This design comes from an exercise in tuning for small area on the open sky130 flow, not from production work.
RTL that was checked went through simulation tests only; none was proved equivalent to the original.
The series may have gaps, and a smaller design here may also do less where the tests do not look.
No functional check of the RTL was part of runs 2 to 6.

Fig. 1: run 1, sequential cells coloured by instance or generate block
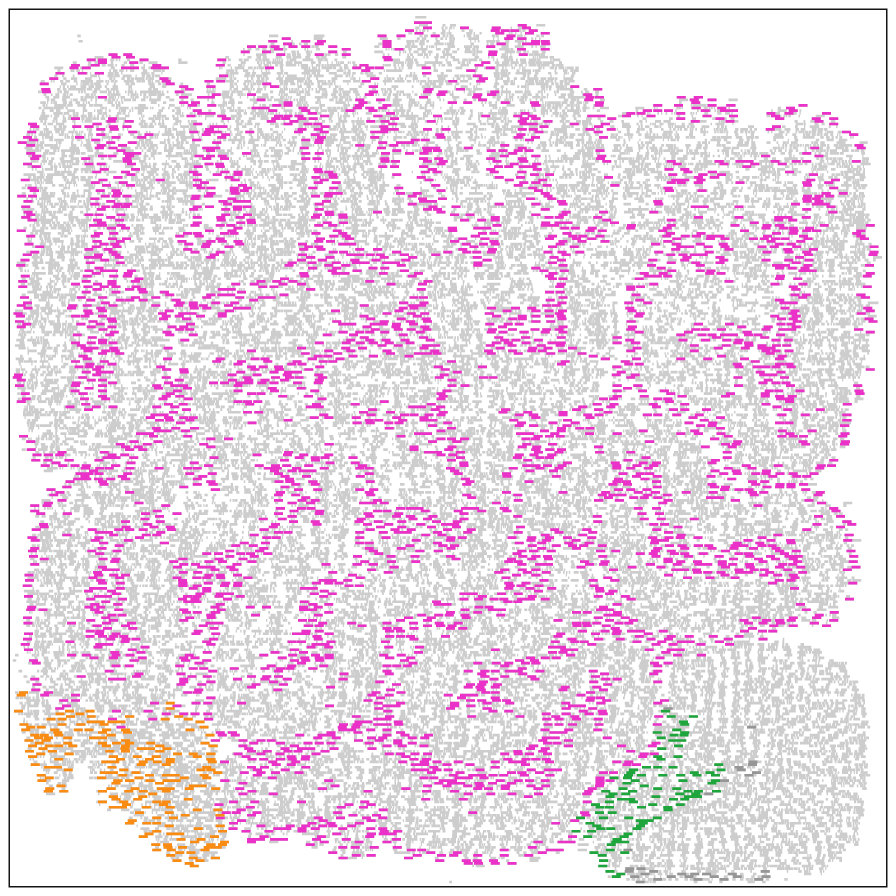
Fig. 2: run 1, routing congestion map
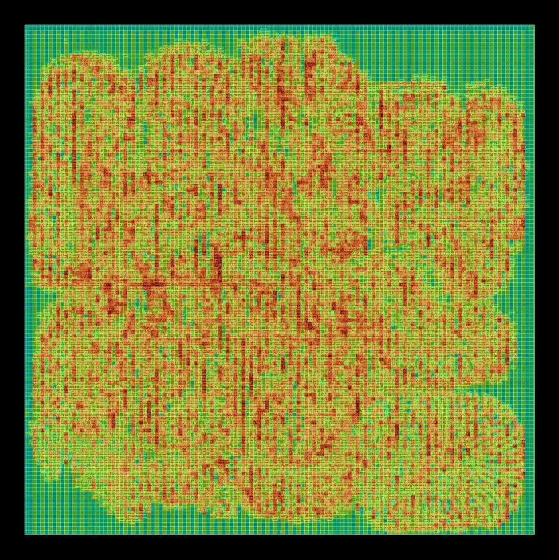
Fig. 3: run 1, routed clock nets over the placement
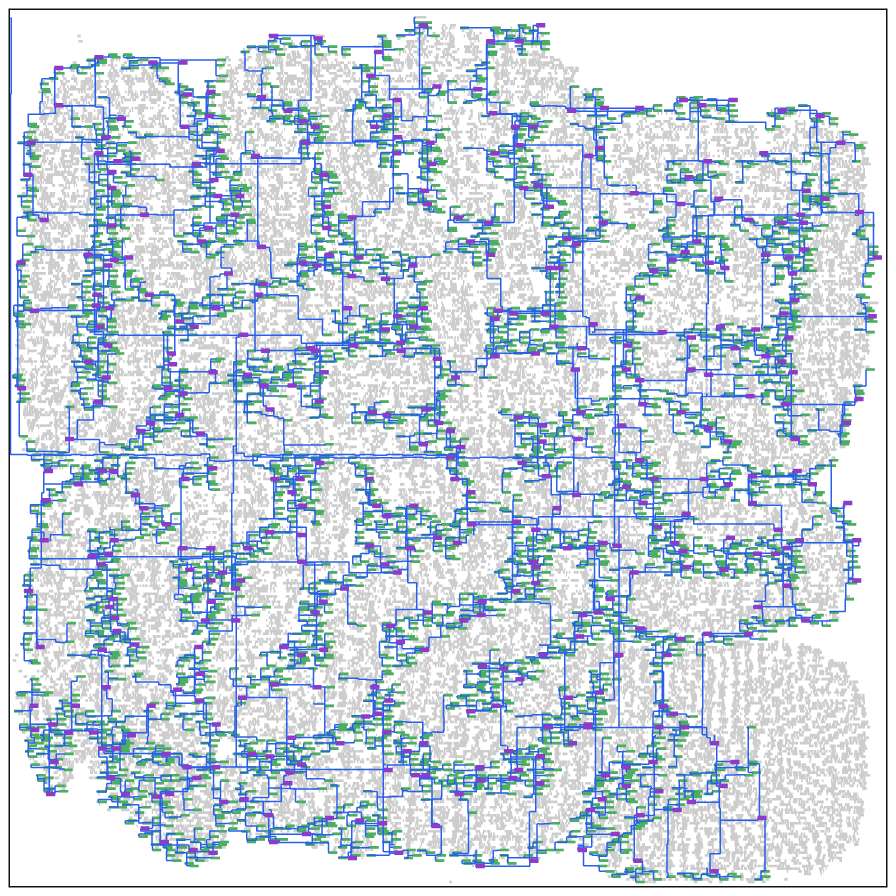
Fig. 4: run 1, routed metal, one colour a layer
The bar under the picture is 200 um long. Only two layers are drawn.
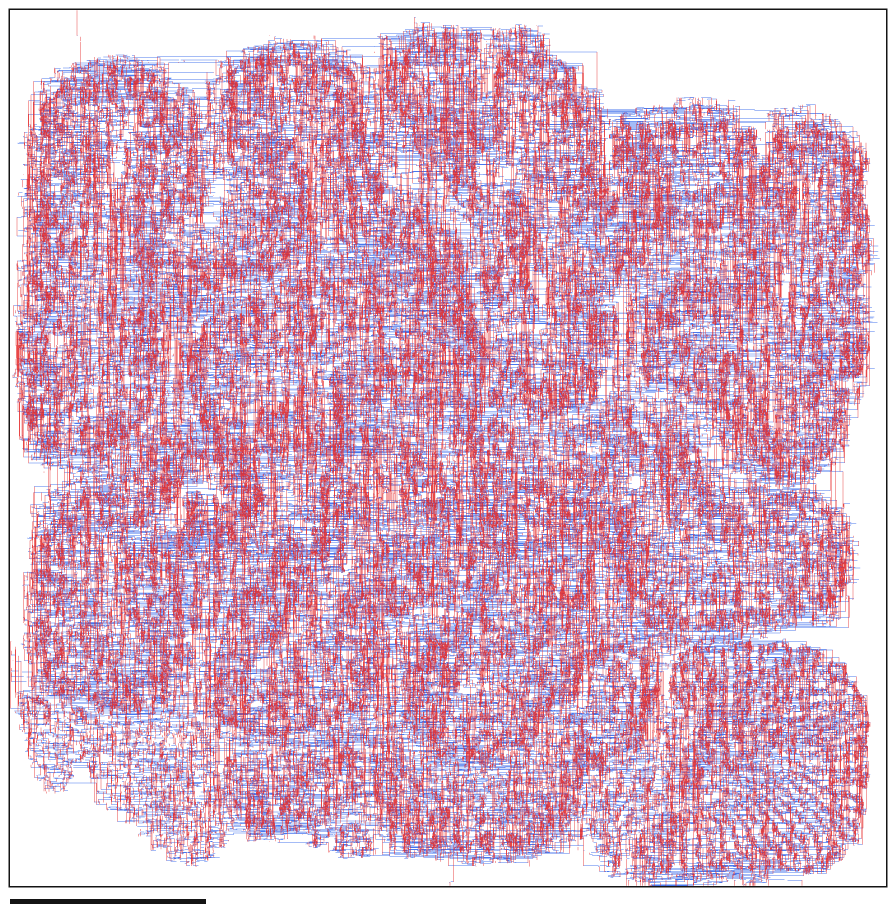
[design/flow/design.v]
module HR_estimator #(
        parameter CLK_FREQ = 200,  
        parameter NUM_PEAKS = 4
)(
    input  wire        clk,
    input  wire        rst,
    input  wire        sample_en,   
    input  signed [7:0] Xin,
    output wire [31:0] bpm
);
    wire signed [12:0] Yout;
    wire peak_detected;
    wire [31:0] avg_interval;
    preprocessing_stage filter_inst(
        .clk(clk),
        .ce(sample_en),
        .rst(rst),
        .Xin(Xin),
        .Yout(Yout)
    );
    peak_detector peak_detector_inst(
        .clk(clk),
        .ce(sample_en),
        .rst(rst),
        .transformed_signal(Yout),
        .peak_detected(peak_detected)
    );
    RR_Interval_Calc #(.NUM_PEAKS(NUM_PEAKS)) RR_inst(
        .clk(clk),
        .ce(sample_en),
        .rst(rst),
        .peak_detected(peak_detected),
        .avg_interval(avg_interval),
        .output_valid()
    );
     bpm_calc #(
        .CLK_FREQ(CLK_FREQ)
    ) bpm_calc (
        .clk(clk),
        .ce(sample_en),
        .rst(rst),
        .rr_cycles(avg_interval),
        .bpm(bpm)
    );
endmodule
module preprocessing_stage #(
    parameter signed [7:0] FLAT_THRESH = 8'sd20,
    parameter integer      FLAT_CYCLES = 16
)(
    input  wire              clk,
    input  wire              ce,
    input  wire              rst,
    input  wire signed [7:0] Xin,
    output wire signed [12:0] Yout
);
    reg  signed [7:0] Xin_prev;
    reg  [7:0]        flat_cnt;
    wire signed [8:0] diff     = Xin - Xin_prev;
    wire [8:0]        diff_abs = diff[8] ? (~diff + 9'sd1) : diff;
    always @(posedge clk or posedge rst) begin
        if (rst) begin
            Xin_prev <= 8'sd0;
            flat_cnt <= 8'd0;
        end else if (ce) begin
            Xin_prev <= Xin;
            if (diff_abs <= {1'b0, FLAT_THRESH}) begin
                    flat_cnt <= flat_cnt + 1'b1;
            end else begin
                flat_cnt <= 8'd0;
            end
        end
    end
    localparam STATE_ACTIVE = 1'b0;
    localparam STATE_SLEEP  = 1'b1;
    reg state;
    always @(posedge clk or posedge rst) begin
        if (rst) begin
            state <= STATE_ACTIVE;
        end else if (ce) begin
            case (state)
                STATE_ACTIVE:
                    if (flat_cnt >= FLAT_CYCLES[7:0])
                        state <= STATE_SLEEP;
                STATE_SLEEP:
                    if (diff_abs > {1'b0, FLAT_THRESH})
                        state <= STATE_ACTIVE;
            endcase
        end
    end
    wire pre_proc_ce = ce && (state == STATE_ACTIVE);
    reg signed [7:0] Xin_delay [4:0];
    integer k;
    always @(posedge clk or posedge rst) begin
        if (rst) begin
            for (k = 0; k < 5; k = k + 1)
                Xin_delay[k] <= 8'sd0;
        end else if (pre_proc_ce) begin
            Xin_delay[4] <= Xin_delay[3];
            Xin_delay[3] <= Xin_delay[2];
            Xin_delay[2] <= Xin_delay[1];
            Xin_delay[1] <= Xin_delay[0];
            Xin_delay[0] <= Xin;
        end
    end
    wire signed [12:0] diff_out;
    assign diff_out = ( -Xin_delay[2]
                        - (Xin_delay[1] <<< 1)
                        + (Xin_delay[3] <<< 1)
                        + Xin_delay[4] ) >>> 3;
    reg signed [8:0] rect_out;
    always @(posedge clk or posedge rst) begin
        if (rst) begin
            rect_out <= 9'd0;
        end else if (pre_proc_ce) begin
            rect_out <= (diff_out[12] ? (~diff_out[8:0] + 1'b1) : diff_out[8:0]);
        end
    end
    reg signed [8:0] Xin_Reg_Inte [15:0];
    integer i;
    always @(posedge clk or posedge rst) begin
        if (rst) begin
            for (i = 0; i < 16; i = i + 1)
                Xin_Reg_Inte[i] <= 9'd0;
        end else if (pre_proc_ce) begin
            for (i = 15; i > 0; i = i - 1)
                Xin_Reg_Inte[i] <= Xin_Reg_Inte[i - 1];
            Xin_Reg_Inte[0] <= rect_out;
        end
    end
    wire signed [12:0] sum_lvl_2;
    assign sum_lvl_2 = Xin_Reg_Inte[0]  + Xin_Reg_Inte[1]  + Xin_Reg_Inte[2]  +
                       Xin_Reg_Inte[3]  + Xin_Reg_Inte[4]  + Xin_Reg_Inte[5]  +
                       Xin_Reg_Inte[6]  + Xin_Reg_Inte[7]  + Xin_Reg_Inte[8]  +
                       Xin_Reg_Inte[9]  + Xin_Reg_Inte[10] + Xin_Reg_Inte[11] +
                       Xin_Reg_Inte[12] + Xin_Reg_Inte[13] + Xin_Reg_Inte[14] +
                       Xin_Reg_Inte[15];
    assign Yout = sum_lvl_2;
endmodule
module peak_detector #(
    parameter integer IDLE_SAMPLES = 50,    
    parameter integer DIV_SLOW    = 16
)(
    input  wire              clk,
    input  wire              ce,                   
    input  wire              rst,
    input  wire signed [12:0] transformed_signal,  
    output reg               peak_detected         
);
    reg signed [12:0] signal_buffer [0:255];
    reg [7:0]         index;
    integer           j;
    always @(posedge clk or posedge rst) begin
        if (rst)
            index <= 8'd0;
        else if (ce) begin
            if (index < 8'd255)
                index <= index + 8'd1;
            else
                index <= 8'd0;
        end
    end
    always @(posedge clk or posedge rst) begin
        if (rst) begin
            for (j = 0; j < 256; j = j + 1)
                signal_buffer[j] <= 13'd0;
        end else if (ce) begin
            signal_buffer[index] <= transformed_signal;
        end
    end
    wire slow_tick;
    clock_divider #(.DIV(DIV_SLOW)) u_div (
        .clk    (clk),
        .ce     (ce),
        .rst    (rst),
        .tick   (slow_tick)
    );
    localparam STATE_FAST = 1'b0;
    localparam STATE_SLOW = 1'b1;
    reg        ps_state;
    reg [15:0] idle_cnt;      
    reg  signed [12:0] threshold;
    wire       raw_peak;
    assign raw_peak = (transformed_signal > threshold);
    always @(posedge clk or posedge rst) begin
        if (rst) begin
            ps_state <= STATE_FAST;
            idle_cnt <= 16'd0;
        end else if (ce) begin
            case (ps_state)
                STATE_FAST: begin
                    if (raw_peak)
                        idle_cnt <= 16'd0;
                    else
                        idle_cnt <= idle_cnt + 16'd1;
                    if (idle_cnt >= IDLE_SAMPLES)
                        ps_state <= STATE_SLOW;   
                end
                STATE_SLOW: begin
                    if (raw_peak) begin
                        ps_state <= STATE_FAST;
                        idle_cnt <= 16'd0;
                    end
                end
            endcase
        end
    end
    wire heavy_ce = ce && ((ps_state == STATE_FAST) || slow_tick);
    reg signed [12:0] max_value, temp_max_value;
    always @(*) begin
        temp_max_value = 13'd0;
        for (j = 0; j < 256; j = j + 1)
            if (signal_buffer[j] > temp_max_value)
                temp_max_value = signal_buffer[j];
    end
    always @(posedge clk or posedge rst) begin
        if (rst) begin
            max_value      <= 13'd0;
        end else if (heavy_ce) begin
            max_value <= temp_max_value;
        end
    end
    always @(posedge clk or posedge rst) begin
        if (rst)
            threshold <= 13'd0;
        else if (heavy_ce)
            threshold <= (max_value >>> 1) + 13'd50;   
    end
    always @(posedge clk or posedge rst) begin
        if (rst)
            peak_detected <= 1'b0;
        else if (ce)
            peak_detected <= raw_peak;
    end
endmodule
module clock_divider #
(
    parameter integer DIV = 16       
)
(
    input  wire clk,
    input  wire ce,
    input  wire rst,
    output wire tick
);
    localparam HALF = DIV/2;
    reg [$clog2(DIV)-1:0] counter;
    reg clk_out;
    always @(posedge clk or posedge rst) begin
        if (rst) begin
            counter <= 0;
            clk_out <= 1'b0;
        end else if (ce) begin
            if (counter == DIV-1)
                counter <= 0;
            else
                counter <= counter + 1'b1;
            if (counter == HALF-1 || counter == DIV-1)
                clk_out <= ~clk_out;
        end
    end
    assign tick = !clk_out && (counter == HALF-1 || counter == DIV-1);
endmodule
module RR_Interval_Calc #(
    parameter integer NUM_PEAKS = 4  
)(
    input  wire       clk,
    input  wire       ce,              
    input  wire       rst,
    input  wire       peak_detected,   
    output reg [31:0] avg_interval,    
    output reg        output_valid     
);
    reg done;
    wire ce_rr = ce && !done;
    reg prev_peak_detected;
    wire peak_rising_edge = peak_detected && !prev_peak_detected;
    always @(posedge clk or posedge rst) begin
        if (rst)
            prev_peak_detected <= 1'b0;
        else if (ce_rr)
            prev_peak_detected <= peak_detected;
    end
    reg [15:0] current_time;
    reg [15:0] prev_time;
    always @(posedge clk or posedge rst) begin
        if (rst) begin
            current_time <= 16'd0;
        end else if (ce_rr) begin
            current_time <= current_time + 16'd1;
        end
    end
    reg [31:0] sum_intervals;
    reg [7:0]  interval_count;   
    always @(posedge clk or posedge rst) begin
        if (rst) begin
            prev_time      <= 16'd0;
            sum_intervals  <= 32'd0;
            interval_count <= 8'd0;
            avg_interval   <= 32'd0;
            output_valid   <= 1'b0;
            done           <= 1'b0;
        end else if (ce_rr) begin
            output_valid <= 1'b0;
            if (peak_rising_edge) begin
                if (prev_time != 16'd0) begin
                    sum_intervals  <= sum_intervals + (current_time - prev_time);
                    interval_count <= interval_count + 1'b1;
                    if (interval_count + 1 == NUM_PEAKS) begin
                        avg_interval <=
                            (sum_intervals + (current_time - prev_time)) / NUM_PEAKS;
                        output_valid <= 1'b1;
                        done         <= 1'b1;   
                    end
                end
                prev_time <= current_time;
            end
        end
    end
endmodule
module bpm_calc #(
    parameter CLK_FREQ = 200
)(
    input  wire        clk,
    input  wire        ce,
    input  wire        rst,
    input  wire [31:0] rr_cycles,
    output reg  [31:0] bpm
);
    always @(posedge clk or posedge rst) begin
        if (rst) begin
            bpm <= 0;
        end else if (ce && rr_cycles != 0) begin
            bpm <= (60 * CLK_FREQ) / rr_cycles;
        end
    end
endmodule
[design/flow/run.sh]
#!/bin/bash
# synth_recipe.tcl (not shown) runs the flow's synth.tcl, then flattens the netlist and writes it again
# the make line also repeats each setting of config.mk as NAME=value (left out here)
make -C /OpenROAD-flow-scripts/flow DESIGN_CONFIG=/design/flow/config.mk WORK_HOME=/design/flow/orfs CLKGATE_MAP_FILE= SYNTH_SCRIPT=/design/flow/synth_recipe.tcl finish
[design/flow/config.mk]
export PLATFORM = sky130hd
export DESIGN_NAME = HR_estimator
export DESIGN_NICKNAME = HR_estimator
export VERILOG_FILES = /design/flow/design.v
export SDC_FILE = /design/flow/constraint.sdc
export NUM_CORES = 8
export LEC_CHECK = 0
export CAP_MARGIN = 20
export CORE_MARGIN = 2
export CORE_UTILIZATION = 45
export PLACE_DENSITY = 0.6
export SLEW_MARGIN = 20
[design/flow/constraint.sdc]
create_clock -name core_clock -period 650.0 [get_ports {clk}]
set_input_delay 130.0000 -clock core_clock [delete_from_list [all_inputs] [get_ports {clk}]]
set_output_delay 130.0000 -clock core_clock [all_outputs]
set_load 0.01 [all_outputs]
==> run notes, run 1 <==
DR iter-0 viols=23300; Worst setup SP type=flip-flop; Warnings, synthesis=8; cts bufs inserted=447; GP Congestion=0.938; top-area cell type share of the netlist area=0.263; Tcrit/Tclk final=0.927; cts hold-fix bufs=0; Buf+Inv Stages, Crit Path=12; largest area contributor in the netlist=dfrtp_1; Worst setup EP type=flip-flop; count leader, synth=nand2_1; asr flop ratio synth=1.00; DR pass1 iterations=6; max_slew headroom=0.218; Setup violations, final=0; final-layout fill cell count=76000; first-pass GRT wire length=1700000 um; worst-path fanout max=29; Most used DFF post-synth=dfrtp_1; Core ar.=0.788 sq mm; Mapped Cells=41500; clk_skew=0.0656 ns; syn_area_per_cell=8.56 sq um; Die Wd=893 um; Clock Path Buffers=4; H-Tree Depth=5; number of antenna violations at the first check in global routing=40; final wirelength=1080000 um; register bit total from synthesis=3730; Post-DRT Antenna Nets=0; CP most frequent cell=ha_1; Max Slew Vio Count=0; number of flops mapped to enable cells by yosys=0; CP max stage delay=0.86 ns; detailed placement HPWL=786000 um; status=finished clean; register area share after synthesis=0.263; most frequent cells after synthesis=nand2_1 (5989), o21ai_0 (4667), dfrtp_1 (3730), ha_1 (2661), nor2_1 (2635); WHS Path Cells=1; die height=893 um; Critical path origin=peak_detector_inst.signal_buffer[0][12]; final net count=42900; CTS sink count=3730; CTS root buf=clkbuf_16; area grow syn2layout=4.10%; max_cap viols=0; hold wc startpoint=peak_detector_inst.u_div.clk_out; GR Util All Layers=0.261; Vias=303000; Setup crit end=peak_detector_inst.max_value[11]; Worst-Skew Late Latency=1.10 ns; largest net degree at the start of global routing=169; leading post-synthesis cells by cell area=dfrtp_1 (26%), ha_1 (9.4%), o21ai_0 (6.6%); Crit path depth=684; CTS tree=done; Die ar.=0.797 sq mm; Crit Path Category=reg -> reg; Max Freq=1.66 MHz; Top Ports=43; initial core utilization=0.451; DR vias/cell=5.95; Synth cell types=259; Crit path max-delay family=compound AO/OA/AOI/OAI gates; minimum clock period=602.85 ns; Clock transition at path regs=0.06 ns; Arrival @ worst endpoint=603.83 ns; Mapped Area=0.355 sq mm; vias in the first global route=293000; total gr overflow=0; Max stage delay cell, worst path=mux2i_2; required time of the critical path=650.98 ns; DR DRC count=0; WHS Endpoint=peak_detector_inst.u_div.clk_out; port buffer count=42; layout cells sized above 1=0.159; final hold vios=0; Tightest Hold Check Type=reg -> reg
-- Fig. 1 (at the start) --
| colour | scope | sequential cells | where |
|---|---|---|---|
| green | `RR_inst` | 104 | lower right |
| magenta | `peak_detector_inst` | 3384 | spread over the die |
| orange | `filter_inst` | 210 | lower left |
not coloured: 32

-- Fig. 2 (at the start) --
met2 usage: 0.431
drt wl/cell: 21.3 um
met1 Use GR: 0.364
grt met3 use: 0.0234
grt peak-use layer: met2

-- Fig. 3 (at the start) --
[green] flip-flops | count: 3730
[blue] clock wires | length: 58.7 mm
[purple] clock-net drivers | count: 447
flops lie: spread over the die

-- Fig. 4 (at the start) --
| colour | layer | wire length |
|---|---|---|
| red | M2 | 497 mm |
| blue | M1 | 505 mm |

-- run 1: timing repair --
item | in CTS | in global routing
buffers inserted | 0 | 30
resized for setup | 0 | 105
endpoints found under the setup margin | 0 | 12
-- run 1: layout by cell type (no fill, tap or decap), types with 491 or more instances in the layout --
master   synthesis  final
nand2_1       5989   5986
o21ai_0       4667   4649
dfrtp_1       3730   3729
ha_1          2661   2657
nor2_1        2635   2606
inv_1         2170   2168
a21oi_1       2151   2142
mux2_2        1377   1378
nand3_1        965    964
xnor2_1        886    878
mux2i_1        814    813
nor3_1         628    614
a21o_1         498    491
-- run 1: layout make-up --
cell class / count / area (sq um) / area share
diodes: 37 / 92.6 / 0.000250
clock buffers: 574 / 12500 / 0.0337
clock inverters: 255 / 3440 / 0.00929
inverters: 2191 / 8310 / 0.0225
multi-input cells: 33400 / 236000 / 0.639
flip-flops and latches: 3730 / 93300 / 0.252
well taps: 10500 / 13100 / 0.0355
repair buffers: 336 / 2810 / 0.00759
-- run 1: kinds of logic (layout without fill, tap and decap cells) --
group           after synthesis  after routing  share of synthesized area
simple gates              14000          14000                      0.197
compound gates            12400          12400                      0.240
buf+inv                    4442           3356                     0.0752
flops                      3730           3730                      0.263
fa+ha+maj                  3183           3183                      0.113
mux                        2572           2573                     0.0823
xor+xnor                   1207           1207                     0.0304
other cells                   2             39                  0.0000211
-- run 1: routing by layer --
layer | vias up | GRT usage | share of wire
met5 | - | 0 | 0.000064
met2 | 7558 | 0.431 | 0.46
met1 | 147000 | 0.364 | 0.47
li1 | 147000 | - | -
met4 | 12 | 0.0740 | 0.030
met3 | 1622 | 0.0234 | 0.045
-- run 1: sequential cells by signal, indices dropped and copies added, names as in the netlist, 8 cells and up --
signal,count
peak_detector_inst.max_value,12
filter_inst.flat_cnt,8
RR_inst.current_time,16
filter_inst.Xin_Reg_Inte,144
RR_inst.avg_interval,30
peak_detector_inst.signal_buffer,3328
RR_inst.prev_time,16
filter_inst.Xin_delay,40
RR_inst.sum_intervals,32
bpm_calc.bpm,32
peak_detector_inst.threshold,13
filter_inst.rect_out,9
peak_detector_inst.index,8
RR_inst.interval_count,8
peak_detector_inst.idle_cnt,16
filter_inst.Xin_prev,8
-- run 1: through the flow --
stage | TNS [ns] | hold WS [ns] | instance area (sq um) | setup slack [ns] | cells
floorplan | 0 | 0.432 | 355000 | 121.65 | 41500
global placement | 0 | 0.456 | 353000 | 43.07 | 50100
detailed placement | 0 | 0.458 | 353000 | 30.84 | 50100
CTS | 0 | 0.470 | 369000 | 28.92 | 50900
global route | -0.196 | 0.494 | 370000 | -0.0309 | 50900
finish | 0 | 0.472 | 370000 | 47.15 | 51000
==> run 2: a larger rewrite; changed files in full <==
==> design/flow/design.v <==
module HR_estimator #(
        parameter CLK_FREQ = 200,
        parameter NUM_PEAKS = 4
)(
    input  wire        clk,
    input  wire        rst,
    input  wire        sample_en,
    input  signed [7:0] Xin,
    output wire [31:0] bpm
);
    wire se = sample_en;
    reg        clr;
    reg  [7:0] c;         
    reg  [3:0] c2;        
    reg signed [7:0] xp;
    reg  [4:0] act;       
    wire signed [8:0] dx = Xin - xp;
    wire [8:0] dxa = dx[8] ? -dx : dx;
    wire flat = dxa <= 9'd20;
    wire sleep = (act == 5'd17);
    wire pre = se & ~sleep;
    always @(posedge clk or posedge rst) begin
        if (rst) begin
            xp  <= 8'sd0;
            act <= 5'd0;
        end else if (se) begin
            xp <= Xin;
            if (sleep)            act <= flat ? 5'd17 : 5'd0;
            else if (act == 5'd16) act <= 5'd17;
            else                  act <= flat ? act + 5'd1 : 5'd0;
        end
    end
    reg signed [7:0] d0, d1, d2, d3, d4;
    reg  [6:0] rect, hold;
    reg        wpend;
    wire signed [10:0] dsum = {{3{d4[7]}}, d4} + {{2{d3[7]}}, d3, 1'b0}
                            - {{3{d2[7]}}, d2} - {{2{d1[7]}}, d1, 1'b0};
    wire signed [7:0] dsh = dsum[10:3];
    wire [6:0] rnew = dsh[7] ? -dsh[6:0] : dsh[6:0];
    always @(posedge clk or posedge rst) begin
        if (rst) begin
            d0 <= 0; d1 <= 0; d2 <= 0; d3 <= 0; d4 <= 0;
            rect <= 0; hold <= 0;
        end else if (pre) begin
            d0 <= Xin; d1 <= d0; d2 <= d1; d3 <= d2; d4 <= d3;
            rect <= rnew;
            hold <= rect;
        end
    end
    reg  [6:0] w [0:15];
    reg [10:0] Y;
    wire       wins = wpend & (c2 == 4'd0);
    integer i;
    always @(posedge clk) begin
        for (i = 15; i > 0; i = i - 1)
            w[i] <= w[i-1];
        w[0] <= clr ? 7'd0 : (wins ? hold : w[15]);
    end
    always @(posedge clk or posedge rst) begin
        if (rst) begin
            c2    <= 4'd0;
            wpend <= 1'b0;
            Y     <= 11'd0;
        end else begin
            if (!wins) c2 <= c2 + 4'd1;
            if (pre) wpend <= 1'b1;
            else if (wins) wpend <= 1'b0;
            if (wins) Y <= Y + hold - w[15];
        end
    end
    reg  [9:0] thr, mv, mx;
    reg        pd;
    reg  [5:0] ps;        
    reg  [3:0] tcnt;
    wire slow = (ps == 6'd51);
    wire raw = {1'b0, Y} > ({2'b0, thr} + 12'd50);
    wire heavy = ~slow | (tcnt == 4'd7);
    always @(posedge clk or posedge rst) begin
        if (rst) begin
            thr <= 0; mv <= 0; pd <= 0; ps <= 0; tcnt <= 0;
        end else if (se) begin
            pd <= raw;
            tcnt <= tcnt + 4'd1;
            if (slow)             ps <= raw ? 6'd0 : 6'd51;
            else if (ps == 6'd50) ps <= 6'd51;
            else                  ps <= raw ? 6'd0 : ps + 6'd1;
            if (heavy) begin
                thr <= mv;
                mv  <= mx;
            end
        end
    end
    reg  [6:0] r [0:255];
    reg  [6:0] pend;
    reg        ipend, scan;
    reg  [9:0] base, acc;
    wire [6:0] tap = r[255];
    wire [6:0] dnew = Y[10:1] - acc;
    wire       ins = (c == 8'd0) & (ipend | se) & ~clr;
    wire [6:0] insv = se ? dnew : pend;
    wire [9:0] h = ((c == 8'd0) ? base : acc) + {{3{tap[6]}}, tap};
    integer j;
    always @(posedge clk) begin
        for (j = 255; j > 0; j = j - 1)
            r[j] <= r[j-1];
        r[0] <= clr ? 7'd0 : (ins ? insv : tap);
    end
    always @(posedge clk or posedge rst) begin
        if (rst) begin
            clr <= 1'b1; c <= 8'd0; pend <= 0; ipend <= 0; scan <= 0;
            base <= 0; acc <= 0; mx <= 0;
        end else begin
            if (clr & (c == 8'd255)) clr <= 1'b0;
            if (!ins) c <= c + 8'd1;
            if (se) pend <= dnew;
            if (ins) begin
                ipend <= 1'b0;
                scan  <= 1'b1;
                base  <= base + {{3{tap[6]}}, tap};
            end else begin
                if (se) ipend <= 1'b1;
                if (scan) begin
                    acc <= h;
                    if ((c == 8'd0) || (h > mx)) mx <= h;
                    if (c == 8'd255) scan <= 1'b0;
                end
            end
        end
    end
    reg        ppd, done, pz;
    reg [15:0] cur;
    reg [18:0] T;
    reg  [1:0] icnt;
    reg        run;
    reg  [3:0] dc;
    reg [13:0] q;
    wire rise = pd & ~ppd;
    wire [15:0] D = T[17:2];
    wire [13:0] DIVIDEND = 14'd12000;
    wire [16:0] R2 = {cur, DIVIDEND[dc]};
    wire [17:0] sub = {1'b0, R2} - {2'b0, D};
    wire ge = ~sub[17];
    always @(posedge clk or posedge rst) begin
        if (rst) begin
            ppd <= 0; done <= 0; pz <= 1'b1; cur <= 0; T <= 0; icnt <= 0;
            run <= 0; dc <= 0; q <= 0;
        end else if (!done) begin
            if (se) begin
                ppd <= pd;
                cur <= cur + 16'd1;
                if (rise) begin
                    pz <= (cur == 16'd0);
                    if (!pz) begin
                        icnt <= icnt + 2'd1;
                        if (icnt == 2'd3) begin
                            T <= T + {3'b0, cur};
                            done <= 1'b1;
                        end
                    end else begin
                        T <= T - {3'b0, cur};
                    end
                end
            end
        end else begin
            if (se && icnt == 2'd0) begin
                icnt <= 2'd1;
                if (!T[18] && D != 16'd0) begin
                    run <= 1'b1;
                    dc  <= 4'd13;
                    cur <= 16'd0;
                end
            end else if (run) begin
                cur <= ge ? sub[15:0] : R2[15:0];
                q   <= {q[12:0], ge};
                dc  <= dc - 4'd1;
                if (dc == 4'd0) run <= 1'b0;
            end
        end
    end
    assign bpm = {18'd0, q};
endmodule
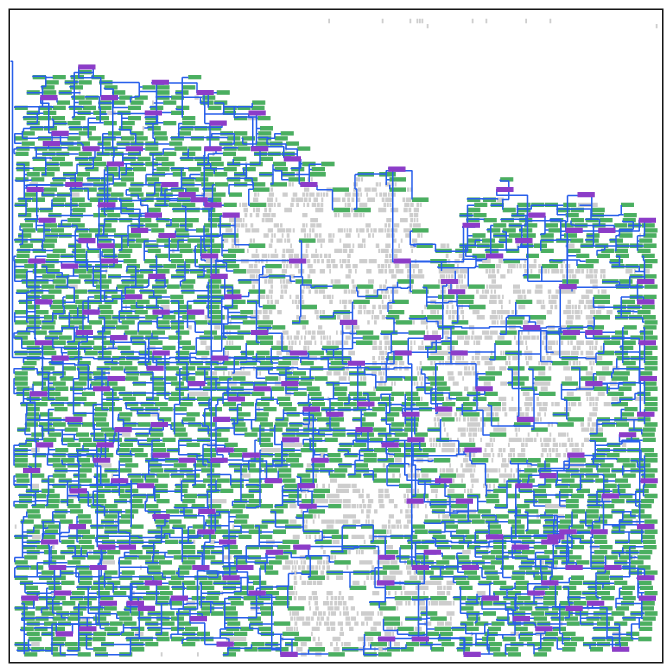
Fig. 5. Routed clock nets over the placement (run 2).
[green] flip-flops | count: 2125
[purple] clock-net drivers | count: 184
[blue] clock wires | length: 20000 um
routed clock nets: 185
flops lie: spread over the die

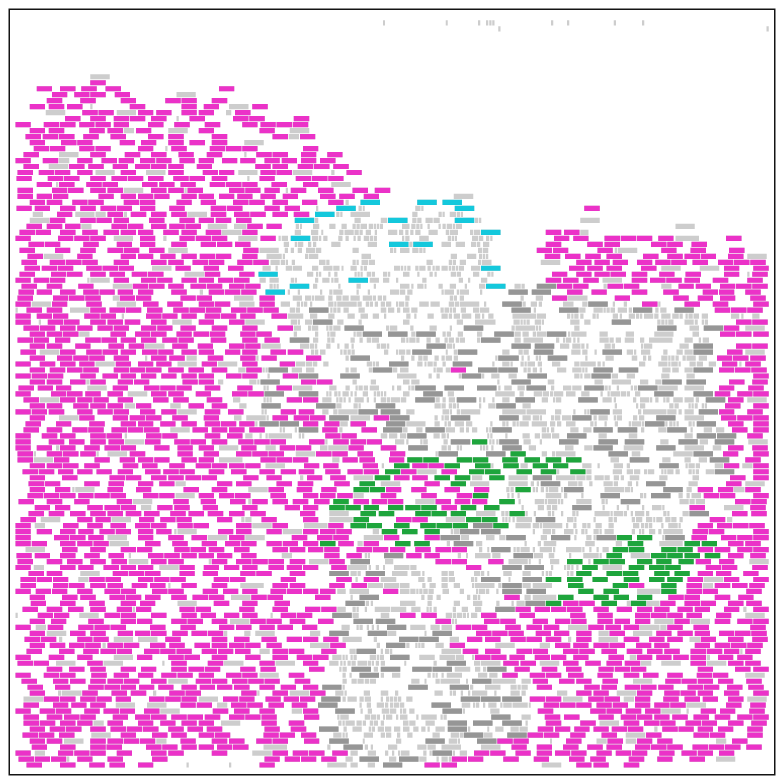
Fig. 6. Where the registers sit (run 2).
| colour | netlist name | sequential cells |
|---|---|---|
| cyan | `T` | 19 |
| green | `w` | 112 |
| magenta | `r` | 1792 |
not coloured: 202

==> run notes, run 2 <==
met3 wire length=3900 um; Mapped Area=0.0530 sq mm; Post-DRT Antenna Nets=0; minimum clock period=132.66 ns; Mapped Cells=3495; Die Wd=347 um; # resized after CTS=0; area grow syn2layout=15.8%; Reg with most FFs=r; leading post-synthesis cells by cell area=dfxtp_1 (72%), dfrtp_1 (10%), ha_1 (3.0%); CTS sink count=2125; largest area contributor in the netlist=dfxtp_1; DR vias/cell=4.29; register area share after synthesis=0.823; DR pass1 iterations=5; GP Congestion=0.764; initial core utilization=0.455; highest metal used=met5; asr flop ratio synth=0.104; Post-DP Area=0.0550 sq mm; Die ar.=0.121 sq mm; top-area cell type share of the netlist area=0.719; number of flip-flops in the largest register=1792; total gr overflow=0; count leader, synth=dfxtp_1; Vias=22900; DR iter-0 viols=1060; worst-path fanout max=8; Crit Path Category=in -> reg; Max Slew Vio Count=0; most frequent cells in the layout=dfxtp_1 (1904), dfrtp_1 (219), clkbuf_16 (192); Clock Path Buffers=3; number of flops mapped to enable cells by yosys=0; Warnings, synthesis=3; H-Tree Depth=4; Post-Place Worst Slack=516.59 ns; GR Util All Layers=0.117; Finished Cell Area=0.0614 sq mm; Post-CTS Setup Bufs=0; met1 wire length=36400 um; Register Area=0.0436 sq mm; detailed placement HPWL=38800 um; Worst setup SP type=primary input; required time of the critical path=650.66 ns; met2 wire len=26600 um; max_slew headroom=0.275; CTS root buf=clkbuf_16; final net count=3827; final core occ=0.527; layout cells sized above 1=0.110; cts hold-fix bufs=0; drt wl/cell=12.8 um; cts bufs inserted=184; final worst setup slack=517.34 ns; number of antenna violations at the first check in global routing=3; Worst setup EP type=flip-flop; Buf+Inv Stages, Crit Path=3; placed cells=4998; Tightest Hold Check Type=reg -> reg; Final Non-Filler Cells=5340; worst hold margin=0.280 ns; CTS tree=done; max_cap viols=0; first-pass GRT wire length=115000 um; Synth cell types=71; Crit path max-delay family=compound AO/OA/AOI/OAI gates; port buffer count=24; clk_skew=0.0667 ns; Most used DFF post-synth=dfxtp_1; Core ar.=0.117 sq mm; Max stage delay cell, worst path=a21oi_1; register bit total from synthesis=2125; most common cell after layout, fill and taps aside=dfxtp_1; biggest regs=r: 1792 flops, w: 112 flops, T: 19 flops; Worst-Skew Late Latency=0.76 ns; final-layout fill cell count=9502; Multi-input gate area=0.00856 sq mm; status=finished clean; most frequent cells after synthesis=dfxtp_1 (1904), dfrtp_1 (219), nand2_1 (184), inv_1 (145), ha_1 (127); Top Ports=43; die height=347 um; Clock transition at path regs=0.07 ns
==> run 2: final timing paths <==
| path | start | slack, ns | to | cells after the start |
|---|---|---|---|---|
| setup reg to reg | c[0] | 644.91 | mx[0] | 23 |
| max in group asynchronous | rst | 518.79 | c[1] | 3 |
| hold reg to reg | r[247][4] | 0.28 | r[248][4] | 0 |
| hold / removal | r[247][4] | 0.28 | r[248][4] | 0 |
| setup / recovery | Xin[0] | 517.34 | act[2] | 14 |
| min in group asynchronous | rst | 129.76 | base[6] | 2 |
==> run 2: kinds of logic after synthesis <==
| kind of cell | count (synthesis) | synth area share |
|---|---|---|
| other | 1 | 0.0000707 |
| adders and majority gates | 156 | 0.0409 |
| muxes | 104 | 0.0216 |
| DFF | 2125 | 0.823 |
| buffers and inverters | 216 | 0.0167 |
| and+or+nand+nor | 421 | 0.0367 |
| xor gates and xnor gates | 110 | 0.0182 |
| AOI/OAI and AO/OA | 362 | 0.0424 |
==> run 2: layer usage <==
metal,vias up,GRT usage
li1,11700,-
met1,10800,0.173
met3,131,0.0350
met4,2,0.0464
met2,311,0.158
met5,-,0
==> run 2: area by class of cell <==
type,instances,area share
repair buffers,33,0.00493
inverters,145,0.00899
multi-input cells,1171,0.139
clock buffers,270,0.0901
diodes,1,0.0000408
well taps,1524,0.0311
flip-flops and latches,2125,0.711
clock inverters,71,0.0143
--- run 3 (diff from run 2) ---
--- a/design/flow/config.mk
+++ b/design/flow/config.mk
@@ -10,2 +10,3 @@
 export CORE_UTILIZATION = 45
+export CTS_BUF_LIST = sky130_fd_sc_hd__clkbuf_4
 export PLACE_DENSITY = 0.6
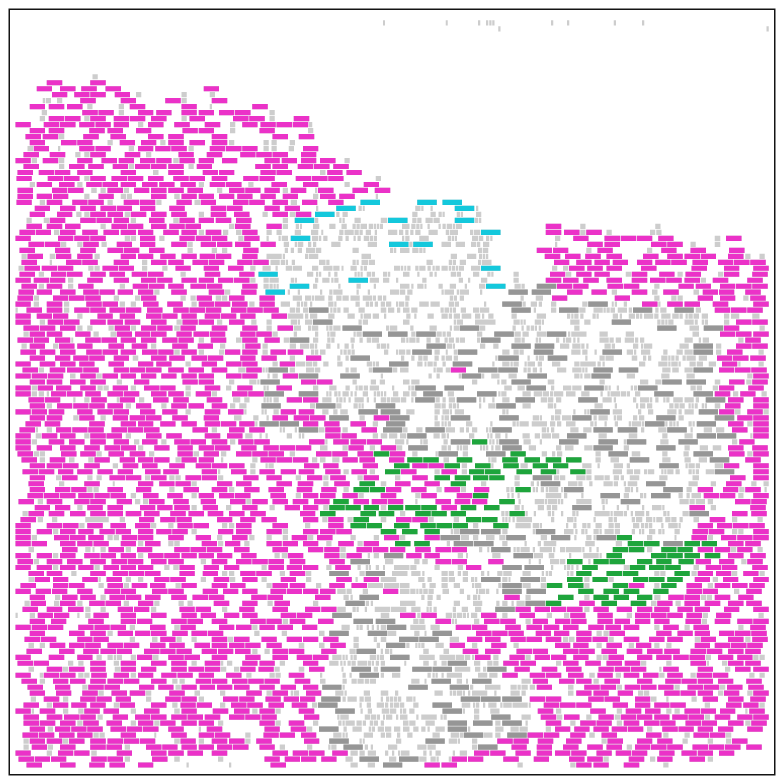
Fig. 7. Where the registers sit (run 3).
| colour | netlist name | sequential cells |
|---|---|---|
| magenta | `r` | 1792 |
| cyan | `T` | 19 |
| green | `w` | 112 |
not coloured: 202

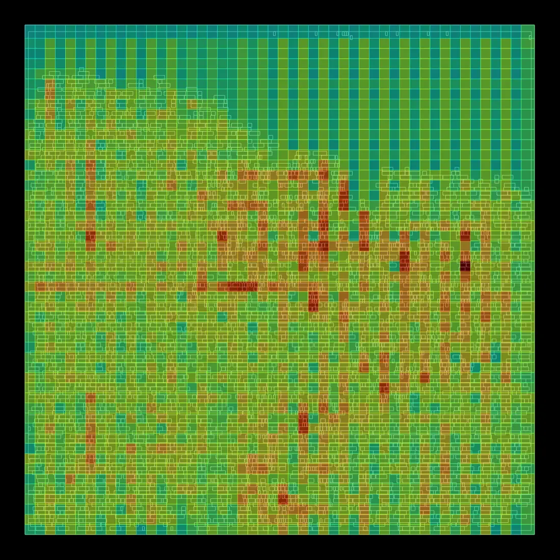
Fig. 8. Routing congestion map (run 3).
grt peak-use layer: met1
drt wl/cell: 12.1 um
grt met3 use: 0.0455
met2 usage: 0.164
met1 Use GR: 0.169

==> run notes, run 3 <==
status=finished clean; Core ar.=0.117 sq mm; largest net degree at the start of global routing=88; DR iter-0 viols=968; Crit path max-delay family=buffers and inverters; Post-Place Worst Slack=516.59 ns; Multi-input gate area=0.00857 sq mm; Warnings, synthesis=3; max_cap viols=0; reg-to-reg startpoint=c[0]; worst reg2reg path depth=23; Total Neg Setup Slack=0 ns; Tightest Hold Check Type=reg -> reg; number of antenna violations at the first check in global routing=4; GP Congestion=0.764; Top Ports=43; most frequent cells in the layout=dfxtp_1 (1904), clkbuf_4 (749), dfrtp_1 (219); final net count=4120; most frequent cells after synthesis=dfxtp_1 (1904), dfrtp_1 (219), nand2_1 (184), inv_1 (145), ha_1 (127); final-layout fill cell count=9838; CP max stage delay=0.65 ns; final worst setup slack=517.75 ns; Mapped Area=0.0530 sq mm; syn_area_per_cell=15.2 sq um; vias in the first global route=25300; CTS root buf=clkbuf_4; DR DRC count=0; asr flop ratio synth=0.104; required time of the critical path=520.00 ns; final wirelength=70700 um; Die ar.=0.121 sq mm; cts hold-fix bufs=0; max_slew headroom=0.339; Clock Path Buffers=4; register bit total from synthesis=2125; Post-DRT Antenna Nets=0; number of flops mapped to enable cells by yosys=0; CTS sink count=2125; Max Freq=7.56 MHz; first-pass GRT wire length=121000 um; largest area contributor in the netlist=dfxtp_1; # resized after CTS=0; reg2reg setup slack=644.81 ns; port buffer count=24; Max stage delay cell, worst path=clkdlybuf4s50_1; DR vias/cell=4.21; Post-CTS Setup Bufs=0; Crit Path Category=reg -> out; Register Area=0.0436 sq mm; Buf+Inv Stages, Crit Path=1; Arrival @ worst endpoint=2.25 ns; GR Util All Layers=0.122; cts bufs inserted=477; biggest regs=r: 1792 flops, w: 112 flops, T: 19 flops; Mapped Cells=3495; Worst setup EP type=output pin; Tcrit/Tclk final=0.203; WHS Path Cells=0
## run 3: cell types whose count changed in the layout (fill, tap and decap cells not counted), moves of 5 or more
| cell | before | now |
|---|---|---|
| clkinv_4 | 8 | 3 |
| clkbuf_4 | 0 | 749 |
| clkinv_16 | 5 | 0 |
| clkbuf_8 | 43 | 0 |
| clkbuf_1 | 35 | 0 |
| bufinv_16 | 10 | 1 |
| clkbuf_16 | 192 | 0 |
| clkinv_1 | 0 | 53 |
| inv_6 | 8 | 0 |
| diode_2 | 1 | 6 |
| clkinv_2 | 24 | 6 |
## run 3: layout make-up
cell class / count / area share
Inverter: 145 / 0.00906
Clock buffer: 749 / 0.0923
Clock inverter: 68 / 0.00517
Multi-Input combinational cell: 1171 / 0.141
Sequential cell: 2125 / 0.716
Antenna cell: 6 / 0.000246
Tap cell: 1524 / 0.0313
Timing Repair Buffer: 33 / 0.00497
## run 3: worst max path at each step
stage                     startpoint  endpoint  slack, ns  cells past startpoint
after floorplan                  rst      T[0]     513.95                      1
after global placement        Xin[0]    act[2]     516.63                     14
after detailed placement      Xin[0]    act[3]     516.59                     14
after CTS                       q[7]    bpm[7]     517.50                      1
after global routing           q[11]   bpm[11]     517.50                      1
final                           q[7]    bpm[7]     517.75                      1
## run 3: logic make-up after synthesis
kind of cell	Yosys count	synth area share
DFF	2125	0.823
and+or+nand+nor	421	0.0367
AOI/OAI and AO/OA	362	0.0424
buffers and inverters	216	0.0167
adders and majority gates	156	0.0409
xor gates and xnor gates	110	0.0182
muxes	104	0.0216
other	1	0.0000707
## run 3: layer usage
layer / vias up / share of wire
li1: 12600 / -
met1: 11500 / 0.52
met5: - / 0.000099
met4: 2 / 0.018
met2: 376 / 0.41
met3: 107 / 0.052
## run 3: stage by stage
step	hold slack, ns	instance area [sq um]	util	std cells
after floorplan	0.310	53100	-	3512
after global placement	0.310	55000	0.472	4998
after detailed placement	0.312	55000	0.472	4998
after CTS	0.247	60900	0.523	5815
after global routing	0.252	60900	0.523	5819
final	0.260	60900	0.523	5821
--- run 4 (diff from run 3) ---
--- a/design/flow/design.v
+++ b/design/flow/design.v
@@ -12,3 +12,2 @@
     reg        clr;
-    reg  [7:0] c;         
     reg  [3:0] c2;        
@@ -51,3 +50,3 @@
     reg [10:0] Y;
-    wire       wins = wpend & (c2 == 4'd0);
+    wire       wins = wpend & (c2 == 4'd0) & (mode == 2'd0) & ~se;
     integer i;
@@ -70,3 +69,3 @@
     end
-    reg  [9:0] thr, mv, mx;
+    reg  [9:0] thr, mv;
     reg        pd;
@@ -92,39 +91,98 @@
     end
-    reg  [6:0] r [0:255];
-    reg  [6:0] pend;
-    reg        ipend, scan;
-    reg  [9:0] base, acc;
-    wire [6:0] tap = r[255];
-    wire [6:0] dnew = Y[10:1] - acc;
-    wire       ins = (c == 8'd0) & (ipend | se) & ~clr;
-    wire [6:0] insv = se ? dnew : pend;
-    wire [9:0] h = ((c == 8'd0) ? base : acc) + {{3{tap[6]}}, tap};
+    localparam NW = 198;                    
+    reg  [3:0] r [0:NW-1];
+    reg  [7:0] c;                           
+    reg  [1:0] f;                           
+    reg  [1:0] mode;                        
+    reg        fs;                          
+    reg  [9:0] V, MAXV;
+    reg  [8:0] z;
+    wire [3:0] tap = r[NW-1];
+    wire [9:0] H = Y[10:1];
+    wire       start = (mode == 2'd1) & (c == 8'd0);
+    wire [9:0]  X  = start ? MAXV : V;
+    wire [10:0] Dx = {1'b0, X} - {1'b0, H};
+    wire        lo = Dx[10];                  
+    wire [9:0]  v0 = lo ? H : X;
+    wire [9:0]  Dv  = lo ? 10'd0 : Dx[9:0];
+    wire [8:0]  z0 = start ? 9'd0 : z;
+    wire        Dhi = |Dv[9:3];
+    wire        zhi = (z0[8:3] == 6'b011111);  
+    wire        z256 = (z0 == 9'd256);
+    reg  [3:0] ow;
+    reg  [1:0] m;
+    reg  [2:0] o, zc;       
+    reg  [2:0] oat;         
+    reg        fsn, fnext, fhere;
+    reg  [1:0] fl;
+    reg  [3:0] lvl_gt;      
+    integer k;
+    function automatic deq(input [9:0] d, input dh, input [2:0] n);
+        deq = !dh && (d[2:0] == n);
+    endfunction
+    function automatic dgt(input [9:0] d, input dh, input [2:0] n);
+        dgt = dh || (d[2:0] > n);
+    endfunction
+    always @(*) begin
+        ow = tap; o = 3'd0; zc = 3'd0; oat = 3'd0; fsn = start ? 1'b0 : fs;
+        m = start ? 2'd2 : mode; fhere = 1'b0; fnext = 1'b0; fl = f;
+        for (k = 0; k < 4; k = k + 1) begin
+            if (!(start && k < f)) begin
+                if (m == 2'd2) begin
+                    if (!tap[k]) begin
+                        zc = zc + 3'd1;
+                        if (!fsn && (z0[8:2] == 7'd0) && (z0[1:0] + zc == 3'd2)) begin
+                            fsn = 1'b1; oat = o; fhere = 1'b1; fl = k;
+                        end
+                    end else begin
+                        o = o + 3'd1;
+                    end
+                    if (deq(Dv, Dhi, o) || (zhi && ({1'b0, z0[2:0]} + zc == 4'd8))) begin
+                        m = 2'd3;
+                        if (!fsn) begin
+                            fsn = 1'b1; oat = o;
+                            if (k == 3) begin fnext = 1'b1; fl = 2'd0; end
+                            else begin fhere = 1'b1; fl = k + 1; end
+                        end
+                    end
+                end else if (m == 2'd3) begin
+                    if (dgt(Dv, Dhi, o)) begin
+                        ow[k] = 1'b1; o = o + 3'd1;
+                    end else if (!((z256 && zc == 3'd1) || (zhi && ({1'b0, z0[2:0]} + zc == 4'd9)))) begin
+                        ow[k] = 1'b0; zc = zc + 3'd1;
+                    end else begin
+                        m = 2'd0;
+                    end
+                end
+            end
+        end
+        if (m == 2'd3 && !dgt(Dv, Dhi, o) && ((z256 && zc == 3'd1) || (zhi && ({1'b0, z0[2:0]} + zc == 4'd9)))) m = 2'd0;
+    end
+    wire [9:0] v  = v0 - {7'd0, o};
+    wire [8:0] zz = z0 + {6'd0, zc};
+    wire [9:0] mvx = fhere | fnext ? v0 - {7'd0, oat} : MAXV;
+    wire busy = start | mode[1];
     integer j;
     always @(posedge clk) begin
-        for (j = 255; j > 0; j = j - 1)
+        for (j = NW-1; j > 0; j = j - 1)
             r[j] <= r[j-1];
-        r[0] <= clr ? 7'd0 : (ins ? insv : tap);
-    end
-    always @(posedge clk or posedge rst) begin
-        if (rst) begin
-            clr <= 1'b1; c <= 8'd0; pend <= 0; ipend <= 0; scan <= 0;
-            base <= 0; acc <= 0; mx <= 0;
+        r[0] <= clr ? 4'd0 : (busy ? ow : tap);
+    end
+    always @(posedge clk or posedge rst) begin
+        if (rst) begin
+            clr <= 1'b1; c <= 8'd0; f <= 2'd0; mode <= 2'd0; fs <= 1'b0;
+            V <= 10'd0; MAXV <= 10'd0; z <= 9'd0;
         end else begin
-            if (clr & (c == 8'd255)) clr <= 1'b0;
-            if (!ins) c <= c + 8'd1;
-            if (se) pend <= dnew;
-            if (ins) begin
-                ipend <= 1'b0;
-                scan  <= 1'b1;
-                base  <= base + {{3{tap[6]}}, tap};
-            end else begin
-                if (se) ipend <= 1'b1;
-                if (scan) begin
-                    acc <= h;
-                    if ((c == 8'd0) || (h > mx)) mx <= h;
-                    if (c == 8'd255) scan <= 1'b0;
-                end
-            end
-        end
-    end
+            if (clr & (c == NW-1)) clr <= 1'b0;
+            if (busy & fhere)      c <= 8'd1;
+            else if (busy & fnext) c <= 8'd0;
+            else                   c <= (c == NW-1) ? 8'd0 : c + 8'd1;
+            if (busy) begin
+                mode <= m; V <= v; z <= zz; fs <= fsn; MAXV <= mvx; f <= fl;
+            end else if (se) begin
+                mode <= 2'd1;
+            end
+        end
+    end
+    wire [9:0] mx = MAXV;
     reg        ppd, done, pz;
--- a/design/flow/config.mk
+++ b/design/flow/config.mk
@@ -10,3 +10,5 @@
 export CORE_UTILIZATION = 45
-export CTS_BUF_LIST = sky130_fd_sc_hd__clkbuf_4
+export CTS_BUF_LIST = sky130_fd_sc_hd__clkbuf_8
+export CTS_CLUSTER_DIAMETER = 50
+export CTS_CLUSTER_SIZE = 20
 export PLACE_DENSITY = 0.6
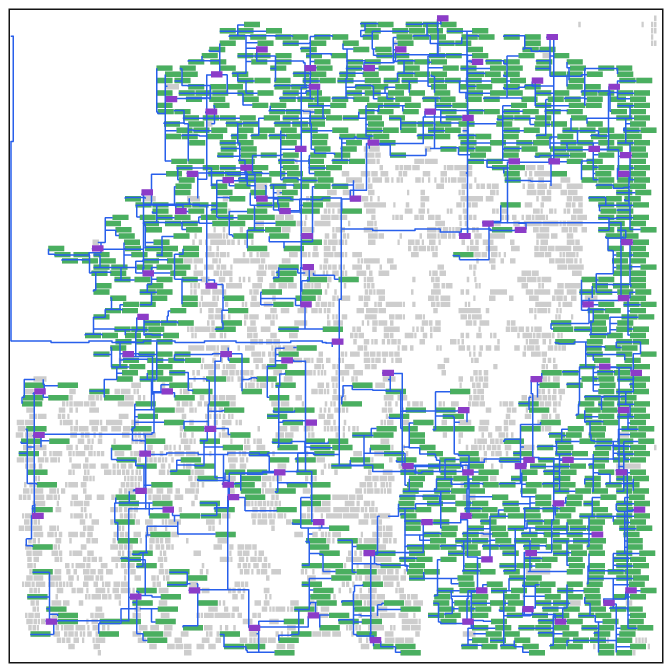
Fig. 9. Routed clock nets over the placement (run 4).
[green] flip-flops | count: 1120
[purple] clock-net drivers | count: 92
[blue] clock wires | length: 10900 um
routed clock nets: 93
flops lie: spread over the die

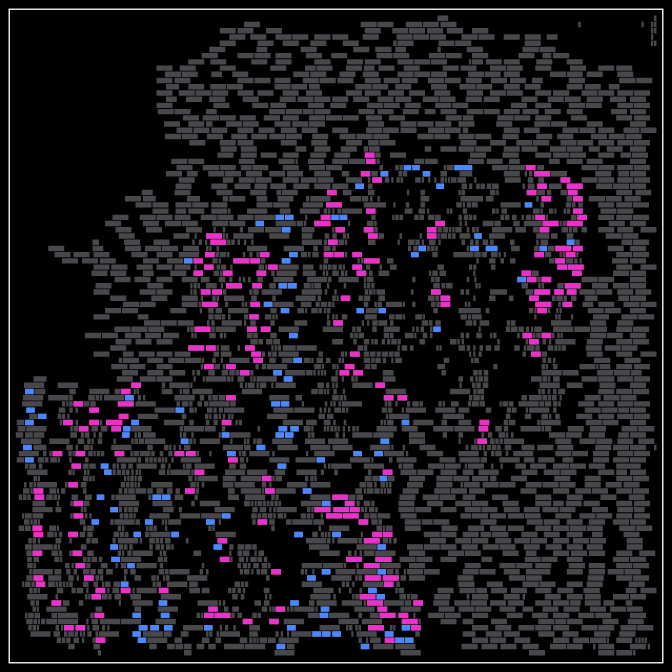
Fig. 10. Selected gate families (run 4).
| colour | family | cells | most used |
|---|---|---|---|
| magenta | fa/ha/maj cells | 190 | ha_1 |
| blue | mux cells | 113 | mux2_2 |

==> run notes, run 4 <==
status=finished clean; Max stage delay cell, worst path=or3b_2; largest net degree at the start of global routing=95; most frequent cells after synthesis=dfxtp_1 (904), dfrtp_1 (214), nand2_1 (196), inv_1 (160), nor2_1 (153); # resized after CTS=0; hold wc startpoint=w[4][0]; WHS Path Cells=0; Warnings, synthesis=3; largest area contributor in the netlist=dfxtp_1; Max Slew Vio Count=0; cts bufs inserted=92; required time of the critical path=650.66 ns; DR vias/cell=4.82; final-layout fill cell count=6848; minimum clock period=133.42 ns; Core ar.=0.0786 sq mm; DR iter-0 viols=982; Most used DFF post-synth=dfxtp_1; most common cell after layout, fill and taps aside=dfxtp_1; max_cap viols=0; Post-DRT Antenna Nets=0; reg-to-reg startpoint=c[3]; Tcrit/Tclk final=0.205; CTS sink count=1120; Register Area=0.0235 sq mm; Max Freq=7.49 MHz; asr flop ratio synth=0.193; Die Wd=285 um; Critical path origin=Xin[0]; clk_skew=0.0562 ns; WHS Endpoint=w[5][0]; GR Util All Layers=0.152; most frequent cells in the layout=dfxtp_1 (904), dfrtp_1 (214), nand2_1 (195); number of flip-flops in the largest register=792; Worst-Skew Late Latency=0.74 ns; initial core utilization=0.453; R2R Path End=MAXV[7]; Post-DP Area=0.0369 sq mm; Crit Path Category=in -> reg; Crit path max-delay family=compound AO/OA/AOI/OAI gates; DR DRC count=0; cts hold-fix bufs=0; vias in the first global route=20000; Worst setup SP type=primary input; H-Tree Depth=3; count leader, synth=dfxtp_1; Post-CTS Setup Bufs=0; Setup violations, final=0; Multi-input gate area=0.0111 sq mm; Arrival @ worst endpoint=134.09 ns; DR pass1 iterations=5; port buffer count=24; Top Ports=43; Clock transition at path regs=0.10 ns; area grow syn2layout=9.69%; die height=285 um; CTS root buf=clkbuf_8; Tightest Hold Check Type=reg -> reg; Reg with most FFs=r; Die ar.=0.0813 sq mm; Clock Path Buffers=3; Total Neg Setup Slack=0 ns; CP most frequent cell=o21ai_0; top-area cell type share of the netlist area=0.509; register bit total from synthesis=1120; detailed placement HPWL=41100 um; register area share after synthesis=0.661; max_slew headroom=0.375; Vias=19600; CP max stage delay=0.50 ns; CTS tree=done; total gr overflow=0; final net count=3145; reg2reg setup slack=636.64 ns; drt wl/cell=14.9 um; final wirelength=60600 um; syn_area_per_cell=12.4 sq um; biggest regs=r: 792 flops, w: 112 flops, T: 19 flops; GP Congestion=0.890; Synth cell types=95; Finished Cell Area=0.0390 sq mm; layout cells sized above 1=0.102; first-pass GRT wire length=102000 um; Worst setup EP type=flip-flop
-- run 4: cell types whose count changed after synthesis, moves of 13 or more --
cell / delta
a21oi_1: +29
dfxtp_1: -1000
ha_1: +25
inv_1: +15
nand3_1: +13
nor2_1: +76
nor2b_1: +15
o21ai_0: +31
-- run 4: kinds of logic after synthesis --
| kind of cell | Yosys count | synth area share |
|---|---|---|
| compound gates | 483 | 0.0877 |
| simple gates | 596 | 0.0813 |
| xor+xnor | 128 | 0.0323 |
| buf+inv | 243 | 0.0280 |
| fa+ha+maj | 190 | 0.0748 |
| flops | 1120 | 0.661 |
| mux | 113 | 0.0350 |
| other cells | 1 | 0.000105 |
-- run 4: how the worst max path moves through the flow --
stage / to / slack (ns) / cells after the start
final: act[2] / 516.58 / 19
after floorplan: MAXV[0] / 514.10 / 1
after global placement: act[2] / 515.82 / 19
after detailed placement: act[3] / 515.82 / 19
after global routing: act[3] / 516.18 / 19
after CTS: act[3] / 516.62 / 19
-- run 4: layout make-up --
type	count	share of cell area
multi-input combinational	1528	0.286
inverter	163	0.0159
antenna	3	0.000192
clock buffer	97	0.0342
clock inverter	62	0.0191
tap	1050	0.0337
sequential	1120	0.602
timing repair buffer	39	0.00904
-- run 4: per-stage QoR --
| step | util | setup slack, ns | instances | hold WS [ns] |
|---|---|---|---|---|
| floorplan | - | 514.10 | 2891 | 0.310 |
| global placement | 0.470 | 515.82 | 3900 | 0.310 |
| detailed placement | 0.470 | 515.82 | 3900 | 0.312 |
| CTS | 0.496 | 516.62 | 4059 | 0.304 |
| global route | 0.496 | 516.18 | 4061 | 0.313 |
| finish | 0.496 | 516.58 | 4062 | 0.304 |
-- run 4: layer usage --
| layer | up-vias | routed length, um | global-route usage |
|---|---|---|---|
| met4 | 0 | 1980 | 0.0534 |
| met2 | 329 | 27200 | 0.244 |
| li1 | 9797 | - | - |
| met5 | - | 0 | 0 |
| met1 | 9336 | 29100 | 0.207 |
| met3 | 130 | 2320 | 0.0287 |
--- run 5 (diff from run 4) ---
--- a/design/flow/config.mk
+++ b/design/flow/config.mk
@@ -10,5 +10,2 @@
 export CORE_UTILIZATION = 45
-export CTS_BUF_LIST = sky130_fd_sc_hd__clkbuf_8
-export CTS_CLUSTER_DIAMETER = 50
-export CTS_CLUSTER_SIZE = 20
 export PLACE_DENSITY = 0.6
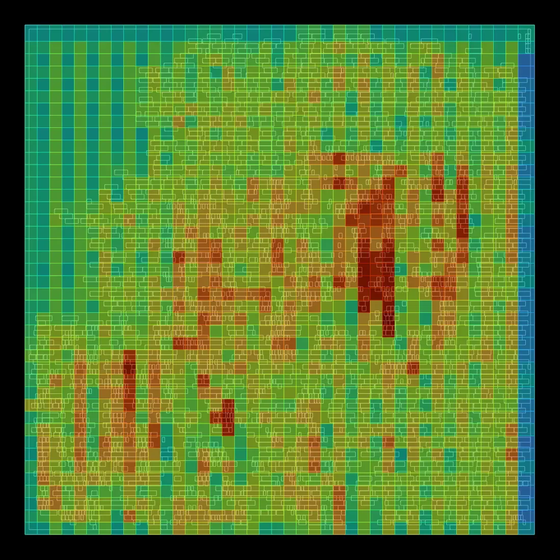
Fig. 11. Routing congestion map (run 5).
GR Util All Layers: 0.156
met1 Use GR: 0.212

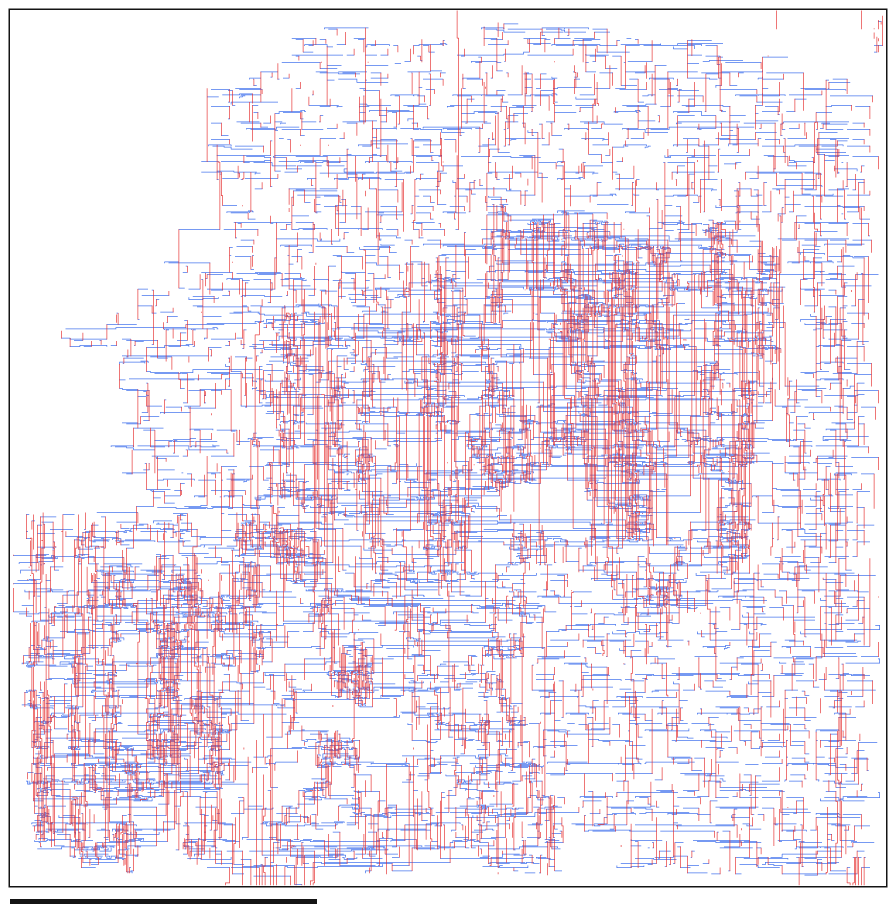
Fig. 12. Routed metal, one colour a layer (run 5).
The bar under the picture is 100 um long. Only two layers are drawn.
| colour | layer | wire length |
|---|---|---|
| red | M2 | 28.5 mm |
| blue | M1 | 29.7 mm |

==> run notes, run 5 <==
CTS tree=done; detailed placement HPWL=41100 um; Total Neg Setup Slack=0 ns; CTS sink count=1120; Top Ports=43; clk_skew=0.0653 ns; Tightest Hold Check Type=reg -> reg; Mapped Cells=2874; Setup violations, final=0; Crit Path Category=in -> reg; Worst setup SP type=primary input; WHS Path Cells=0; leading post-synthesis cells by cell area=dfxtp_1 (51%), dfrtp_1 (15%), ha_1 (5.3%); largest net degree at the start of global routing=95; most frequent cells after synthesis=dfxtp_1 (904), dfrtp_1 (214), nand2_1 (196), inv_1 (160), nor2_1 (153); Post-DRT Antenna Nets=0; Max Freq=7.49 MHz; DR DRC count=0; final wirelength=62100 um; most common cell after layout, fill and taps aside=dfxtp_1; final hold vios=0; reg2reg setup slack=636.65 ns; status=finished clean; register area share after synthesis=0.661; hold wc startpoint=w[12][4]; reg-to-reg startpoint=c[3]; most frequent cells in the layout=dfxtp_1 (904), dfrtp_1 (214), nand2_1 (195); number of flops mapped to enable cells by yosys=0; DR pass1 iterations=5; R2R Path End=MAXV[7]; max_cap viols=0; Post-Place Worst Slack=515.82 ns; DR vias/cell=4.81; drt wl/cell=15.2 um; Max Slew Vio Count=0; Reg with most FFs=r; area grow syn2layout=14.5%; Die Wd=285 um; top-area cell type share of the netlist area=0.509
## run 5: stage by stage
stage | std cells | cell area [sq um] | hold slack (ns) | util
floorplan | 2891 | 35600 | 0.310 | -
global placement | 3900 | 36900 | 0.310 | 0.470
detailed placement | 3900 | 36900 | 0.312 | 0.470
CTS | 4094 | 40700 | 0.261 | 0.518
global route | 4094 | 40700 | 0.274 | 0.518
finish | 4094 | 40700 | 0.274 | 0.518
## run 5: worst max-delay path, cell delays in order
cell             delay, ns
clkdlybuf4s50_1       0.47
inv_1                 0.05
ha_1                  0.21
fa_1                  0.41
nor2b_1               0.12
o21ai_0               0.10
a21boi_0              0.25
o21ai_0               0.15
a21o_1                0.21
a31oi_1               0.47
a21oi_1               0.08
o21ai_0               0.15
o21ai_0               0.12
a21oi_1               0.14
o21ai_0               0.10
a21o_1                0.23
or3b_2                0.50
nor3_1                0.20
a211o_1               0.12
## run 5: area by class of cell
type                       count  area [sq um]  share of cell area
clock buffer                 149          3100              0.0761
clock inverter                45           702              0.0172
inverter                     163           619              0.0152
multi-input combinational   1528         11100               0.274
sequential                  1120         23500               0.577
tap                         1050          1310              0.0323
timing repair buffer          39           353             0.00866
## run 5: per-layer routing
| layer | vias to the layer above | global-route usage | wire [um] |
|---|---|---|---|
| met2 | 331 | 0.253 | 28500 |
| met5 | - | 0 | 0 |
| met1 | 9438 | 0.212 | 29700 |
| met4 | 0 | 0.0559 | 1770 |
| li1 | 9824 | - | - |
| met3 | 117 | 0.0246 | 2090 |
## run 5: how the worst max path moves through the flow
stage	from	to	depth (start not counted)
floorplan	rst	MAXV[0]	1
global placement	Xin[0]	act[2]	19
detailed placement	Xin[0]	act[3]	19
CTS	Xin[0]	act[3]	19
global route	Xin[0]	act[3]	19
finish	Xin[0]	act[3]	19
## run 5: cell families after synthesis
| kind of cell | after synthesis | share of synthesized area |
|---|---|---|
| other cells | 1 | 0.000105 |
| fa+ha+maj | 190 | 0.0748 |
| mux | 113 | 0.0350 |
| buf+inv | 243 | 0.0280 |
| simple gates | 596 | 0.0813 |
| compound gates | 483 | 0.0877 |
| xor+xnor | 128 | 0.0323 |
| flops | 1120 | 0.661 |
## Run 6: files that changed since run 5, shown whole
==> design/flow/design.v <==
module HR_estimator #(
        parameter CLK_FREQ = 200,
        parameter NUM_PEAKS = 4
)(
    input  wire        clk,
    input  wire        rst,
    input  wire        sample_en,
    input  signed [7:0] Xin,
    output wire [31:0] bpm
);
    wire [10:0] Y;
    wire [9:0]  mx;
    wire        pd, clr, idle;
    wire [13:0] q;
    hr_pre  u_pre  (.clk(clk), .rst(rst), .se(sample_en), .Xin(Xin), .clr(clr),
                    .idle(idle), .Y(Y));
    hr_peak u_peak (.clk(clk), .rst(rst), .se(sample_en), .Y(Y), .mx(mx), .pd(pd));
    hr_ring u_ring (.clk(clk), .rst(rst), .se(sample_en), .H(Y[10:1]), .mx(mx),
                    .idle(idle), .clr(clr));
    hr_rr   u_rr   (.clk(clk), .rst(rst), .se(sample_en), .pd(pd), .q(q));
    assign bpm = {18'd0, q};
endmodule
module hr_pre (
    input  wire        clk,
    input  wire        rst,
    input  wire        se,
    input  signed [7:0] Xin,
    input  wire        clr,       
    input  wire        idle,      
    output reg  [10:0] Y
);
    reg signed [7:0] xp;
    reg  [4:0] act;       
    wire signed [8:0] dx = Xin - xp;
    wire [8:0] dxa = dx[8] ? -dx : dx;
    wire flat = dxa <= 9'd20;
    wire sleep = (act == 5'd17);
    wire pre = se & ~sleep;
    always @(posedge clk or posedge rst) begin
        if (rst) begin
            xp  <= 8'sd0;
            act <= 5'd0;
        end else if (se) begin
            xp <= Xin;
            if (sleep)             act <= flat ? 5'd17 : 5'd0;
            else if (act == 5'd16) act <= 5'd17;
            else                   act <= flat ? act + 5'd1 : 5'd0;
        end
    end
    reg signed [7:0] d0, d1, d2, d3, d4;
    reg  [6:0] rect;
    wire signed [10:0] dsum = {{3{d4[7]}}, d4} + {{2{d3[7]}}, d3, 1'b0}
                            - {{3{d2[7]}}, d2} - {{2{d1[7]}}, d1, 1'b0};
    wire signed [7:0] dsh = dsum[10:3];
    wire [6:0] rnew = dsh[7] ? -dsh[6:0] : dsh[6:0];
    always @(posedge clk or posedge rst) begin
        if (rst) begin
            d0 <= 0; d1 <= 0; d2 <= 0; d3 <= 0; d4 <= 0;
            rect <= 0;
        end else if (pre) begin
            d0 <= Xin; d1 <= d0; d2 <= d1; d3 <= d2; d4 <= d3;
            rect <= rnew;
        end
    end
    reg  [6:0] hold;
    reg        wpend;
    reg  [3:0] c2;
    reg  [6:0] w [0:15];
    wire       wins = wpend & (c2 == 4'd0) & idle;
    integer i;
    always @(posedge clk) begin
        for (i = 15; i > 0; i = i - 1)
            w[i] <= w[i-1];
        w[0] <= clr ? 7'd0 : (wins ? hold : w[15]);
        if (!wins) c2 <= c2 + 4'd1;
        if (pre) hold <= rect;
    end
    always @(posedge clk or posedge rst) begin
        if (rst) begin
            wpend <= 1'b0;
            Y     <= 11'd0;
        end else begin
            if (pre) wpend <= 1'b1;
            else if (wins) wpend <= 1'b0;
            if (wins) Y <= Y + hold - w[15];
        end
    end
endmodule
module hr_peak (
    input  wire        clk,
    input  wire        rst,
    input  wire        se,
    input  wire [10:0] Y,
    input  wire [9:0]  mx,        
    output reg         pd
);
    reg  [9:0] thr, mv;           
    reg  [5:0] ps;                
    reg  [3:0] tcnt;
    wire slow = (ps == 6'd51);
    wire raw = {1'b0, Y} > ({2'b0, thr} + 12'd50);
    wire heavy = ~slow | (tcnt == 4'd7);
    always @(posedge clk or posedge rst) begin
        if (rst) begin
            thr <= 0; mv <= 0; pd <= 0; ps <= 0; tcnt <= 0;
        end else if (se) begin
            pd <= raw;
            tcnt <= tcnt + 4'd1;
            if (slow)             ps <= raw ? 6'd0 : 6'd51;
            else if (ps == 6'd50) ps <= 6'd51;
            else                  ps <= raw ? 6'd0 : ps + 6'd1;
            if (heavy) begin
                thr <= mv;
                mv  <= mx;
            end
        end
    end
endmodule
module hr_ring (
    input  wire        clk,
    input  wire        rst,
    input  wire        se,
    input  wire [9:0]  H,
    output reg  [9:0]  mx,
    output wire        idle,
    output reg         clr
);
    localparam NW = 198;                    
    reg  [3:0] r [0:NW-1];
    reg  [7:0] c;                           
    reg  [1:0] f;                           
    reg  [1:0] mode;                        
    reg        fs;                          
    reg  [9:0] V;                           
    reg  [8:0] z;                           
    wire [3:0] tap = r[NW-1];
    wire       start = (mode == 2'd1) & (c == 8'd0);
    assign idle = (mode == 2'd0);
    wire [9:0]  X  = start ? mx : V;
    wire [10:0] Dx = {1'b0, X} - {1'b0, H};
    wire        lo = Dx[10];                
    wire [9:0]  v0 = lo ? H : X;
    wire [9:0]  Dv = lo ? 10'd0 : Dx[9:0];  
    wire [8:0]  z0 = start ? 9'd0 : z;
    wire        Dhi = |Dv[9:3];
    wire        zhi = (z0[8:3] == 6'b011111);    
    wire        z256 = (z0 == 9'd256);
    reg  [3:0] ow;
    reg  [1:0] m;
    reg  [2:0] o, zc;       
    reg  [2:0] oat;         
    reg        fsn, fnext, fhere;
    reg  [1:0] fl;
    integer k;
    always @(*) begin
        ow = tap; o = 3'd0; zc = 3'd0; oat = 3'd0; fsn = start ? 1'b0 : fs;
        m = start ? 2'd2 : mode; fhere = 1'b0; fnext = 1'b0; fl = f;
        for (k = 0; k < 4; k = k + 1) begin
            if (!(start && k < f)) begin
                if (m == 2'd2) begin
                    if (!tap[k]) begin
                        zc = zc + 3'd1;
                        if (!fsn && (z0[8:2] == 7'd0) && (z0[1:0] + zc == 3'd2)) begin
                            fsn = 1'b1; oat = o; fhere = 1'b1; fl = k;
                        end
                    end else begin
                        o = o + 3'd1;
                    end
                    if ((!Dhi && Dv[2:0] == o) || (zhi && ({1'b0, z0[2:0]} + zc == 4'd8))) begin
                        m = 2'd3;
                        if (!fsn) begin
                            fsn = 1'b1; oat = o;
                            if (k == 3) begin fnext = 1'b1; fl = 2'd0; end
                            else begin fhere = 1'b1; fl = k + 1; end
                        end
                    end
                end else if (m == 2'd3) begin
                    if (Dhi || Dv[2:0] > o) begin
                        ow[k] = 1'b1; o = o + 3'd1;
                    end else if (!((z256 && zc == 3'd1) || (zhi && ({1'b0, z0[2:0]} + zc == 4'd9)))) begin
                        ow[k] = 1'b0; zc = zc + 3'd1;
                    end else begin
                        m = 2'd0;
                    end
                end
            end
        end
        if (m == 2'd3 && !(Dhi || Dv[2:0] > o) &&
            ((z256 && zc == 3'd1) || (zhi && ({1'b0, z0[2:0]} + zc == 4'd9))))
            m = 2'd0;
    end
    wire busy = start | mode[1];
    integer j;
    always @(posedge clk) begin
        for (j = NW-1; j > 0; j = j - 1)
            r[j] <= r[j-1];
        r[0] <= clr ? 4'd0 : (busy ? ow : tap);
        if (busy) begin
            V <= v0 - {7'd0, o};
            z <= z0 + {6'd0, zc};
            fs <= fsn;
            f <= fl;
        end
    end
    always @(posedge clk or posedge rst) begin
        if (rst) begin
            clr <= 1'b1; c <= 8'd0; mode <= 2'd0; mx <= 10'd0;
        end else begin
            if (clr & (c == NW-1)) clr <= 1'b0;
            if (busy & fhere)      c <= 8'd1;
            else if (busy & fnext) c <= 8'd0;
            else                   c <= (c == NW-1) ? 8'd0 : c + 8'd1;
            if (busy) begin
                mode <= m;
                if (fhere | fnext) mx <= v0 - {7'd0, oat};
            end else if (se) begin
                mode <= 2'd1;
            end
        end
    end
endmodule
module hr_rr (
    input  wire        clk,
    input  wire        rst,
    input  wire        se,
    input  wire        pd,
    output reg  [13:0] q
);
    reg        ppd, done, pz;
    reg [15:0] cur;
    reg [18:0] T;
    reg  [1:0] icnt;
    reg        run;
    reg  [3:0] dc;
    wire rise = pd & ~ppd;
    wire [15:0] D = T[17:2];
    wire [13:0] DIVIDEND = 14'd12000;
    wire [16:0] R2 = {cur, DIVIDEND[dc]};
    wire [17:0] sub = {1'b0, R2} - {2'b0, D};
    wire ge = ~sub[17];
    always @(posedge clk)
        if (run) dc <= dc - 4'd1;
        else     dc <= 4'd13;
    always @(posedge clk or posedge rst) begin
        if (rst) begin
            ppd <= 0; done <= 0; pz <= 1'b1; cur <= 0; T <= 0; icnt <= 0;
            run <= 0; q <= 0;
        end else if (!done) begin
            if (se) begin
                ppd <= pd;
                cur <= cur + 16'd1;
                if (rise) begin
                    pz <= (cur == 16'd0);
                    if (!pz) begin
                        icnt <= icnt + 2'd1;
                        if (icnt == 2'd3) begin
                            T <= T + {3'b0, cur};
                            done <= 1'b1;
                        end
                    end else begin
                        T <= T - {3'b0, cur};
                    end
                end
            end
        end else begin
            if (se && icnt == 2'd0) begin
                icnt <= 2'd1;
                if (!T[18] && D != 16'd0) begin
                    run <= 1'b1;
                    cur <= 16'd0;
                end
            end else if (run) begin
                cur <= ge ? sub[15:0] : R2[15:0];
                q   <= {q[12:0], ge};
                if (dc == 4'd0) run <= 1'b0;
            end
        end
    end
endmodule
==> design/flow/config.mk <==
export PLATFORM = sky130hd
export DESIGN_NAME = HR_estimator
export DESIGN_NICKNAME = HR_estimator
export VERILOG_FILES = /design/flow/design.v
export SDC_FILE = /design/flow/constraint.sdc
export NUM_CORES = 8
export LEC_CHECK = 0
export CAP_MARGIN = 20
export CORE_MARGIN = 2
export CORE_UTILIZATION = 45
export CTS_BUF_LIST = sky130_fd_sc_hd__clkbuf_8
export CTS_CLUSTER_DIAMETER = 50
export CTS_CLUSTER_SIZE = 20
export PLACE_DENSITY = 0.6
export SLEW_MARGIN = 20
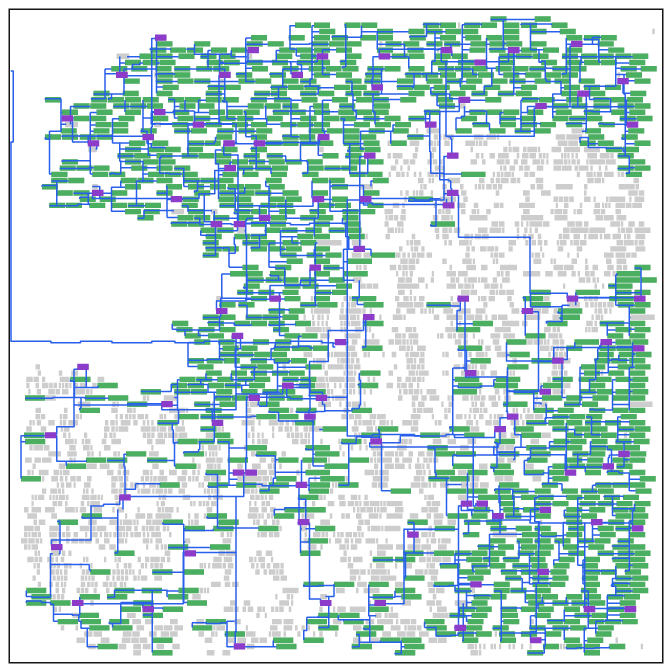
Fig. 13. Routed clock nets over the placement (run 6).
[purple] clock-net drivers | count: 93
[blue] clock wires | length: 11200 um
[green] flip-flops | count: 1120
routed clock nets: 94

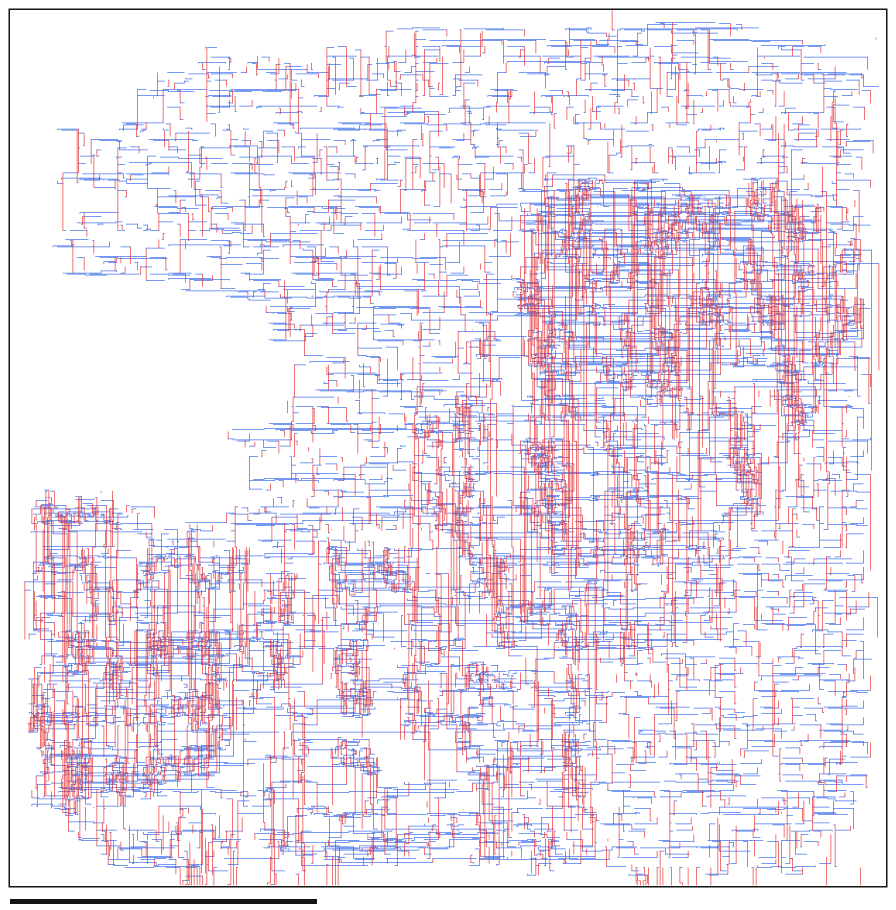
Fig. 14. Routed metal, one colour a layer (run 6).
The bar under the picture is 100 um long. Only two layers are drawn.
| colour | layer | wire length |
|---|---|---|
| blue | M1 | 29.7 mm |
| red | M2 | 27.2 mm |

==> run notes, run 6 <==
largest net degree at the start of global routing=103; total gr overflow=0; Top Ports=43; H-Tree Depth=3; final core occ=0.497; most frequent cells in the layout=dfxtp_1 (908), nand2_1 (192), dfrtp_1 (177); status=finished clean; Buf+Inv Stages, Crit Path=3; biggest regs=u_ring.r: 792 flops, u_pre.w: 112 flops, u_rr.T: 19 flops; GR Util All Layers=0.151; Post-DRT Antenna Nets=0; number of antenna violations at the first check in global routing=1; Crit Path Category=in -> reg; most common cell after layout, fill and taps aside=dfxtp_1; Worst setup EP type=flip-flop; layout cells sized above 1=0.100; minimum clock period=133.35 ns; first-pass GRT wire length=102000 um; die height=285 um; Warnings, synthesis=6; initial core utilization=0.453; leading post-synthesis cells by cell area=dfxtp_1 (51%), dfrtp_1 (12%), ha_1 (5.6%); Post-DP Area=0.0370 sq mm; register bit total from synthesis=1120; worst-path fanout max=6; Post-Place Worst Slack=515.90 ns; syn_area_per_cell=12.4 sq um; GP Congestion=0.898; Finished Cell Area=0.0391 sq mm; port buffer count=24; Mapped Cells=2867; cts hold-fix bufs=0; CTS tree=done; Clock transition at path regs=0.11 ns; Reg with most FFs=u_ring.r; Crit path max-delay family=simple AND/OR/NAND/NOR gates; Max Freq=7.50 MHz; Max Slew Vio Count=0; cts bufs inserted=93; register area share after synthesis=0.663; DR iter-0 viols=895; drt wl/cell=15.0 um; detailed placement HPWL=40900 um; asr flop ratio synth=0.160; worst-path cell chain=clkdlybuf4s50_1 > inv_1 > ha_1 > fa_1 > inv_1 > a21oi_1 > o21bai_1 > xnor2_1 > nand3_1 > or3b_2 > nor3_1 > o2111ai_1 > a22o_1 > or3b_2 > or3_1 > o221ai_1; Worst setup SP type=primary input; max_cap viols=0; count leader, synth=dfxtp_1; most frequent cells after synthesis=dfxtp_1 (908), nand2_1 (193), dfrtp_1 (177), inv_1 (169), ha_1 (159); Tightest Hold Check Type=reg -> reg; Arrival @ worst endpoint=133.97 ns; Setup violations, final=0; Total Neg Setup Slack=0 ns; top-area cell type share of the netlist area=0.510; required time of the critical path=650.62 ns; Vias=19600; clk_skew=0.0267 ns; CTS sink count=1120; final hold vios=0; Die Wd=285 um; DR DRC count=0; Most used DFF post-synth=dfxtp_1; Max stage delay cell, worst path=or3b_2; Mapped Area=0.0357 sq mm; Core ar.=0.0787 sq mm; CP max stage delay=0.51 ns; vias in the first global route=19600; Clock Path Buffers=3
-- run 6: kinds of logic (layout without fill, tap and decap cells) --
family	count (synthesis)	count (layout)	synth area share
other	1	20	0.000105
buffers and inverters	249	370	0.0289
AO/OA/AOI/OAI	454	454	0.0838
adder cells (fa/ha/maj)	190	190	0.0732
multiplexers	104	104	0.0327
XOR/XNOR	139	139	0.0349
AND/OR/NAND/NOR	610	610	0.0831
flip-flops	1120	1120	0.663
-- run 6: final timing paths --
path,startpoint,end,slack [ns],cells past startpoint
worst max register to register,u_ring.c[0],u_ring.mx[8],636.10,56
worst min register to register,u_ring.r[196][0],u_ring.r[197][0],0.31,0
min in group asynchronous,rst,u_pre.d3[2],129.74,2
worst max-delay path,Xin[0],u_pre.act[3],516.65,16
worst min-delay path,u_ring.r[196][0],u_ring.r[197][0],0.31,0
max in group asynchronous,rst,u_ring.mx[0],519.11,3
-- run 6: worst reg2reg max path: cells and delay by family, from the launching register on --
kind	cells	cell delay, ns
compound gates	14	3.91
xor+xnor	2	0.52
fa+ha+maj	11	3.43
buf+inv	8	1.27
flops	1	0.46
mux	3	0.56
simple gates	18	3.67
-- run 6: area by class of cell --
| type | instances | area, sq um |
|---|---|---|
| Clock inverter | 65 | 797 |
| Tap cell | 1050 | 1310 |
| Multi-Input combinational cell | 1515 | 11100 |
| Sequential cell | 1120 | 23700 |
| Antenna cell | 2 | 5.00 |
| Inverter | 169 | 639 |
| Fill cell | 6813 | 39600 |
| Timing Repair Buffer | 42 | 392 |
| Clock buffer | 94 | 1290 |
-- run 6: metal layers --
layer  track usage  wire length [um]  part of all wire  vias to the layer above
met5             0                 0                 0                        -
met4        0.0488              1560             0.026                        0
met3        0.0275              2460             0.040                      111
met2         0.238             27200              0.45                      316
met1         0.213             29700              0.49                     9377
li1              -                 -                 -                     9783
-- run 6: stage by stage --
step | hold WS (ns) | instances
6_report | 0.310 | 4057
5_1_grt | 0.308 | 4057
4_1_cts | 0.310 | 4054
3_5_place_dp | 0.312 | 3895
3_3_place_gp | 0.310 | 3895
2_1_floorplan | 0.310 | 2884
--- run 7 (diff from run 6) ---
--- a/design/flow/design.v
+++ b/design/flow/design.v
@@ -19,3 +19,3 @@
                     .idle(idle), .clr(clr));
-    hr_rr   u_rr   (.clk(clk), .rst(rst), .se(sample_en), .pd(pd), .q(q));
+    hr_rr   u_rr   (.clk(clk), .rst(rst), .se(sample_en), .pd(pd), .clr(clr), .q(q));
     assign bpm = {18'd0, q};
@@ -74,3 +74,4 @@
         w[0] <= clr ? 7'd0 : (wins ? hold : w[15]);
-        if (!wins) c2 <= c2 + 4'd1;
+        if (clr) c2 <= 4'd0;
+        else if (!wins) c2 <= c2 + 4'd1;
         if (pre) hold <= rect;
@@ -197,2 +198,3 @@
         r[0] <= clr ? 4'd0 : (busy ? ow : tap);
+        if (clr) f <= 2'd0;
         if (busy) begin
@@ -226,50 +228,79 @@
     input  wire        pd,
+    input  wire        clr,
     output reg  [13:0] q
 );
-    reg        ppd, done, pz;
-    reg [15:0] cur;
-    reg [18:0] T;
-    reg  [1:0] icnt;
-    reg        run;
-    reg  [3:0] dc;
+    reg  [18:0] tr, cr;
+    reg  [4:0]  p;
+    reg         ppd, done, pz, pend, act, cya, cyb, sh, run, dpend;
+    reg  [1:0]  icnt, op;       
+    reg  [3:0]  dc;
     wire rise = pd & ~ppd;
-    wire [15:0] D = T[17:2];
+    wire go   = pend & (p == 5'd0);
+    wire en   = go | act;
+    wire p0   = (p == 5'd0);
+    wire tb   = tr[18];
+    wire cb   = cr[18];
+    wire low  = ~p[4];                           
     wire [13:0] DIVIDEND = 14'd12000;
-    wire [16:0] R2 = {cur, DIVIDEND[dc]};
-    wire [17:0] sub = {1'b0, R2} - {2'b0, D};
-    wire ge = ~sub[17];
-    always @(posedge clk)
-        if (run) dc <= dc - 4'd1;
-        else     dc <= 4'd13;
-    always @(posedge clk or posedge rst) begin
-        if (rst) begin
-            ppd <= 0; done <= 0; pz <= 1'b1; cur <= 0; T <= 0; icnt <= 0;
-            run <= 0; q <= 0;
-        end else if (!done) begin
-            if (se) begin
-                ppd <= pd;
-                cur <= cur + 16'd1;
-                if (rise) begin
-                    pz <= (cur == 16'd0);
-                    if (!pz) begin
-                        icnt <= icnt + 2'd1;
-                        if (icnt == 2'd3) begin
-                            T <= T + {3'b0, cur};
-                            done <= 1'b1;
-                        end
-                    end else begin
-                        T <= T - {3'b0, cur};
-                    end
+    wire tsub = (op == 2'd1);
+    wire tadd = (op[0] & ~tsub) | tsub;          
+    wire ta_b = cb ^ tsub;
+    wire ta_c = p0 ? tsub : cya;
+    wire tnew = tb ^ ta_b ^ ta_c;
+    wire first = (dc == 4'd13);
+    wire rold  = cb & ~first;
+    wire dsub  = first | q[0];
+    wire da    = p0 ? DIVIDEND[dc] : sh;
+    wire db    = (low & tr[16]) ^ dsub;
+    wire dcin  = p0 ? dsub : cyb;
+    wire dsum  = da ^ db ^ dcin;
+    wire icin  = p0 | cyb;
+    wire cinc  = low & (cb ^ icin);
+    always @(posedge clk) begin
+        p <= (p == 5'd18 || clr) ? 5'd0 : p + 5'd1;
+        tr <= {tr[17:0], clr ? 1'b0 : ((en & tadd) ? tnew : tb)};
+        cr <= {cr[17:0], clr ? 1'b0 : (run ? dsum : (en ? cinc : cb))};
+        cya <= (tb & ta_b) | (tb & ta_c) | (ta_b & ta_c);
+        cyb <= run ? ((da & db) | (da & dcin) | (db & dcin)) : (cb & icin);
+        sh  <= rold;
+        if (run) begin
+            if (p == 5'd18) dc <= dc - 4'd1;
+        end else dc <= 4'd13;
+    end
+    always @(posedge clk or posedge rst) begin
+        if (rst) begin
+            ppd <= 0; done <= 0; pz <= 1'b1; icnt <= 0; pend <= 0; act <= 0;
+            op <= 0; run <= 0; q <= 0; dpend <= 0;
+        end else begin
+            if (go) pend <= 1'b0;
+            if (go) act <= 1'b1;
+            else if (p == 5'd18) act <= 1'b0;
+            if (se && !done) begin
+                ppd  <= pd;
+                pend <= 1'b1;
+                op   <= !rise ? 2'd0 : pz ? 2'd1 : (icnt == 2'd3) ? 2'd3 : 2'd2;
+                if (rise && !pz) begin
+                    icnt <= icnt + 2'd1;
+                    if (icnt == 2'd3) done <= 1'b1;
                 end
             end
-        end else begin
-            if (se && icnt == 2'd0) begin
+            if (en && op != 2'd0) begin
+                if (op != 2'd3) begin
+                    if (low) pz <= (p0 | pz) & ~cb;
+                end else begin
+                    if (p == 5'd2)                  pz <= tnew;
+                    else if (p > 5'd2 && p < 5'd18) pz <= pz | tnew;
+                    else if (p == 5'd18)            pz <= pz & ~tnew;
+                end
+            end
+            if (done && se && icnt == 2'd0) begin
                 icnt <= 2'd1;
-                if (!T[18] && D != 16'd0) begin
-                    run <= 1'b1;
-                    cur <= 16'd0;
-                end
-            end else if (run) begin
-                cur <= ge ? sub[15:0] : R2[15:0];
-                q   <= {q[12:0], ge};
+                if (pz) dpend <= 1'b1;
+            end
+            if (dpend && p == 5'd18) begin
+                dpend <= 1'b0;
+                run <= 1'b1;
+            end
+            if (run && p == 5'd18) begin
+                q <= {q[12:0], ~dsum};
                 if (dc == 4'd0) run <= 1'b0;
--- a/design/flow/config.mk
+++ b/design/flow/config.mk
@@ -10,5 +10,5 @@
 export CORE_UTILIZATION = 45
-export CTS_BUF_LIST = sky130_fd_sc_hd__clkbuf_8
+export CTS_BUF_LIST = sky130_fd_sc_hd__clkbuf_16
 export CTS_CLUSTER_DIAMETER = 50
-export CTS_CLUSTER_SIZE = 20
+export CTS_CLUSTER_SIZE = 30
 export PLACE_DENSITY = 0.6
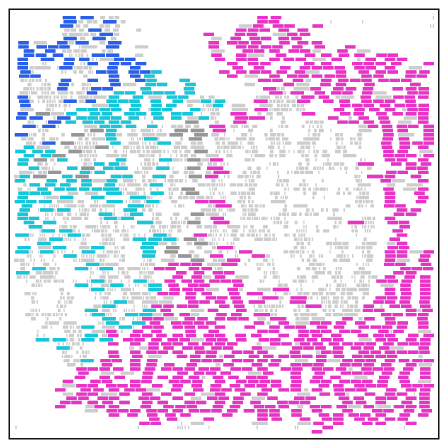
Fig. 15. Sequential cells coloured by instance or generate block (run 7).
| colour | scope | sequential cells |
|---|---|---|
| magenta | `u_ring` | 835 |
| blue | `u_rr` | 74 |
| cyan | `u_pre` | 195 |
not coloured: 32

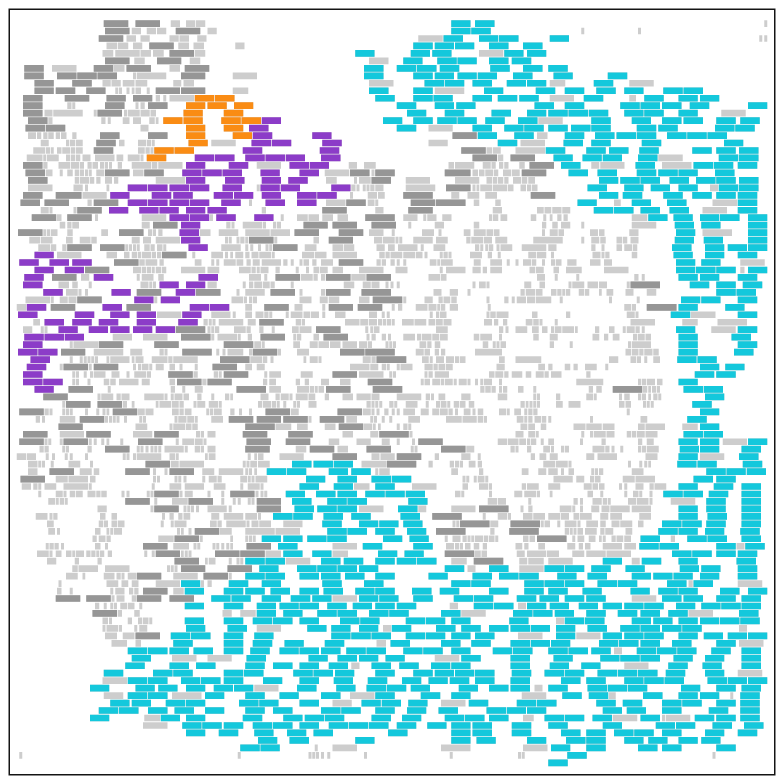
Fig. 16. Where the registers sit (run 7).
| colour | netlist name | sequential cells | where |
|---|---|---|---|
| cyan | `u_ring.r` | 792 | spread over the die |
| orange | `u_rr.cr` | 19 | upper left |
| purple | `u_pre.w` | 112 | upper left |

==> run notes, run 7 <==
status=finished clean; max_slew headroom=0.276; final core occ=0.520; register bit total from synthesis=1136; number of antenna violations at the first check in global routing=1; final worst setup slack=516.64 ns; syn_area_per_cell=12.8 sq um; Tightest Hold Check Type=reg -> reg; total gr overflow=0; largest net degree at the start of global routing=97; Die Wd=278 um; count leader, synth=dfxtp_1; DR pass1 iterations=5; Top Ports=43; Synth cell types=101; required time of the critical path=650.55 ns; drt wl/cell=14.6 um; asr flop ratio synth=0.131; vias in the first global route=18200; most common cell after layout, fill and taps aside=dfxtp_1; Worst-Skew Late Latency=0.66 ns; area grow syn2layout=14.3%; Worst setup SP type=primary input; top-area cell type share of the netlist area=0.566; Max Slew Vio Count=0; Vias=18000; Setup violations, final=0; Reg with most FFs=u_ring.r; Post-CTS Setup Bufs=0; hold wc startpoint=u_ring.r[45][3]; number of flip-flops in the largest register=792; DR DRC count=0; R2R Path End=u_ring.mx[6]; biggest regs=u_ring.r: 792 flops, u_pre.w: 112 flops; CTS tree=done; Post-DRT Antenna Nets=0; Clock transition at path regs=0.10 ns; cts bufs inserted=92; first-pass GRT wire length=92900 um; detailed placement HPWL=35800 um; cts hold-fix bufs=0; Warnings, synthesis=6; Crit Path Category=in -> reg; largest area contributor in the netlist=dfxtp_1; worst-path fanout max=5; Core ar.=0.0744 sq mm; Clock Path Buffers=3; Arrival @ worst endpoint=133.90 ns; Post-DP Area=0.0351 sq mm
run 7: cell types whose count changed after synthesis, sizes merged, moves of 12 or more:
cell	previous run	this run
nand3	37	49
xnor2	98	57
o21ai	127	92
ha	159	128
mux2	90	51
dfrtp	177	147
a21oi	122	82
nor2	149	122
nand2b	31	19
nand2	195	281
inv	169	131
dfxtp	908	958
and3	29	15
nor3	46	31
run 7: worst max-delay path by stage:
stage | start | end | slack [ns] | cells past startpoint
6_report | Xin[0] | u_pre.act[3] | 516.64 | 17
5_1_grt | Xin[0] | u_pre.act[3] | 516.28 | 17
4_1_cts | Xin[0] | u_pre.act[3] | 516.67 | 17
3_5_place_dp | Xin[0] | u_pre.act[3] | 515.99 | 17
3_3_place_gp | Xin[0] | u_pre.act[3] | 516.12 | 17
2_1_floorplan | rst | u_peak.mv[0] | 516.00 | 1
run 7: critical path, stage by stage:
cell and delay [ns]:
clkdlybuf4s50_1 0.50, inv_1 0.08, ha_1 0.23, fa_1 0.41, nor2b_1 0.13, o21ai_0 0.10, a21boi_0 0.26, nor2_1 0.13
nor3_1 0.39, o21ai_0 0.17, mux2i_1 0.16, a21oi_1 0.09, nor3b_1 0.19, o221ai_1 0.24, a211o_1 0.36, or3_1 0.36
o221ai_1 0.08
run 7: cell families (layout without fill, tap and decap cells):
| group | after synthesis | count (layout) | synth area share |
|---|---|---|---|
| simple gates | 647 | 647 | 0.0907 |
| xor+xnor | 96 | 96 | 0.0248 |
| compound gates | 348 | 348 | 0.0701 |
| fa+ha+maj | 159 | 159 | 0.0656 |
| mux | 62 | 62 | 0.0211 |
| flops | 1136 | 1136 | 0.702 |
| buf+inv | 199 | 340 | 0.0251 |
| other cells | 1 | 18 | 0.000111 |
run 7: cell type report:
cell class	count	area, sq um
fillers	6307	35700
well taps	969	1210
multi-input cells	1330	9290
inverters	133	504
clock inverters	80	1270
clock buffers	93	2330
flip-flops and latches	1136	23800
repair buffers	34	315
run 7: metal layers:
layer | GRT usage | share of wire
met5 | 0 | 0
met4 | 0.0514 | 0.030
met3 | 0.0284 | 0.036
met2 | 0.227 | 0.44
met1 | 0.204 | 0.49
--- run 8 (diff from run 7) ---
--- a/design/flow/config.mk
+++ b/design/flow/config.mk
@@ -11,4 +11,4 @@
 export CTS_BUF_LIST = sky130_fd_sc_hd__clkbuf_16
-export CTS_CLUSTER_DIAMETER = 50
-export CTS_CLUSTER_SIZE = 30
+export CTS_CLUSTER_DIAMETER = 60
+export CTS_CLUSTER_SIZE = 40
 export PLACE_DENSITY = 0.6
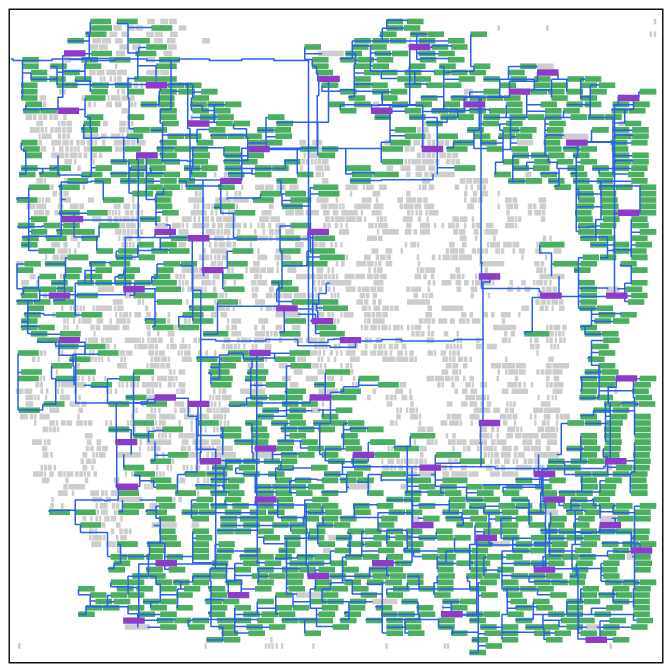
Fig. 17. Routed clock nets over the placement (run 8).
[blue] clock wires | length: 10300 um
[green] flip-flops | count: 1136
[purple] clock-net drivers | count: 59
routed clock nets: 60
flops lie: spread over the die

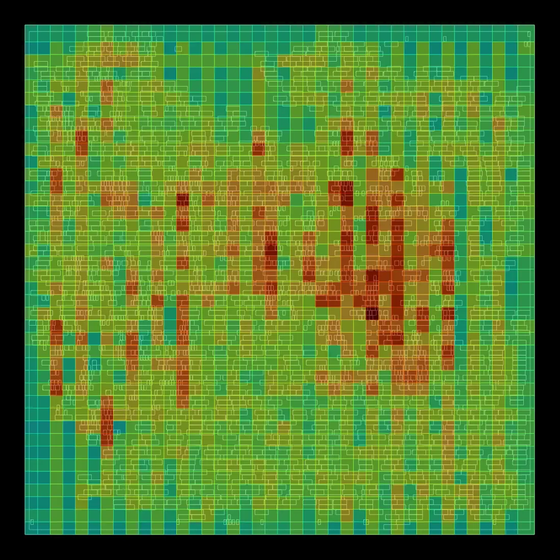
Fig. 18. Routing congestion map (run 8).
grt met3 use: 0.0203
drt wl/cell: 14.7 um
met2 usage: 0.225
final core occ: 0.505
met1 Use GR: 0.202

==> run notes, run 8 <==
GR Util All Layers=0.143; max_cap viols=0; Max Freq=7.50 MHz; clk_skew=0.0387 ns; vias in the first global route=17700; most common cell after layout, fill and taps aside=dfxtp_1; Mapped Area=0.0339 sq mm; worst reg2reg path depth=53; area grow syn2layout=11.0%; Max stage delay cell, worst path=clkdlybuf4s50_1; CTS sink count=1136; initial core utilization=0.455; Worst setup EP type=flip-flop; Finished Cell Area=0.0376 sq mm; register bit total from synthesis=1136; CTS tree=done; detailed placement HPWL=35800 um; DR pass1 iterations=5; Max Slew Vio Count=0; leading post-synthesis cells by cell area=dfxtp_1 (57%), dfrtp_1 (11%), ha_1 (4.7%); Mapped Cells=2648; most frequent cells after synthesis=dfxtp_1 (958), nand2_1 (280), dfrtp_1 (147), inv_1 (130), ha_1 (128); Post-DP Area=0.0351 sq mm; Tightest Hold Check Type=reg -> reg; status=finished clean; # diodes=0; Post-CTS Setup Bufs=0; Die ar.=0.0774 sq mm; CTS root buf=clkbuf_16; Setup violations, final=0; register area share after synthesis=0.702; Tcrit/Tclk final=0.205; CP max stage delay=0.50 ns; Worst setup SP type=primary input; number of flops mapped to enable cells by yosys=29; first-pass GRT wire length=91200 um; Total Neg Setup Slack=0 ns; required time of the critical path=650.57 ns; worst-path cell chain=clkdlybuf4s50_1 > inv_1 > ha_1 > fa_1 > nor2b_1 > o21ai_0 > a21boi_0 > nor2_1 > nor3_1 > o21ai_0 > mux2i_1 > a21oi_1 > nor3b_1 > o221ai_1 > a211o_1 > or3_1 > o221ai_1; number of flip-flops in the largest register=792; reg2reg setup slack=635.65 ns; Warnings, synthesis=6; Synth cell types=101; final net count=2864; syn_area_per_cell=12.8 sq um; Post-DRT Antenna Nets=0; most frequent cells in the layout=dfxtp_1 (958), nand2_1 (280), dfrtp_1 (147); worst hold margin=0.305 ns; Reg with most FFs=u_ring.r; biggest regs=u_ring.r: 792 flops, u_pre.w: 112 flops; Most used DFF post-synth=dfxtp_1; total gr overflow=0; R2R Path End=u_ring.mx[6]; Post-Place Worst Slack=515.99 ns
==> run 8: worst min-delay path by stage <==
stage | from | endpoint | slack (ns) | cells past startpoint
6_report | u_ring.r[183][3] | u_ring.r[184][3] | 0.30 | 0
5_1_grt | u_ring.r[75][3] | u_ring.r[76][3] | 0.30 | 0
4_1_cts | u_ring.r[183][3] | u_ring.r[184][3] | 0.31 | 0
3_5_place_dp | u_pre.w[11][3] | u_pre.w[12][3] | 0.31 | 0
3_3_place_gp | u_pre.w[5][6] | u_pre.w[6][6] | 0.31 | 0
2_1_floorplan | u_pre.w[9][0] | u_pre.w[10][0] | 0.31 | 0
==> run 8: critical path, delay by kind of cell <==
family | cells | cell delay [ns]
fa+ha+maj | 2 | 0.65
mux | 1 | 0.16
compound gates | 7 | 1.30
buf+inv | 2 | 0.59
simple gates | 5 | 1.21
==> run 8: per-layer routing <==
| metal | part of all wire | GRT usage | routed length, um |
|---|---|---|---|
| met1 | 0.50 | 0.202 | 27300 |
| met2 | 0.44 | 0.225 | 23800 |
| met3 | 0.031 | 0.0203 | 1680 |
| met5 | 0 | 0 | 0 |
| met4 | 0.030 | 0.0491 | 1620 |
==> run 8: cells by family (layout without fill, tap and decap cells) <==
family                   Yosys count  in the layout  share of synthesized area
adder cells (fa/ha/maj)          159            159                     0.0656
flip-flops                      1136           1136                      0.702
AO/OA/AOI/OAI                    348            348                     0.0701
other                              1             18                   0.000111
AND/OR/NAND/NOR                  647            647                     0.0907
XOR/XNOR                          96             96                     0.0248
multiplexers                      62             62                     0.0211
buffers and inverters            199            278                     0.0251
==> run 8: per-stage QoR <==
step                      instances  utilization
after global placement         3602        0.472
after floorplan                2665            -
after detailed placement       3602        0.472
after CTS                      3713        0.505
after global routing           3713        0.505
final                          3713        0.505
==> run 8: final cells by class <==
type / count / area (sq um) / share of cell area
clock inverters: 51 / 975 / 0.0259
repair buffers: 34 / 315 / 0.00839
flip-flops and latches: 1136 / 23800 / 0.633
well taps: 969 / 1210 / 0.0323
multi-input cells: 1330 / 9290 / 0.247
clock buffers: 60 / 1500 / 0.0400
inverters: 133 / 504 / 0.0134
--- run 9 (diff from run 8) ---
--- a/design/flow/config.mk
+++ b/design/flow/config.mk
@@ -10,5 +10,5 @@
 export CORE_UTILIZATION = 45
-export CTS_BUF_LIST = sky130_fd_sc_hd__clkbuf_16
-export CTS_CLUSTER_DIAMETER = 60
-export CTS_CLUSTER_SIZE = 40
+export CTS_BUF_LIST = sky130_fd_sc_hd__clkbuf_8
+export CTS_CLUSTER_DIAMETER = 50
+export CTS_CLUSTER_SIZE = 20
 export PLACE_DENSITY = 0.6
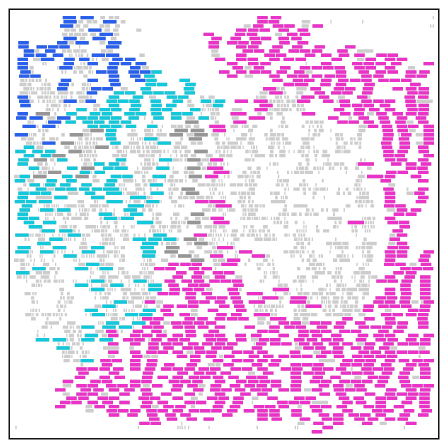
Fig. 19. Sequential cells coloured by instance or generate block (run 9).
| colour | scope | sequential cells |
|---|---|---|
| blue | `u_rr` | 74 |
| magenta | `u_ring` | 835 |
| cyan | `u_pre` | 195 |
not coloured: 32

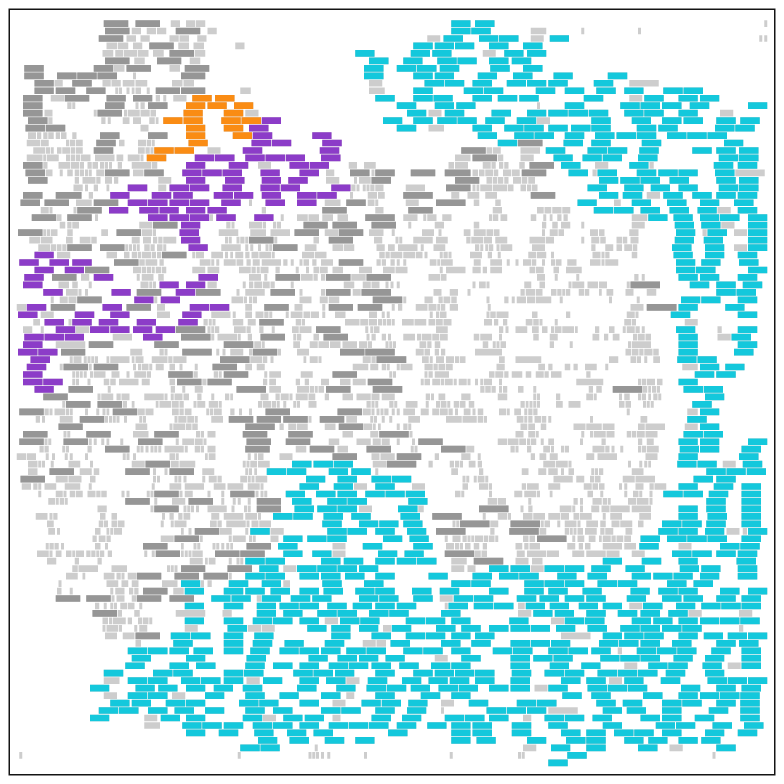
Fig. 20. Where the registers sit (run 9).
| colour | netlist name | sequential cells | where |
|---|---|---|---|
| cyan | `u_ring.r` | 792 | spread over the die |
| orange | `u_rr.cr` | 19 | upper left |
| purple | `u_pre.w` | 112 | upper left |

==> run notes, run 9 <==
status=finished clean; Top Ports=43; Worst-Skew Late Latency=0.74 ns; most common cell after layout, fill and taps aside=dfxtp_1; Post-Synth Adder-Cell Area=0.0656; Worst setup EP type=flip-flop; Most used DFF post-synth=dfxtp_1; Reg with most FFs=u_ring.r; placed cells=3602; max_slew headroom=0.268; count leader, synth=dfxtp_1; # rows=100; actual slew at the worst max-slew pin=1.10 ns; leading post-synthesis cells by cell area=dfxtp_1 (57%), dfrtp_1 (11%), ha_1 (4.7%); Crit path max-delay family=compound AO/OA/AOI/OAI gates; number of flops mapped to enable cells by yosys=29; Warnings, synthesis=6; clk_skew=0.0501 ns; Clock transition at path regs=0.10 ns; H-Tree Depth=3; max_cap viols=0; Max Slew Vio Count=0; die height=278 um; DR DRC count=0; Max stage delay cell, worst path=clkdlybuf4s50_1; top-area cell type share of the netlist area=0.566; vias in the first global route=18200; final core occ=0.502; cts bufs inserted=94; register area share after synthesis=0.702; port buffer count=24; CTS tree=done; biggest regs=u_ring.r: 792 flops, u_pre.w: 112 flops; # resized after CTS=0; drt wl/cell=14.5 um; Post-Place Worst Slack=515.99 ns; register bit total from synthesis=1136; largest family of logic cells by synthesized area=simple AND/OR/NAND/NOR gates; Synth cell types=101; Worst setup SP type=primary input; Clock Path Buffers=3; GP Congestion=0.853; CTS root buf=clkbuf_8; required time of the critical path=650.61 ns; Crit Path Category=in -> reg; Max Freq=7.50 MHz; Synth Area in Simple Gates=0.0907; cts hold-fix bufs=0; CP max stage delay=0.50 ns; mux share of post-synthesis cell area=0.0211; Mapped Area=0.0339 sq mm; compound-cell area share of the yosys netlist=0.0701; final worst setup slack=516.70 ns; DR iter-0 viols=795; first-pass GRT wire length=92400 um; RSZ-0062 raised after global routing=false; Total Neg Setup Slack=0 ns; Vias=17900; area grow syn2layout=10.4%; Tightest Hold Check Type=reg -> reg; CTS sink count=1136; asr flop ratio synth=0.131; Final Non-Filler Cells=3773; Post-CTS Setup Bufs=0; most frequent cells in the layout=dfxtp_1 (958), nand2_1 (280), dfrtp_1 (147); Die ar.=0.0774 sq mm; DR pass1 iterations=7; Arrival @ worst endpoint=133.92 ns; syn_area_per_cell=12.8 sq um; Tcrit/Tclk final=0.205; Post-DRT Antenna Nets=0; final-layout fill cell count=6451; layout cells sized above 1=0.0945; worst-path cell chain=clkdlybuf4s50_1 > inv_1 > ha_1 > fa_1 > nor2b_1 > o21ai_0 > a21boi_0 > nor2_1 > nor3_1 > o21ai_0 > mux2i_1 > a21oi_1 > nor3b_1 > o221ai_1 > a211o_1 > or3_1 > o221ai_1; Mapped Cells=2648; Setup violations, final=0; Die Wd=278 um; initial core utilization=0.455; largest net degree at the start of global routing=97; Buf+Inv Stages, Crit Path=2; final wirelength=54900 um; number of antenna violations at the first check in global routing=2; final net count=2899; Core ar.=0.0744 sq mm; xor/xnor cell area share of the yosys netlist=0.0248; final hold vios=0; DR vias/cell=4.75; total gr overflow=0; detailed placement HPWL=35800 um; worst-path fanout max=5; GR Util All Layers=0.145; largest area contributor in the netlist=dfxtp_1; minimum clock period=133.30 ns; number of flip-flops in the largest register=792; most frequent cells after synthesis=dfxtp_1 (958), nand2_1 (280), dfrtp_1 (147), inv_1 (130), ha_1 (128)
## run 9: cell type report
class                      count  area (sq um)  share of cell area
multi-input combinational   1330          9290               0.249
inverter                     133           504              0.0135
clock inverter                71           913              0.0244
timing repair buffer          34           315             0.00843
sequential                  1136         23800               0.636
antenna                        1          2.50           0.0000669
tap                          969          1210              0.0324
clock buffer                  99          1360              0.0365
## run 9: stage by stage
| stage | hold WS, ns | area (sq um) |
|---|---|---|
| 4_1_cts | 0.303 | 37400 |
| 2_1_floorplan | 0.310 | 33900 |
| 6_report | 0.313 | 37400 |
| 5_1_grt | 0.303 | 37400 |
| 3_5_place_dp | 0.312 | 35100 |
| 3_3_place_gp | 0.310 | 35100 |
## run 9: worst reg2reg max path: cells and delay by family, from the launching register on
kind,cells,cell delay (ns)
fa+ha+maj,12,3.71
buf+inv,5,0.53
compound gates,11,2.91
flops,1,0.47
xor+xnor,2,0.53
simple gates,21,5.50
mux,2,0.58
## run 9: cell families after synthesis
group,after synthesis
other,1
buffers and inverters,199
XOR/XNOR,96
adder cells (fa/ha/maj),159
flip-flops,1136
AO/OA/AOI/OAI,348
AND/OR/NAND/NOR,647
multiplexers,62
## run 9: layer usage
metal  up-vias  routed length, um  track usage
met3       112               1830       0.0270
met4         0               1700       0.0538
met1      8517              27300        0.203
met2       277              24000        0.225
li1       9006                  -            -
met5         -                  0            0
## run 9: worst paths after layout
path                            slack (ns)              to        start  cells past startpoint
worst max-delay path                516.70    u_pre.act[3]       Xin[0]                     17
worst min-delay path                  0.31     u_rr.cr[14]  u_rr.cr[13]                      0
worst max register to register      635.69    u_ring.mx[6]  u_ring.c[0]                     53
worst min register to register        0.31     u_rr.cr[14]  u_rr.cr[13]                      0
max in group asynchronous           518.87       u_rr.q[2]          rst                      3
min in group asynchronous           129.85  u_ring.mode[0]          rst                      2
--- run 10 (diff from run 9) ---
--- a/design/flow/design.v
+++ b/design/flow/design.v
@@ -49,23 +49,27 @@
     end
-    reg signed [7:0] d0, d1, d2, d3, d4;
-    reg  [6:0] rect;
-    wire signed [10:0] dsum = {{3{d4[7]}}, d4} + {{2{d3[7]}}, d3, 1'b0}
-                            - {{3{d2[7]}}, d2} - {{2{d1[7]}}, d1, 1'b0};
-    wire signed [7:0] dsh = dsum[10:3];
-    wire [6:0] rnew = dsh[7] ? -dsh[6:0] : dsh[6:0];
-    always @(posedge clk or posedge rst) begin
-        if (rst) begin
-            d0 <= 0; d1 <= 0; d2 <= 0; d3 <= 0; d4 <= 0;
-            rect <= 0;
-        end else if (pre) begin
-            d0 <= Xin; d1 <= d0; d2 <= d1; d3 <= d2; d4 <= d3;
-            rect <= rnew;
-        end
+    reg  [7:0] dr [0:5];
+    reg  [2:0] c6;
+    reg  [2:0] st;        
+    reg signed [10:0] acc;
+    wire [7:0] dt = dr[5];
+    wire       dins = (st == 3'd1) & (c6 == 3'd0);
+    integer i;
+    always @(posedge clk) begin
+        for (i = 5; i > 0; i = i - 1)
+            dr[i] <= dr[i-1];
+        dr[0] <= clr ? 8'd0 : (dins ? xp : dt);
+        if (clr) c6 <= 3'd0;
+        else if (!dins) c6 <= (c6 == 3'd5) ? 3'd0 : c6 + 3'd1;
     end
-    reg  [6:0] hold;
-    reg        wpend;
+    wire        dbl = (st == 3'd2) | (st == 3'd4);
+    wire        neg = (st == 3'd3) | (st == 3'd4);
+    wire [10:0] opd = dbl ? {{2{dt[7]}}, dt, 1'b0} : {{3{dt[7]}}, dt};
+    wire [10:0] sum = (dins ? 11'd0 : acc) + (neg ? ~opd : opd) + {10'd0, neg};
+    always @(posedge clk)
+        if (dins | (st == 3'd2) | (st == 3'd3) | (st == 3'd4)) acc <= sum;
+    wire signed [7:0] dsh = acc[10:3];
+    wire [6:0] rect = dsh[7] ? -dsh[6:0] : dsh[6:0];
     reg  [3:0] c2;
     reg  [6:0] w [0:15];
-    wire       wins = wpend & (c2 == 4'd0) & idle;
-    integer i;
+    wire       wins = (st == 3'd5) & (c2 == 4'd0) & idle;
     always @(posedge clk) begin
@@ -73,6 +77,5 @@
             w[i] <= w[i-1];
-        w[0] <= clr ? 7'd0 : (wins ? hold : w[15]);
+        w[0] <= clr ? 7'd0 : (wins ? rect : w[15]);
         if (clr) c2 <= 4'd0;
         else if (!wins) c2 <= c2 + 4'd1;
-        if (pre) hold <= rect;
     end
@@ -80,8 +83,9 @@
         if (rst) begin
-            wpend <= 1'b0;
-            Y     <= 11'd0;
+            st <= 3'd0;
+            Y  <= 11'd0;
         end else begin
-            if (pre) wpend <= 1'b1;
-            else if (wins) wpend <= 1'b0;
-            if (wins) Y <= Y + hold - w[15];
+            if (pre) st <= 3'd1;
+            else if (dins | (st == 3'd2) | (st == 3'd3) | (st == 3'd4)) st <= st + 3'd1;
+            else if (wins) st <= 3'd0;
+            if (wins) Y <= Y + rect - w[15];
         end
--- a/design/flow/config.mk
+++ b/design/flow/config.mk
@@ -10,5 +10,5 @@
 export CORE_UTILIZATION = 45
-export CTS_BUF_LIST = sky130_fd_sc_hd__clkbuf_8
-export CTS_CLUSTER_DIAMETER = 50
-export CTS_CLUSTER_SIZE = 20
+export CTS_BUF_LIST = sky130_fd_sc_hd__clkbuf_4
+export CTS_CLUSTER_DIAMETER = 30
+export CTS_CLUSTER_SIZE = 12
 export PLACE_DENSITY = 0.6
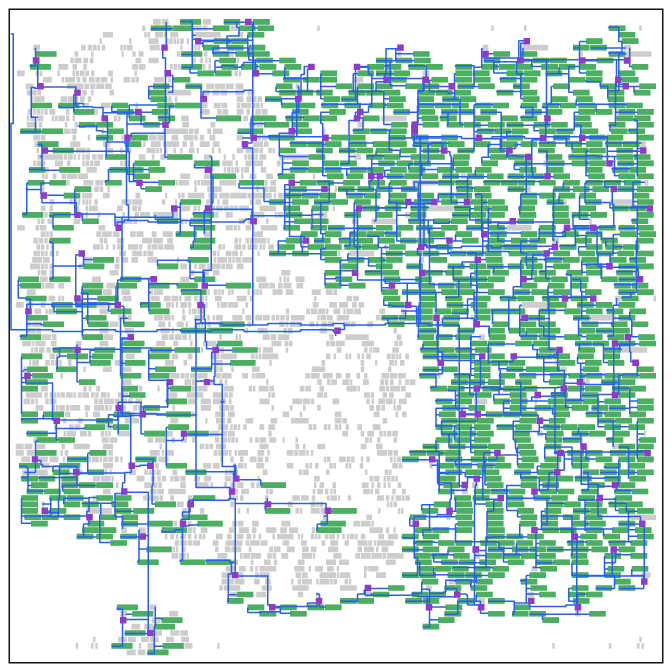
Fig. 21. Routed clock nets over the placement (run 10).
[blue] clock wires | length: 11800 um
[green] flip-flops | count: 1146
[purple] clock-net drivers | count: 164
routed clock nets: 165
flops lie: spread over the die

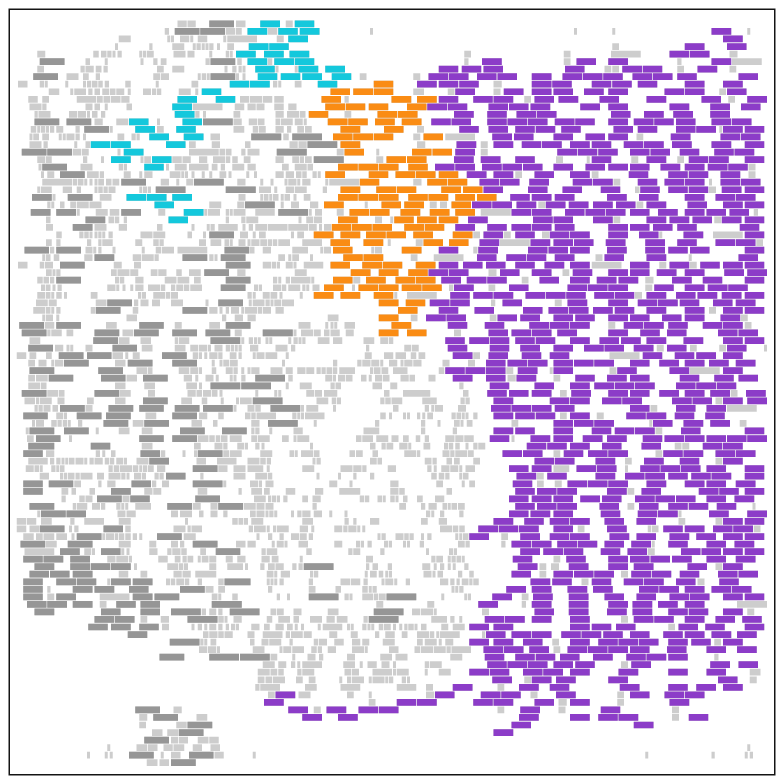
Fig. 22. Where the registers sit (run 10).
| colour | netlist name | sequential cells |
|---|---|---|
| cyan | `u_pre.dr` | 48 |
| purple | `u_ring.r` | 792 |
| orange | `u_pre.w` | 112 |

==> run notes, run 10 <==
status=finished clean; Post-DP Area=0.0345 sq mm; WHS Endpoint=u_ring.r[8][3]; Vias=17800; Synth cell types=95; Post-Place Worst Slack=515.97 ns; CTS root buf=clkbuf_4; Worst-Skew Late Latency=1.01 ns; DR iter-0 viols=867; Reg with most FFs=u_ring.r; Mapped Area=0.0332 sq mm; number of flip-flops in the largest register=792; actual slew at the worst max-slew pin=1.02 ns; cts bufs inserted=164; Worst setup EP type=flip-flop; Top Ports=43; final core occ=0.509; largest family of logic cells by synthesized area=simple AND/OR/NAND/NOR gates; max_cap viols=0; Final Non-Filler Cells=3759; # resized after CTS=0; biggest regs=u_ring.r: 792 flops, u_pre.w: 112 flops, u_pre.dr: 48 flops; Core ar.=0.0730 sq mm; final hold vios=0; Tightest Hold Check Type=reg -> reg; R2R Path End=u_ring.mx[9]; # rows=99; worst hold margin=0.273 ns; Mapped Cells=2515; number of antenna violations at the first check in global routing=1; final-layout fill cell count=6305; Finished Cell Area=0.0371 sq mm; Die ar.=0.0760 sq mm; CTS tree=done; DR vias/cell=4.73; most frequent cells after synthesis=dfxtp_1 (1009), nand2_1 (184), ha_1 (124), inv_1 (107); Arrival @ worst endpoint=133.95 ns; required time of the critical path=650.88 ns
## run 10: layout make-up
| class | count | area, sq um | area share |
|---|---|---|---|
| multi-input combinational | 1212 | 8740 | 0.235 |
| tap | 959 | 1200 | 0.0323 |
| inverter | 108 | 409 | 0.0110 |
| sequential | 1146 | 23800 | 0.641 |
| clock inverter | 107 | 1220 | 0.0328 |
| clock buffer | 188 | 1410 | 0.0380 |
| antenna | 2 | 5.00 | 0.000135 |
| timing repair buffer | 37 | 342 | 0.00920 |
## run 10: per-layer routing
layer,vias up,part of all wire,GRT usage
met5,-,0,0
met4,0,0.026,0.0700
met3,117,0.045,0.0371
met2,337,0.43,0.224
met1,8467,0.50,0.207
li1,8858,-,-
## run 10: worst max path at each step
stage           start      endpoint  slack (ns)  cells past startpoint
2_1_floorplan  Xin[0]  u_pre.act[3]      516.84                     15
3_3_place_gp   Xin[0]  u_pre.act[3]      516.03                     16
3_5_place_dp   Xin[0]  u_pre.act[3]      515.97                     17
4_1_cts        Xin[0]  u_pre.act[3]      517.10                     17
5_1_grt        Xin[0]  u_pre.act[3]      516.80                     17
6_report       Xin[0]  u_pre.act[3]      516.93                     17
## run 10: worst max-delay path, cell delays in order
cell             delay (ns)
clkdlybuf4s50_1        0.48
inv_1                  0.05
ha_1                   0.22
fa_1                   0.44
nor2b_1                0.13
o21ai_0                0.10
a21boi_0               0.26
o21a_1                 0.17
o21ai_0                0.12
a31o_2                 0.28
a31oi_1                0.17
a21oi_1                0.09
o21ai_0                0.25
nand3_1                0.17
or3b_2                 0.55
or3_1                  0.36
o221ai_1               0.08

==> layout pictures side by side <==
Routed clock nets over the placement.
picture 1
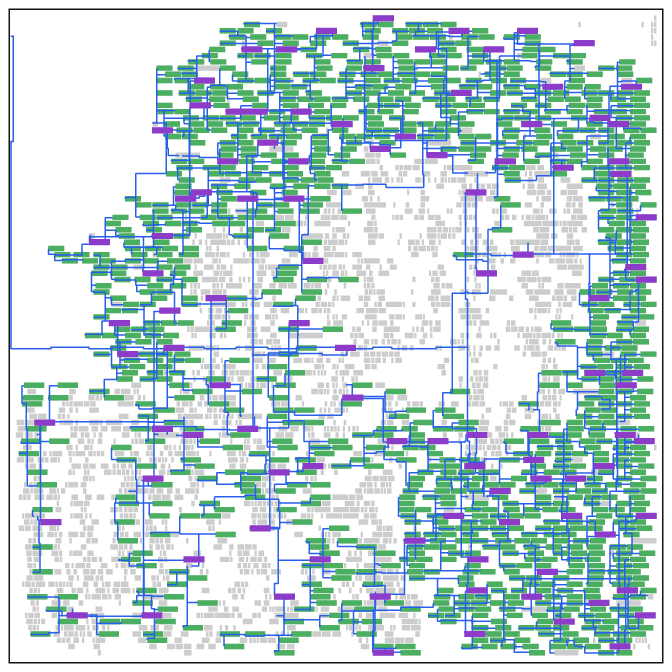
picture 2
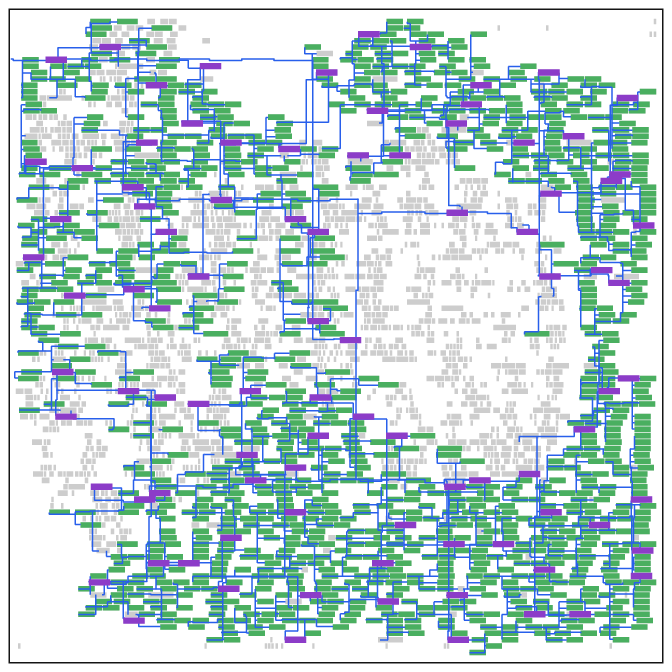
picture 3
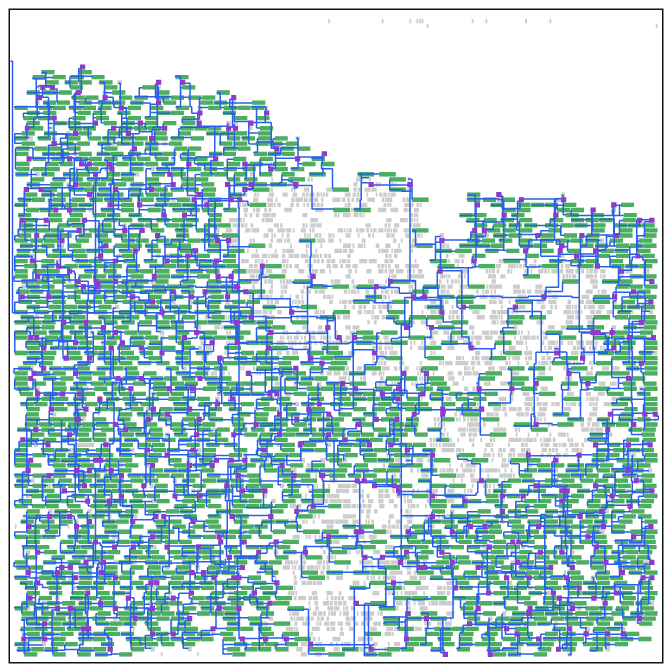
Picture 3 is run 3.
Picture 2 is run 7.
Picture 1 is run 5.
The one with the most sequential cells is picture 3.

Key to picture 3:
[purple] clock-net drivers | count: 477
[blue] clock wires | length: 22.7 mm
[green] flip-flops | count: 2125
routed clock nets: 478


==> notes/layouts.md <==
Pictures saved along the way, in no particular order.

Selected gate families.
image #1
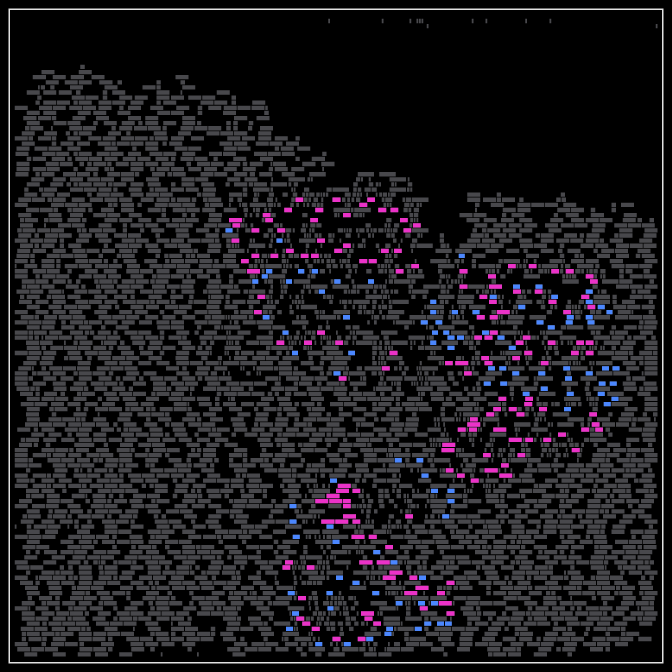
image #2
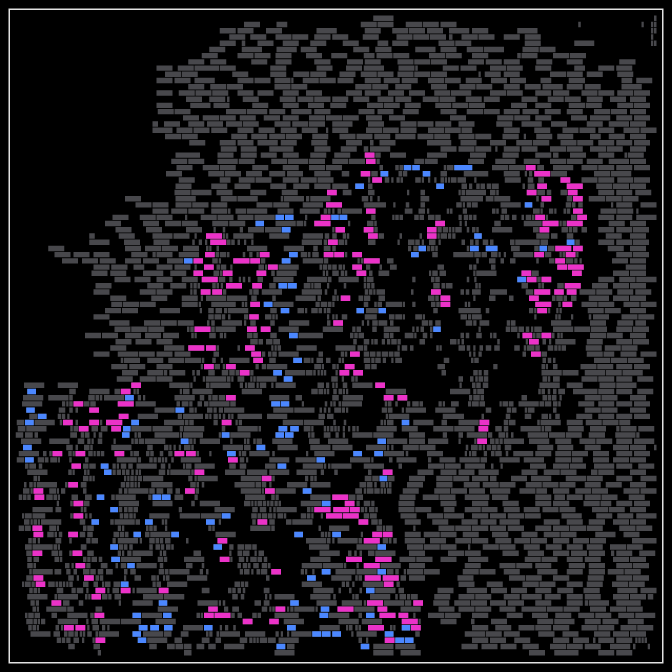
- run 3 = image #1
- run 5 = image #2
The one with the most cells is image #1.

what the ideal ports hide:
Ports are ideal in the flow. The routed layouts listed here were re-timed in OpenROAD. Step 1 assumes that a clkbuf_16 drives the clock port and a buf_2 every other input. Step 2 times the ports against the registers' clock, not the clock port: input delays grow and output delays shrink by t, the midpoint of the rising clock arrivals with the driver on. a / b / c = no drivers / after step 1 / after step 2; a / b = the first two.
run	shift t [ns]	setup WS [ns]	worst hold slack (ns)	pins driven straight from the clock port
run 1	1.210	47.146 / 47.146 / 47.146	0.472 / 0.472 / 0.472	1
run 2	0.791	517.336 / 517.379 / 516.588	0.280 / 0.280 / 0.280	1
run 3	1.233	517.745 / 517.682 / 516.600	0.260 / 0.260 / 0.260	1
run 4	0.772	516.576 / 516.606 / 515.834	0.304 / 0.304 / 0.304	1
run 5	0.716	516.486 / 516.519 / 515.803	0.274 / 0.274 / 0.274	1
run 6	0.750	516.652 / 516.679 / 515.928	0.310 / 0.310 / 0.310	1
run 7	0.704	516.644 / 516.654 / 515.949	0.313 / 0.313 / 0.313	1
run 8	0.709	516.640 / 516.648 / 515.940	0.305 / 0.305 / 0.305	1
run 9	0.770	516.697 / 516.700 / 515.930	0.313 / 0.313 / 0.313	1
run 10	1.039	516.934 / 516.922 / 515.882	0.273 / 0.273 / 0.273	1
After both steps every run listed still meets setup and hold. The setup slack of run 3, which loses most, moves by -0.063 ns with the drivers and by -1.145 ns with both steps.
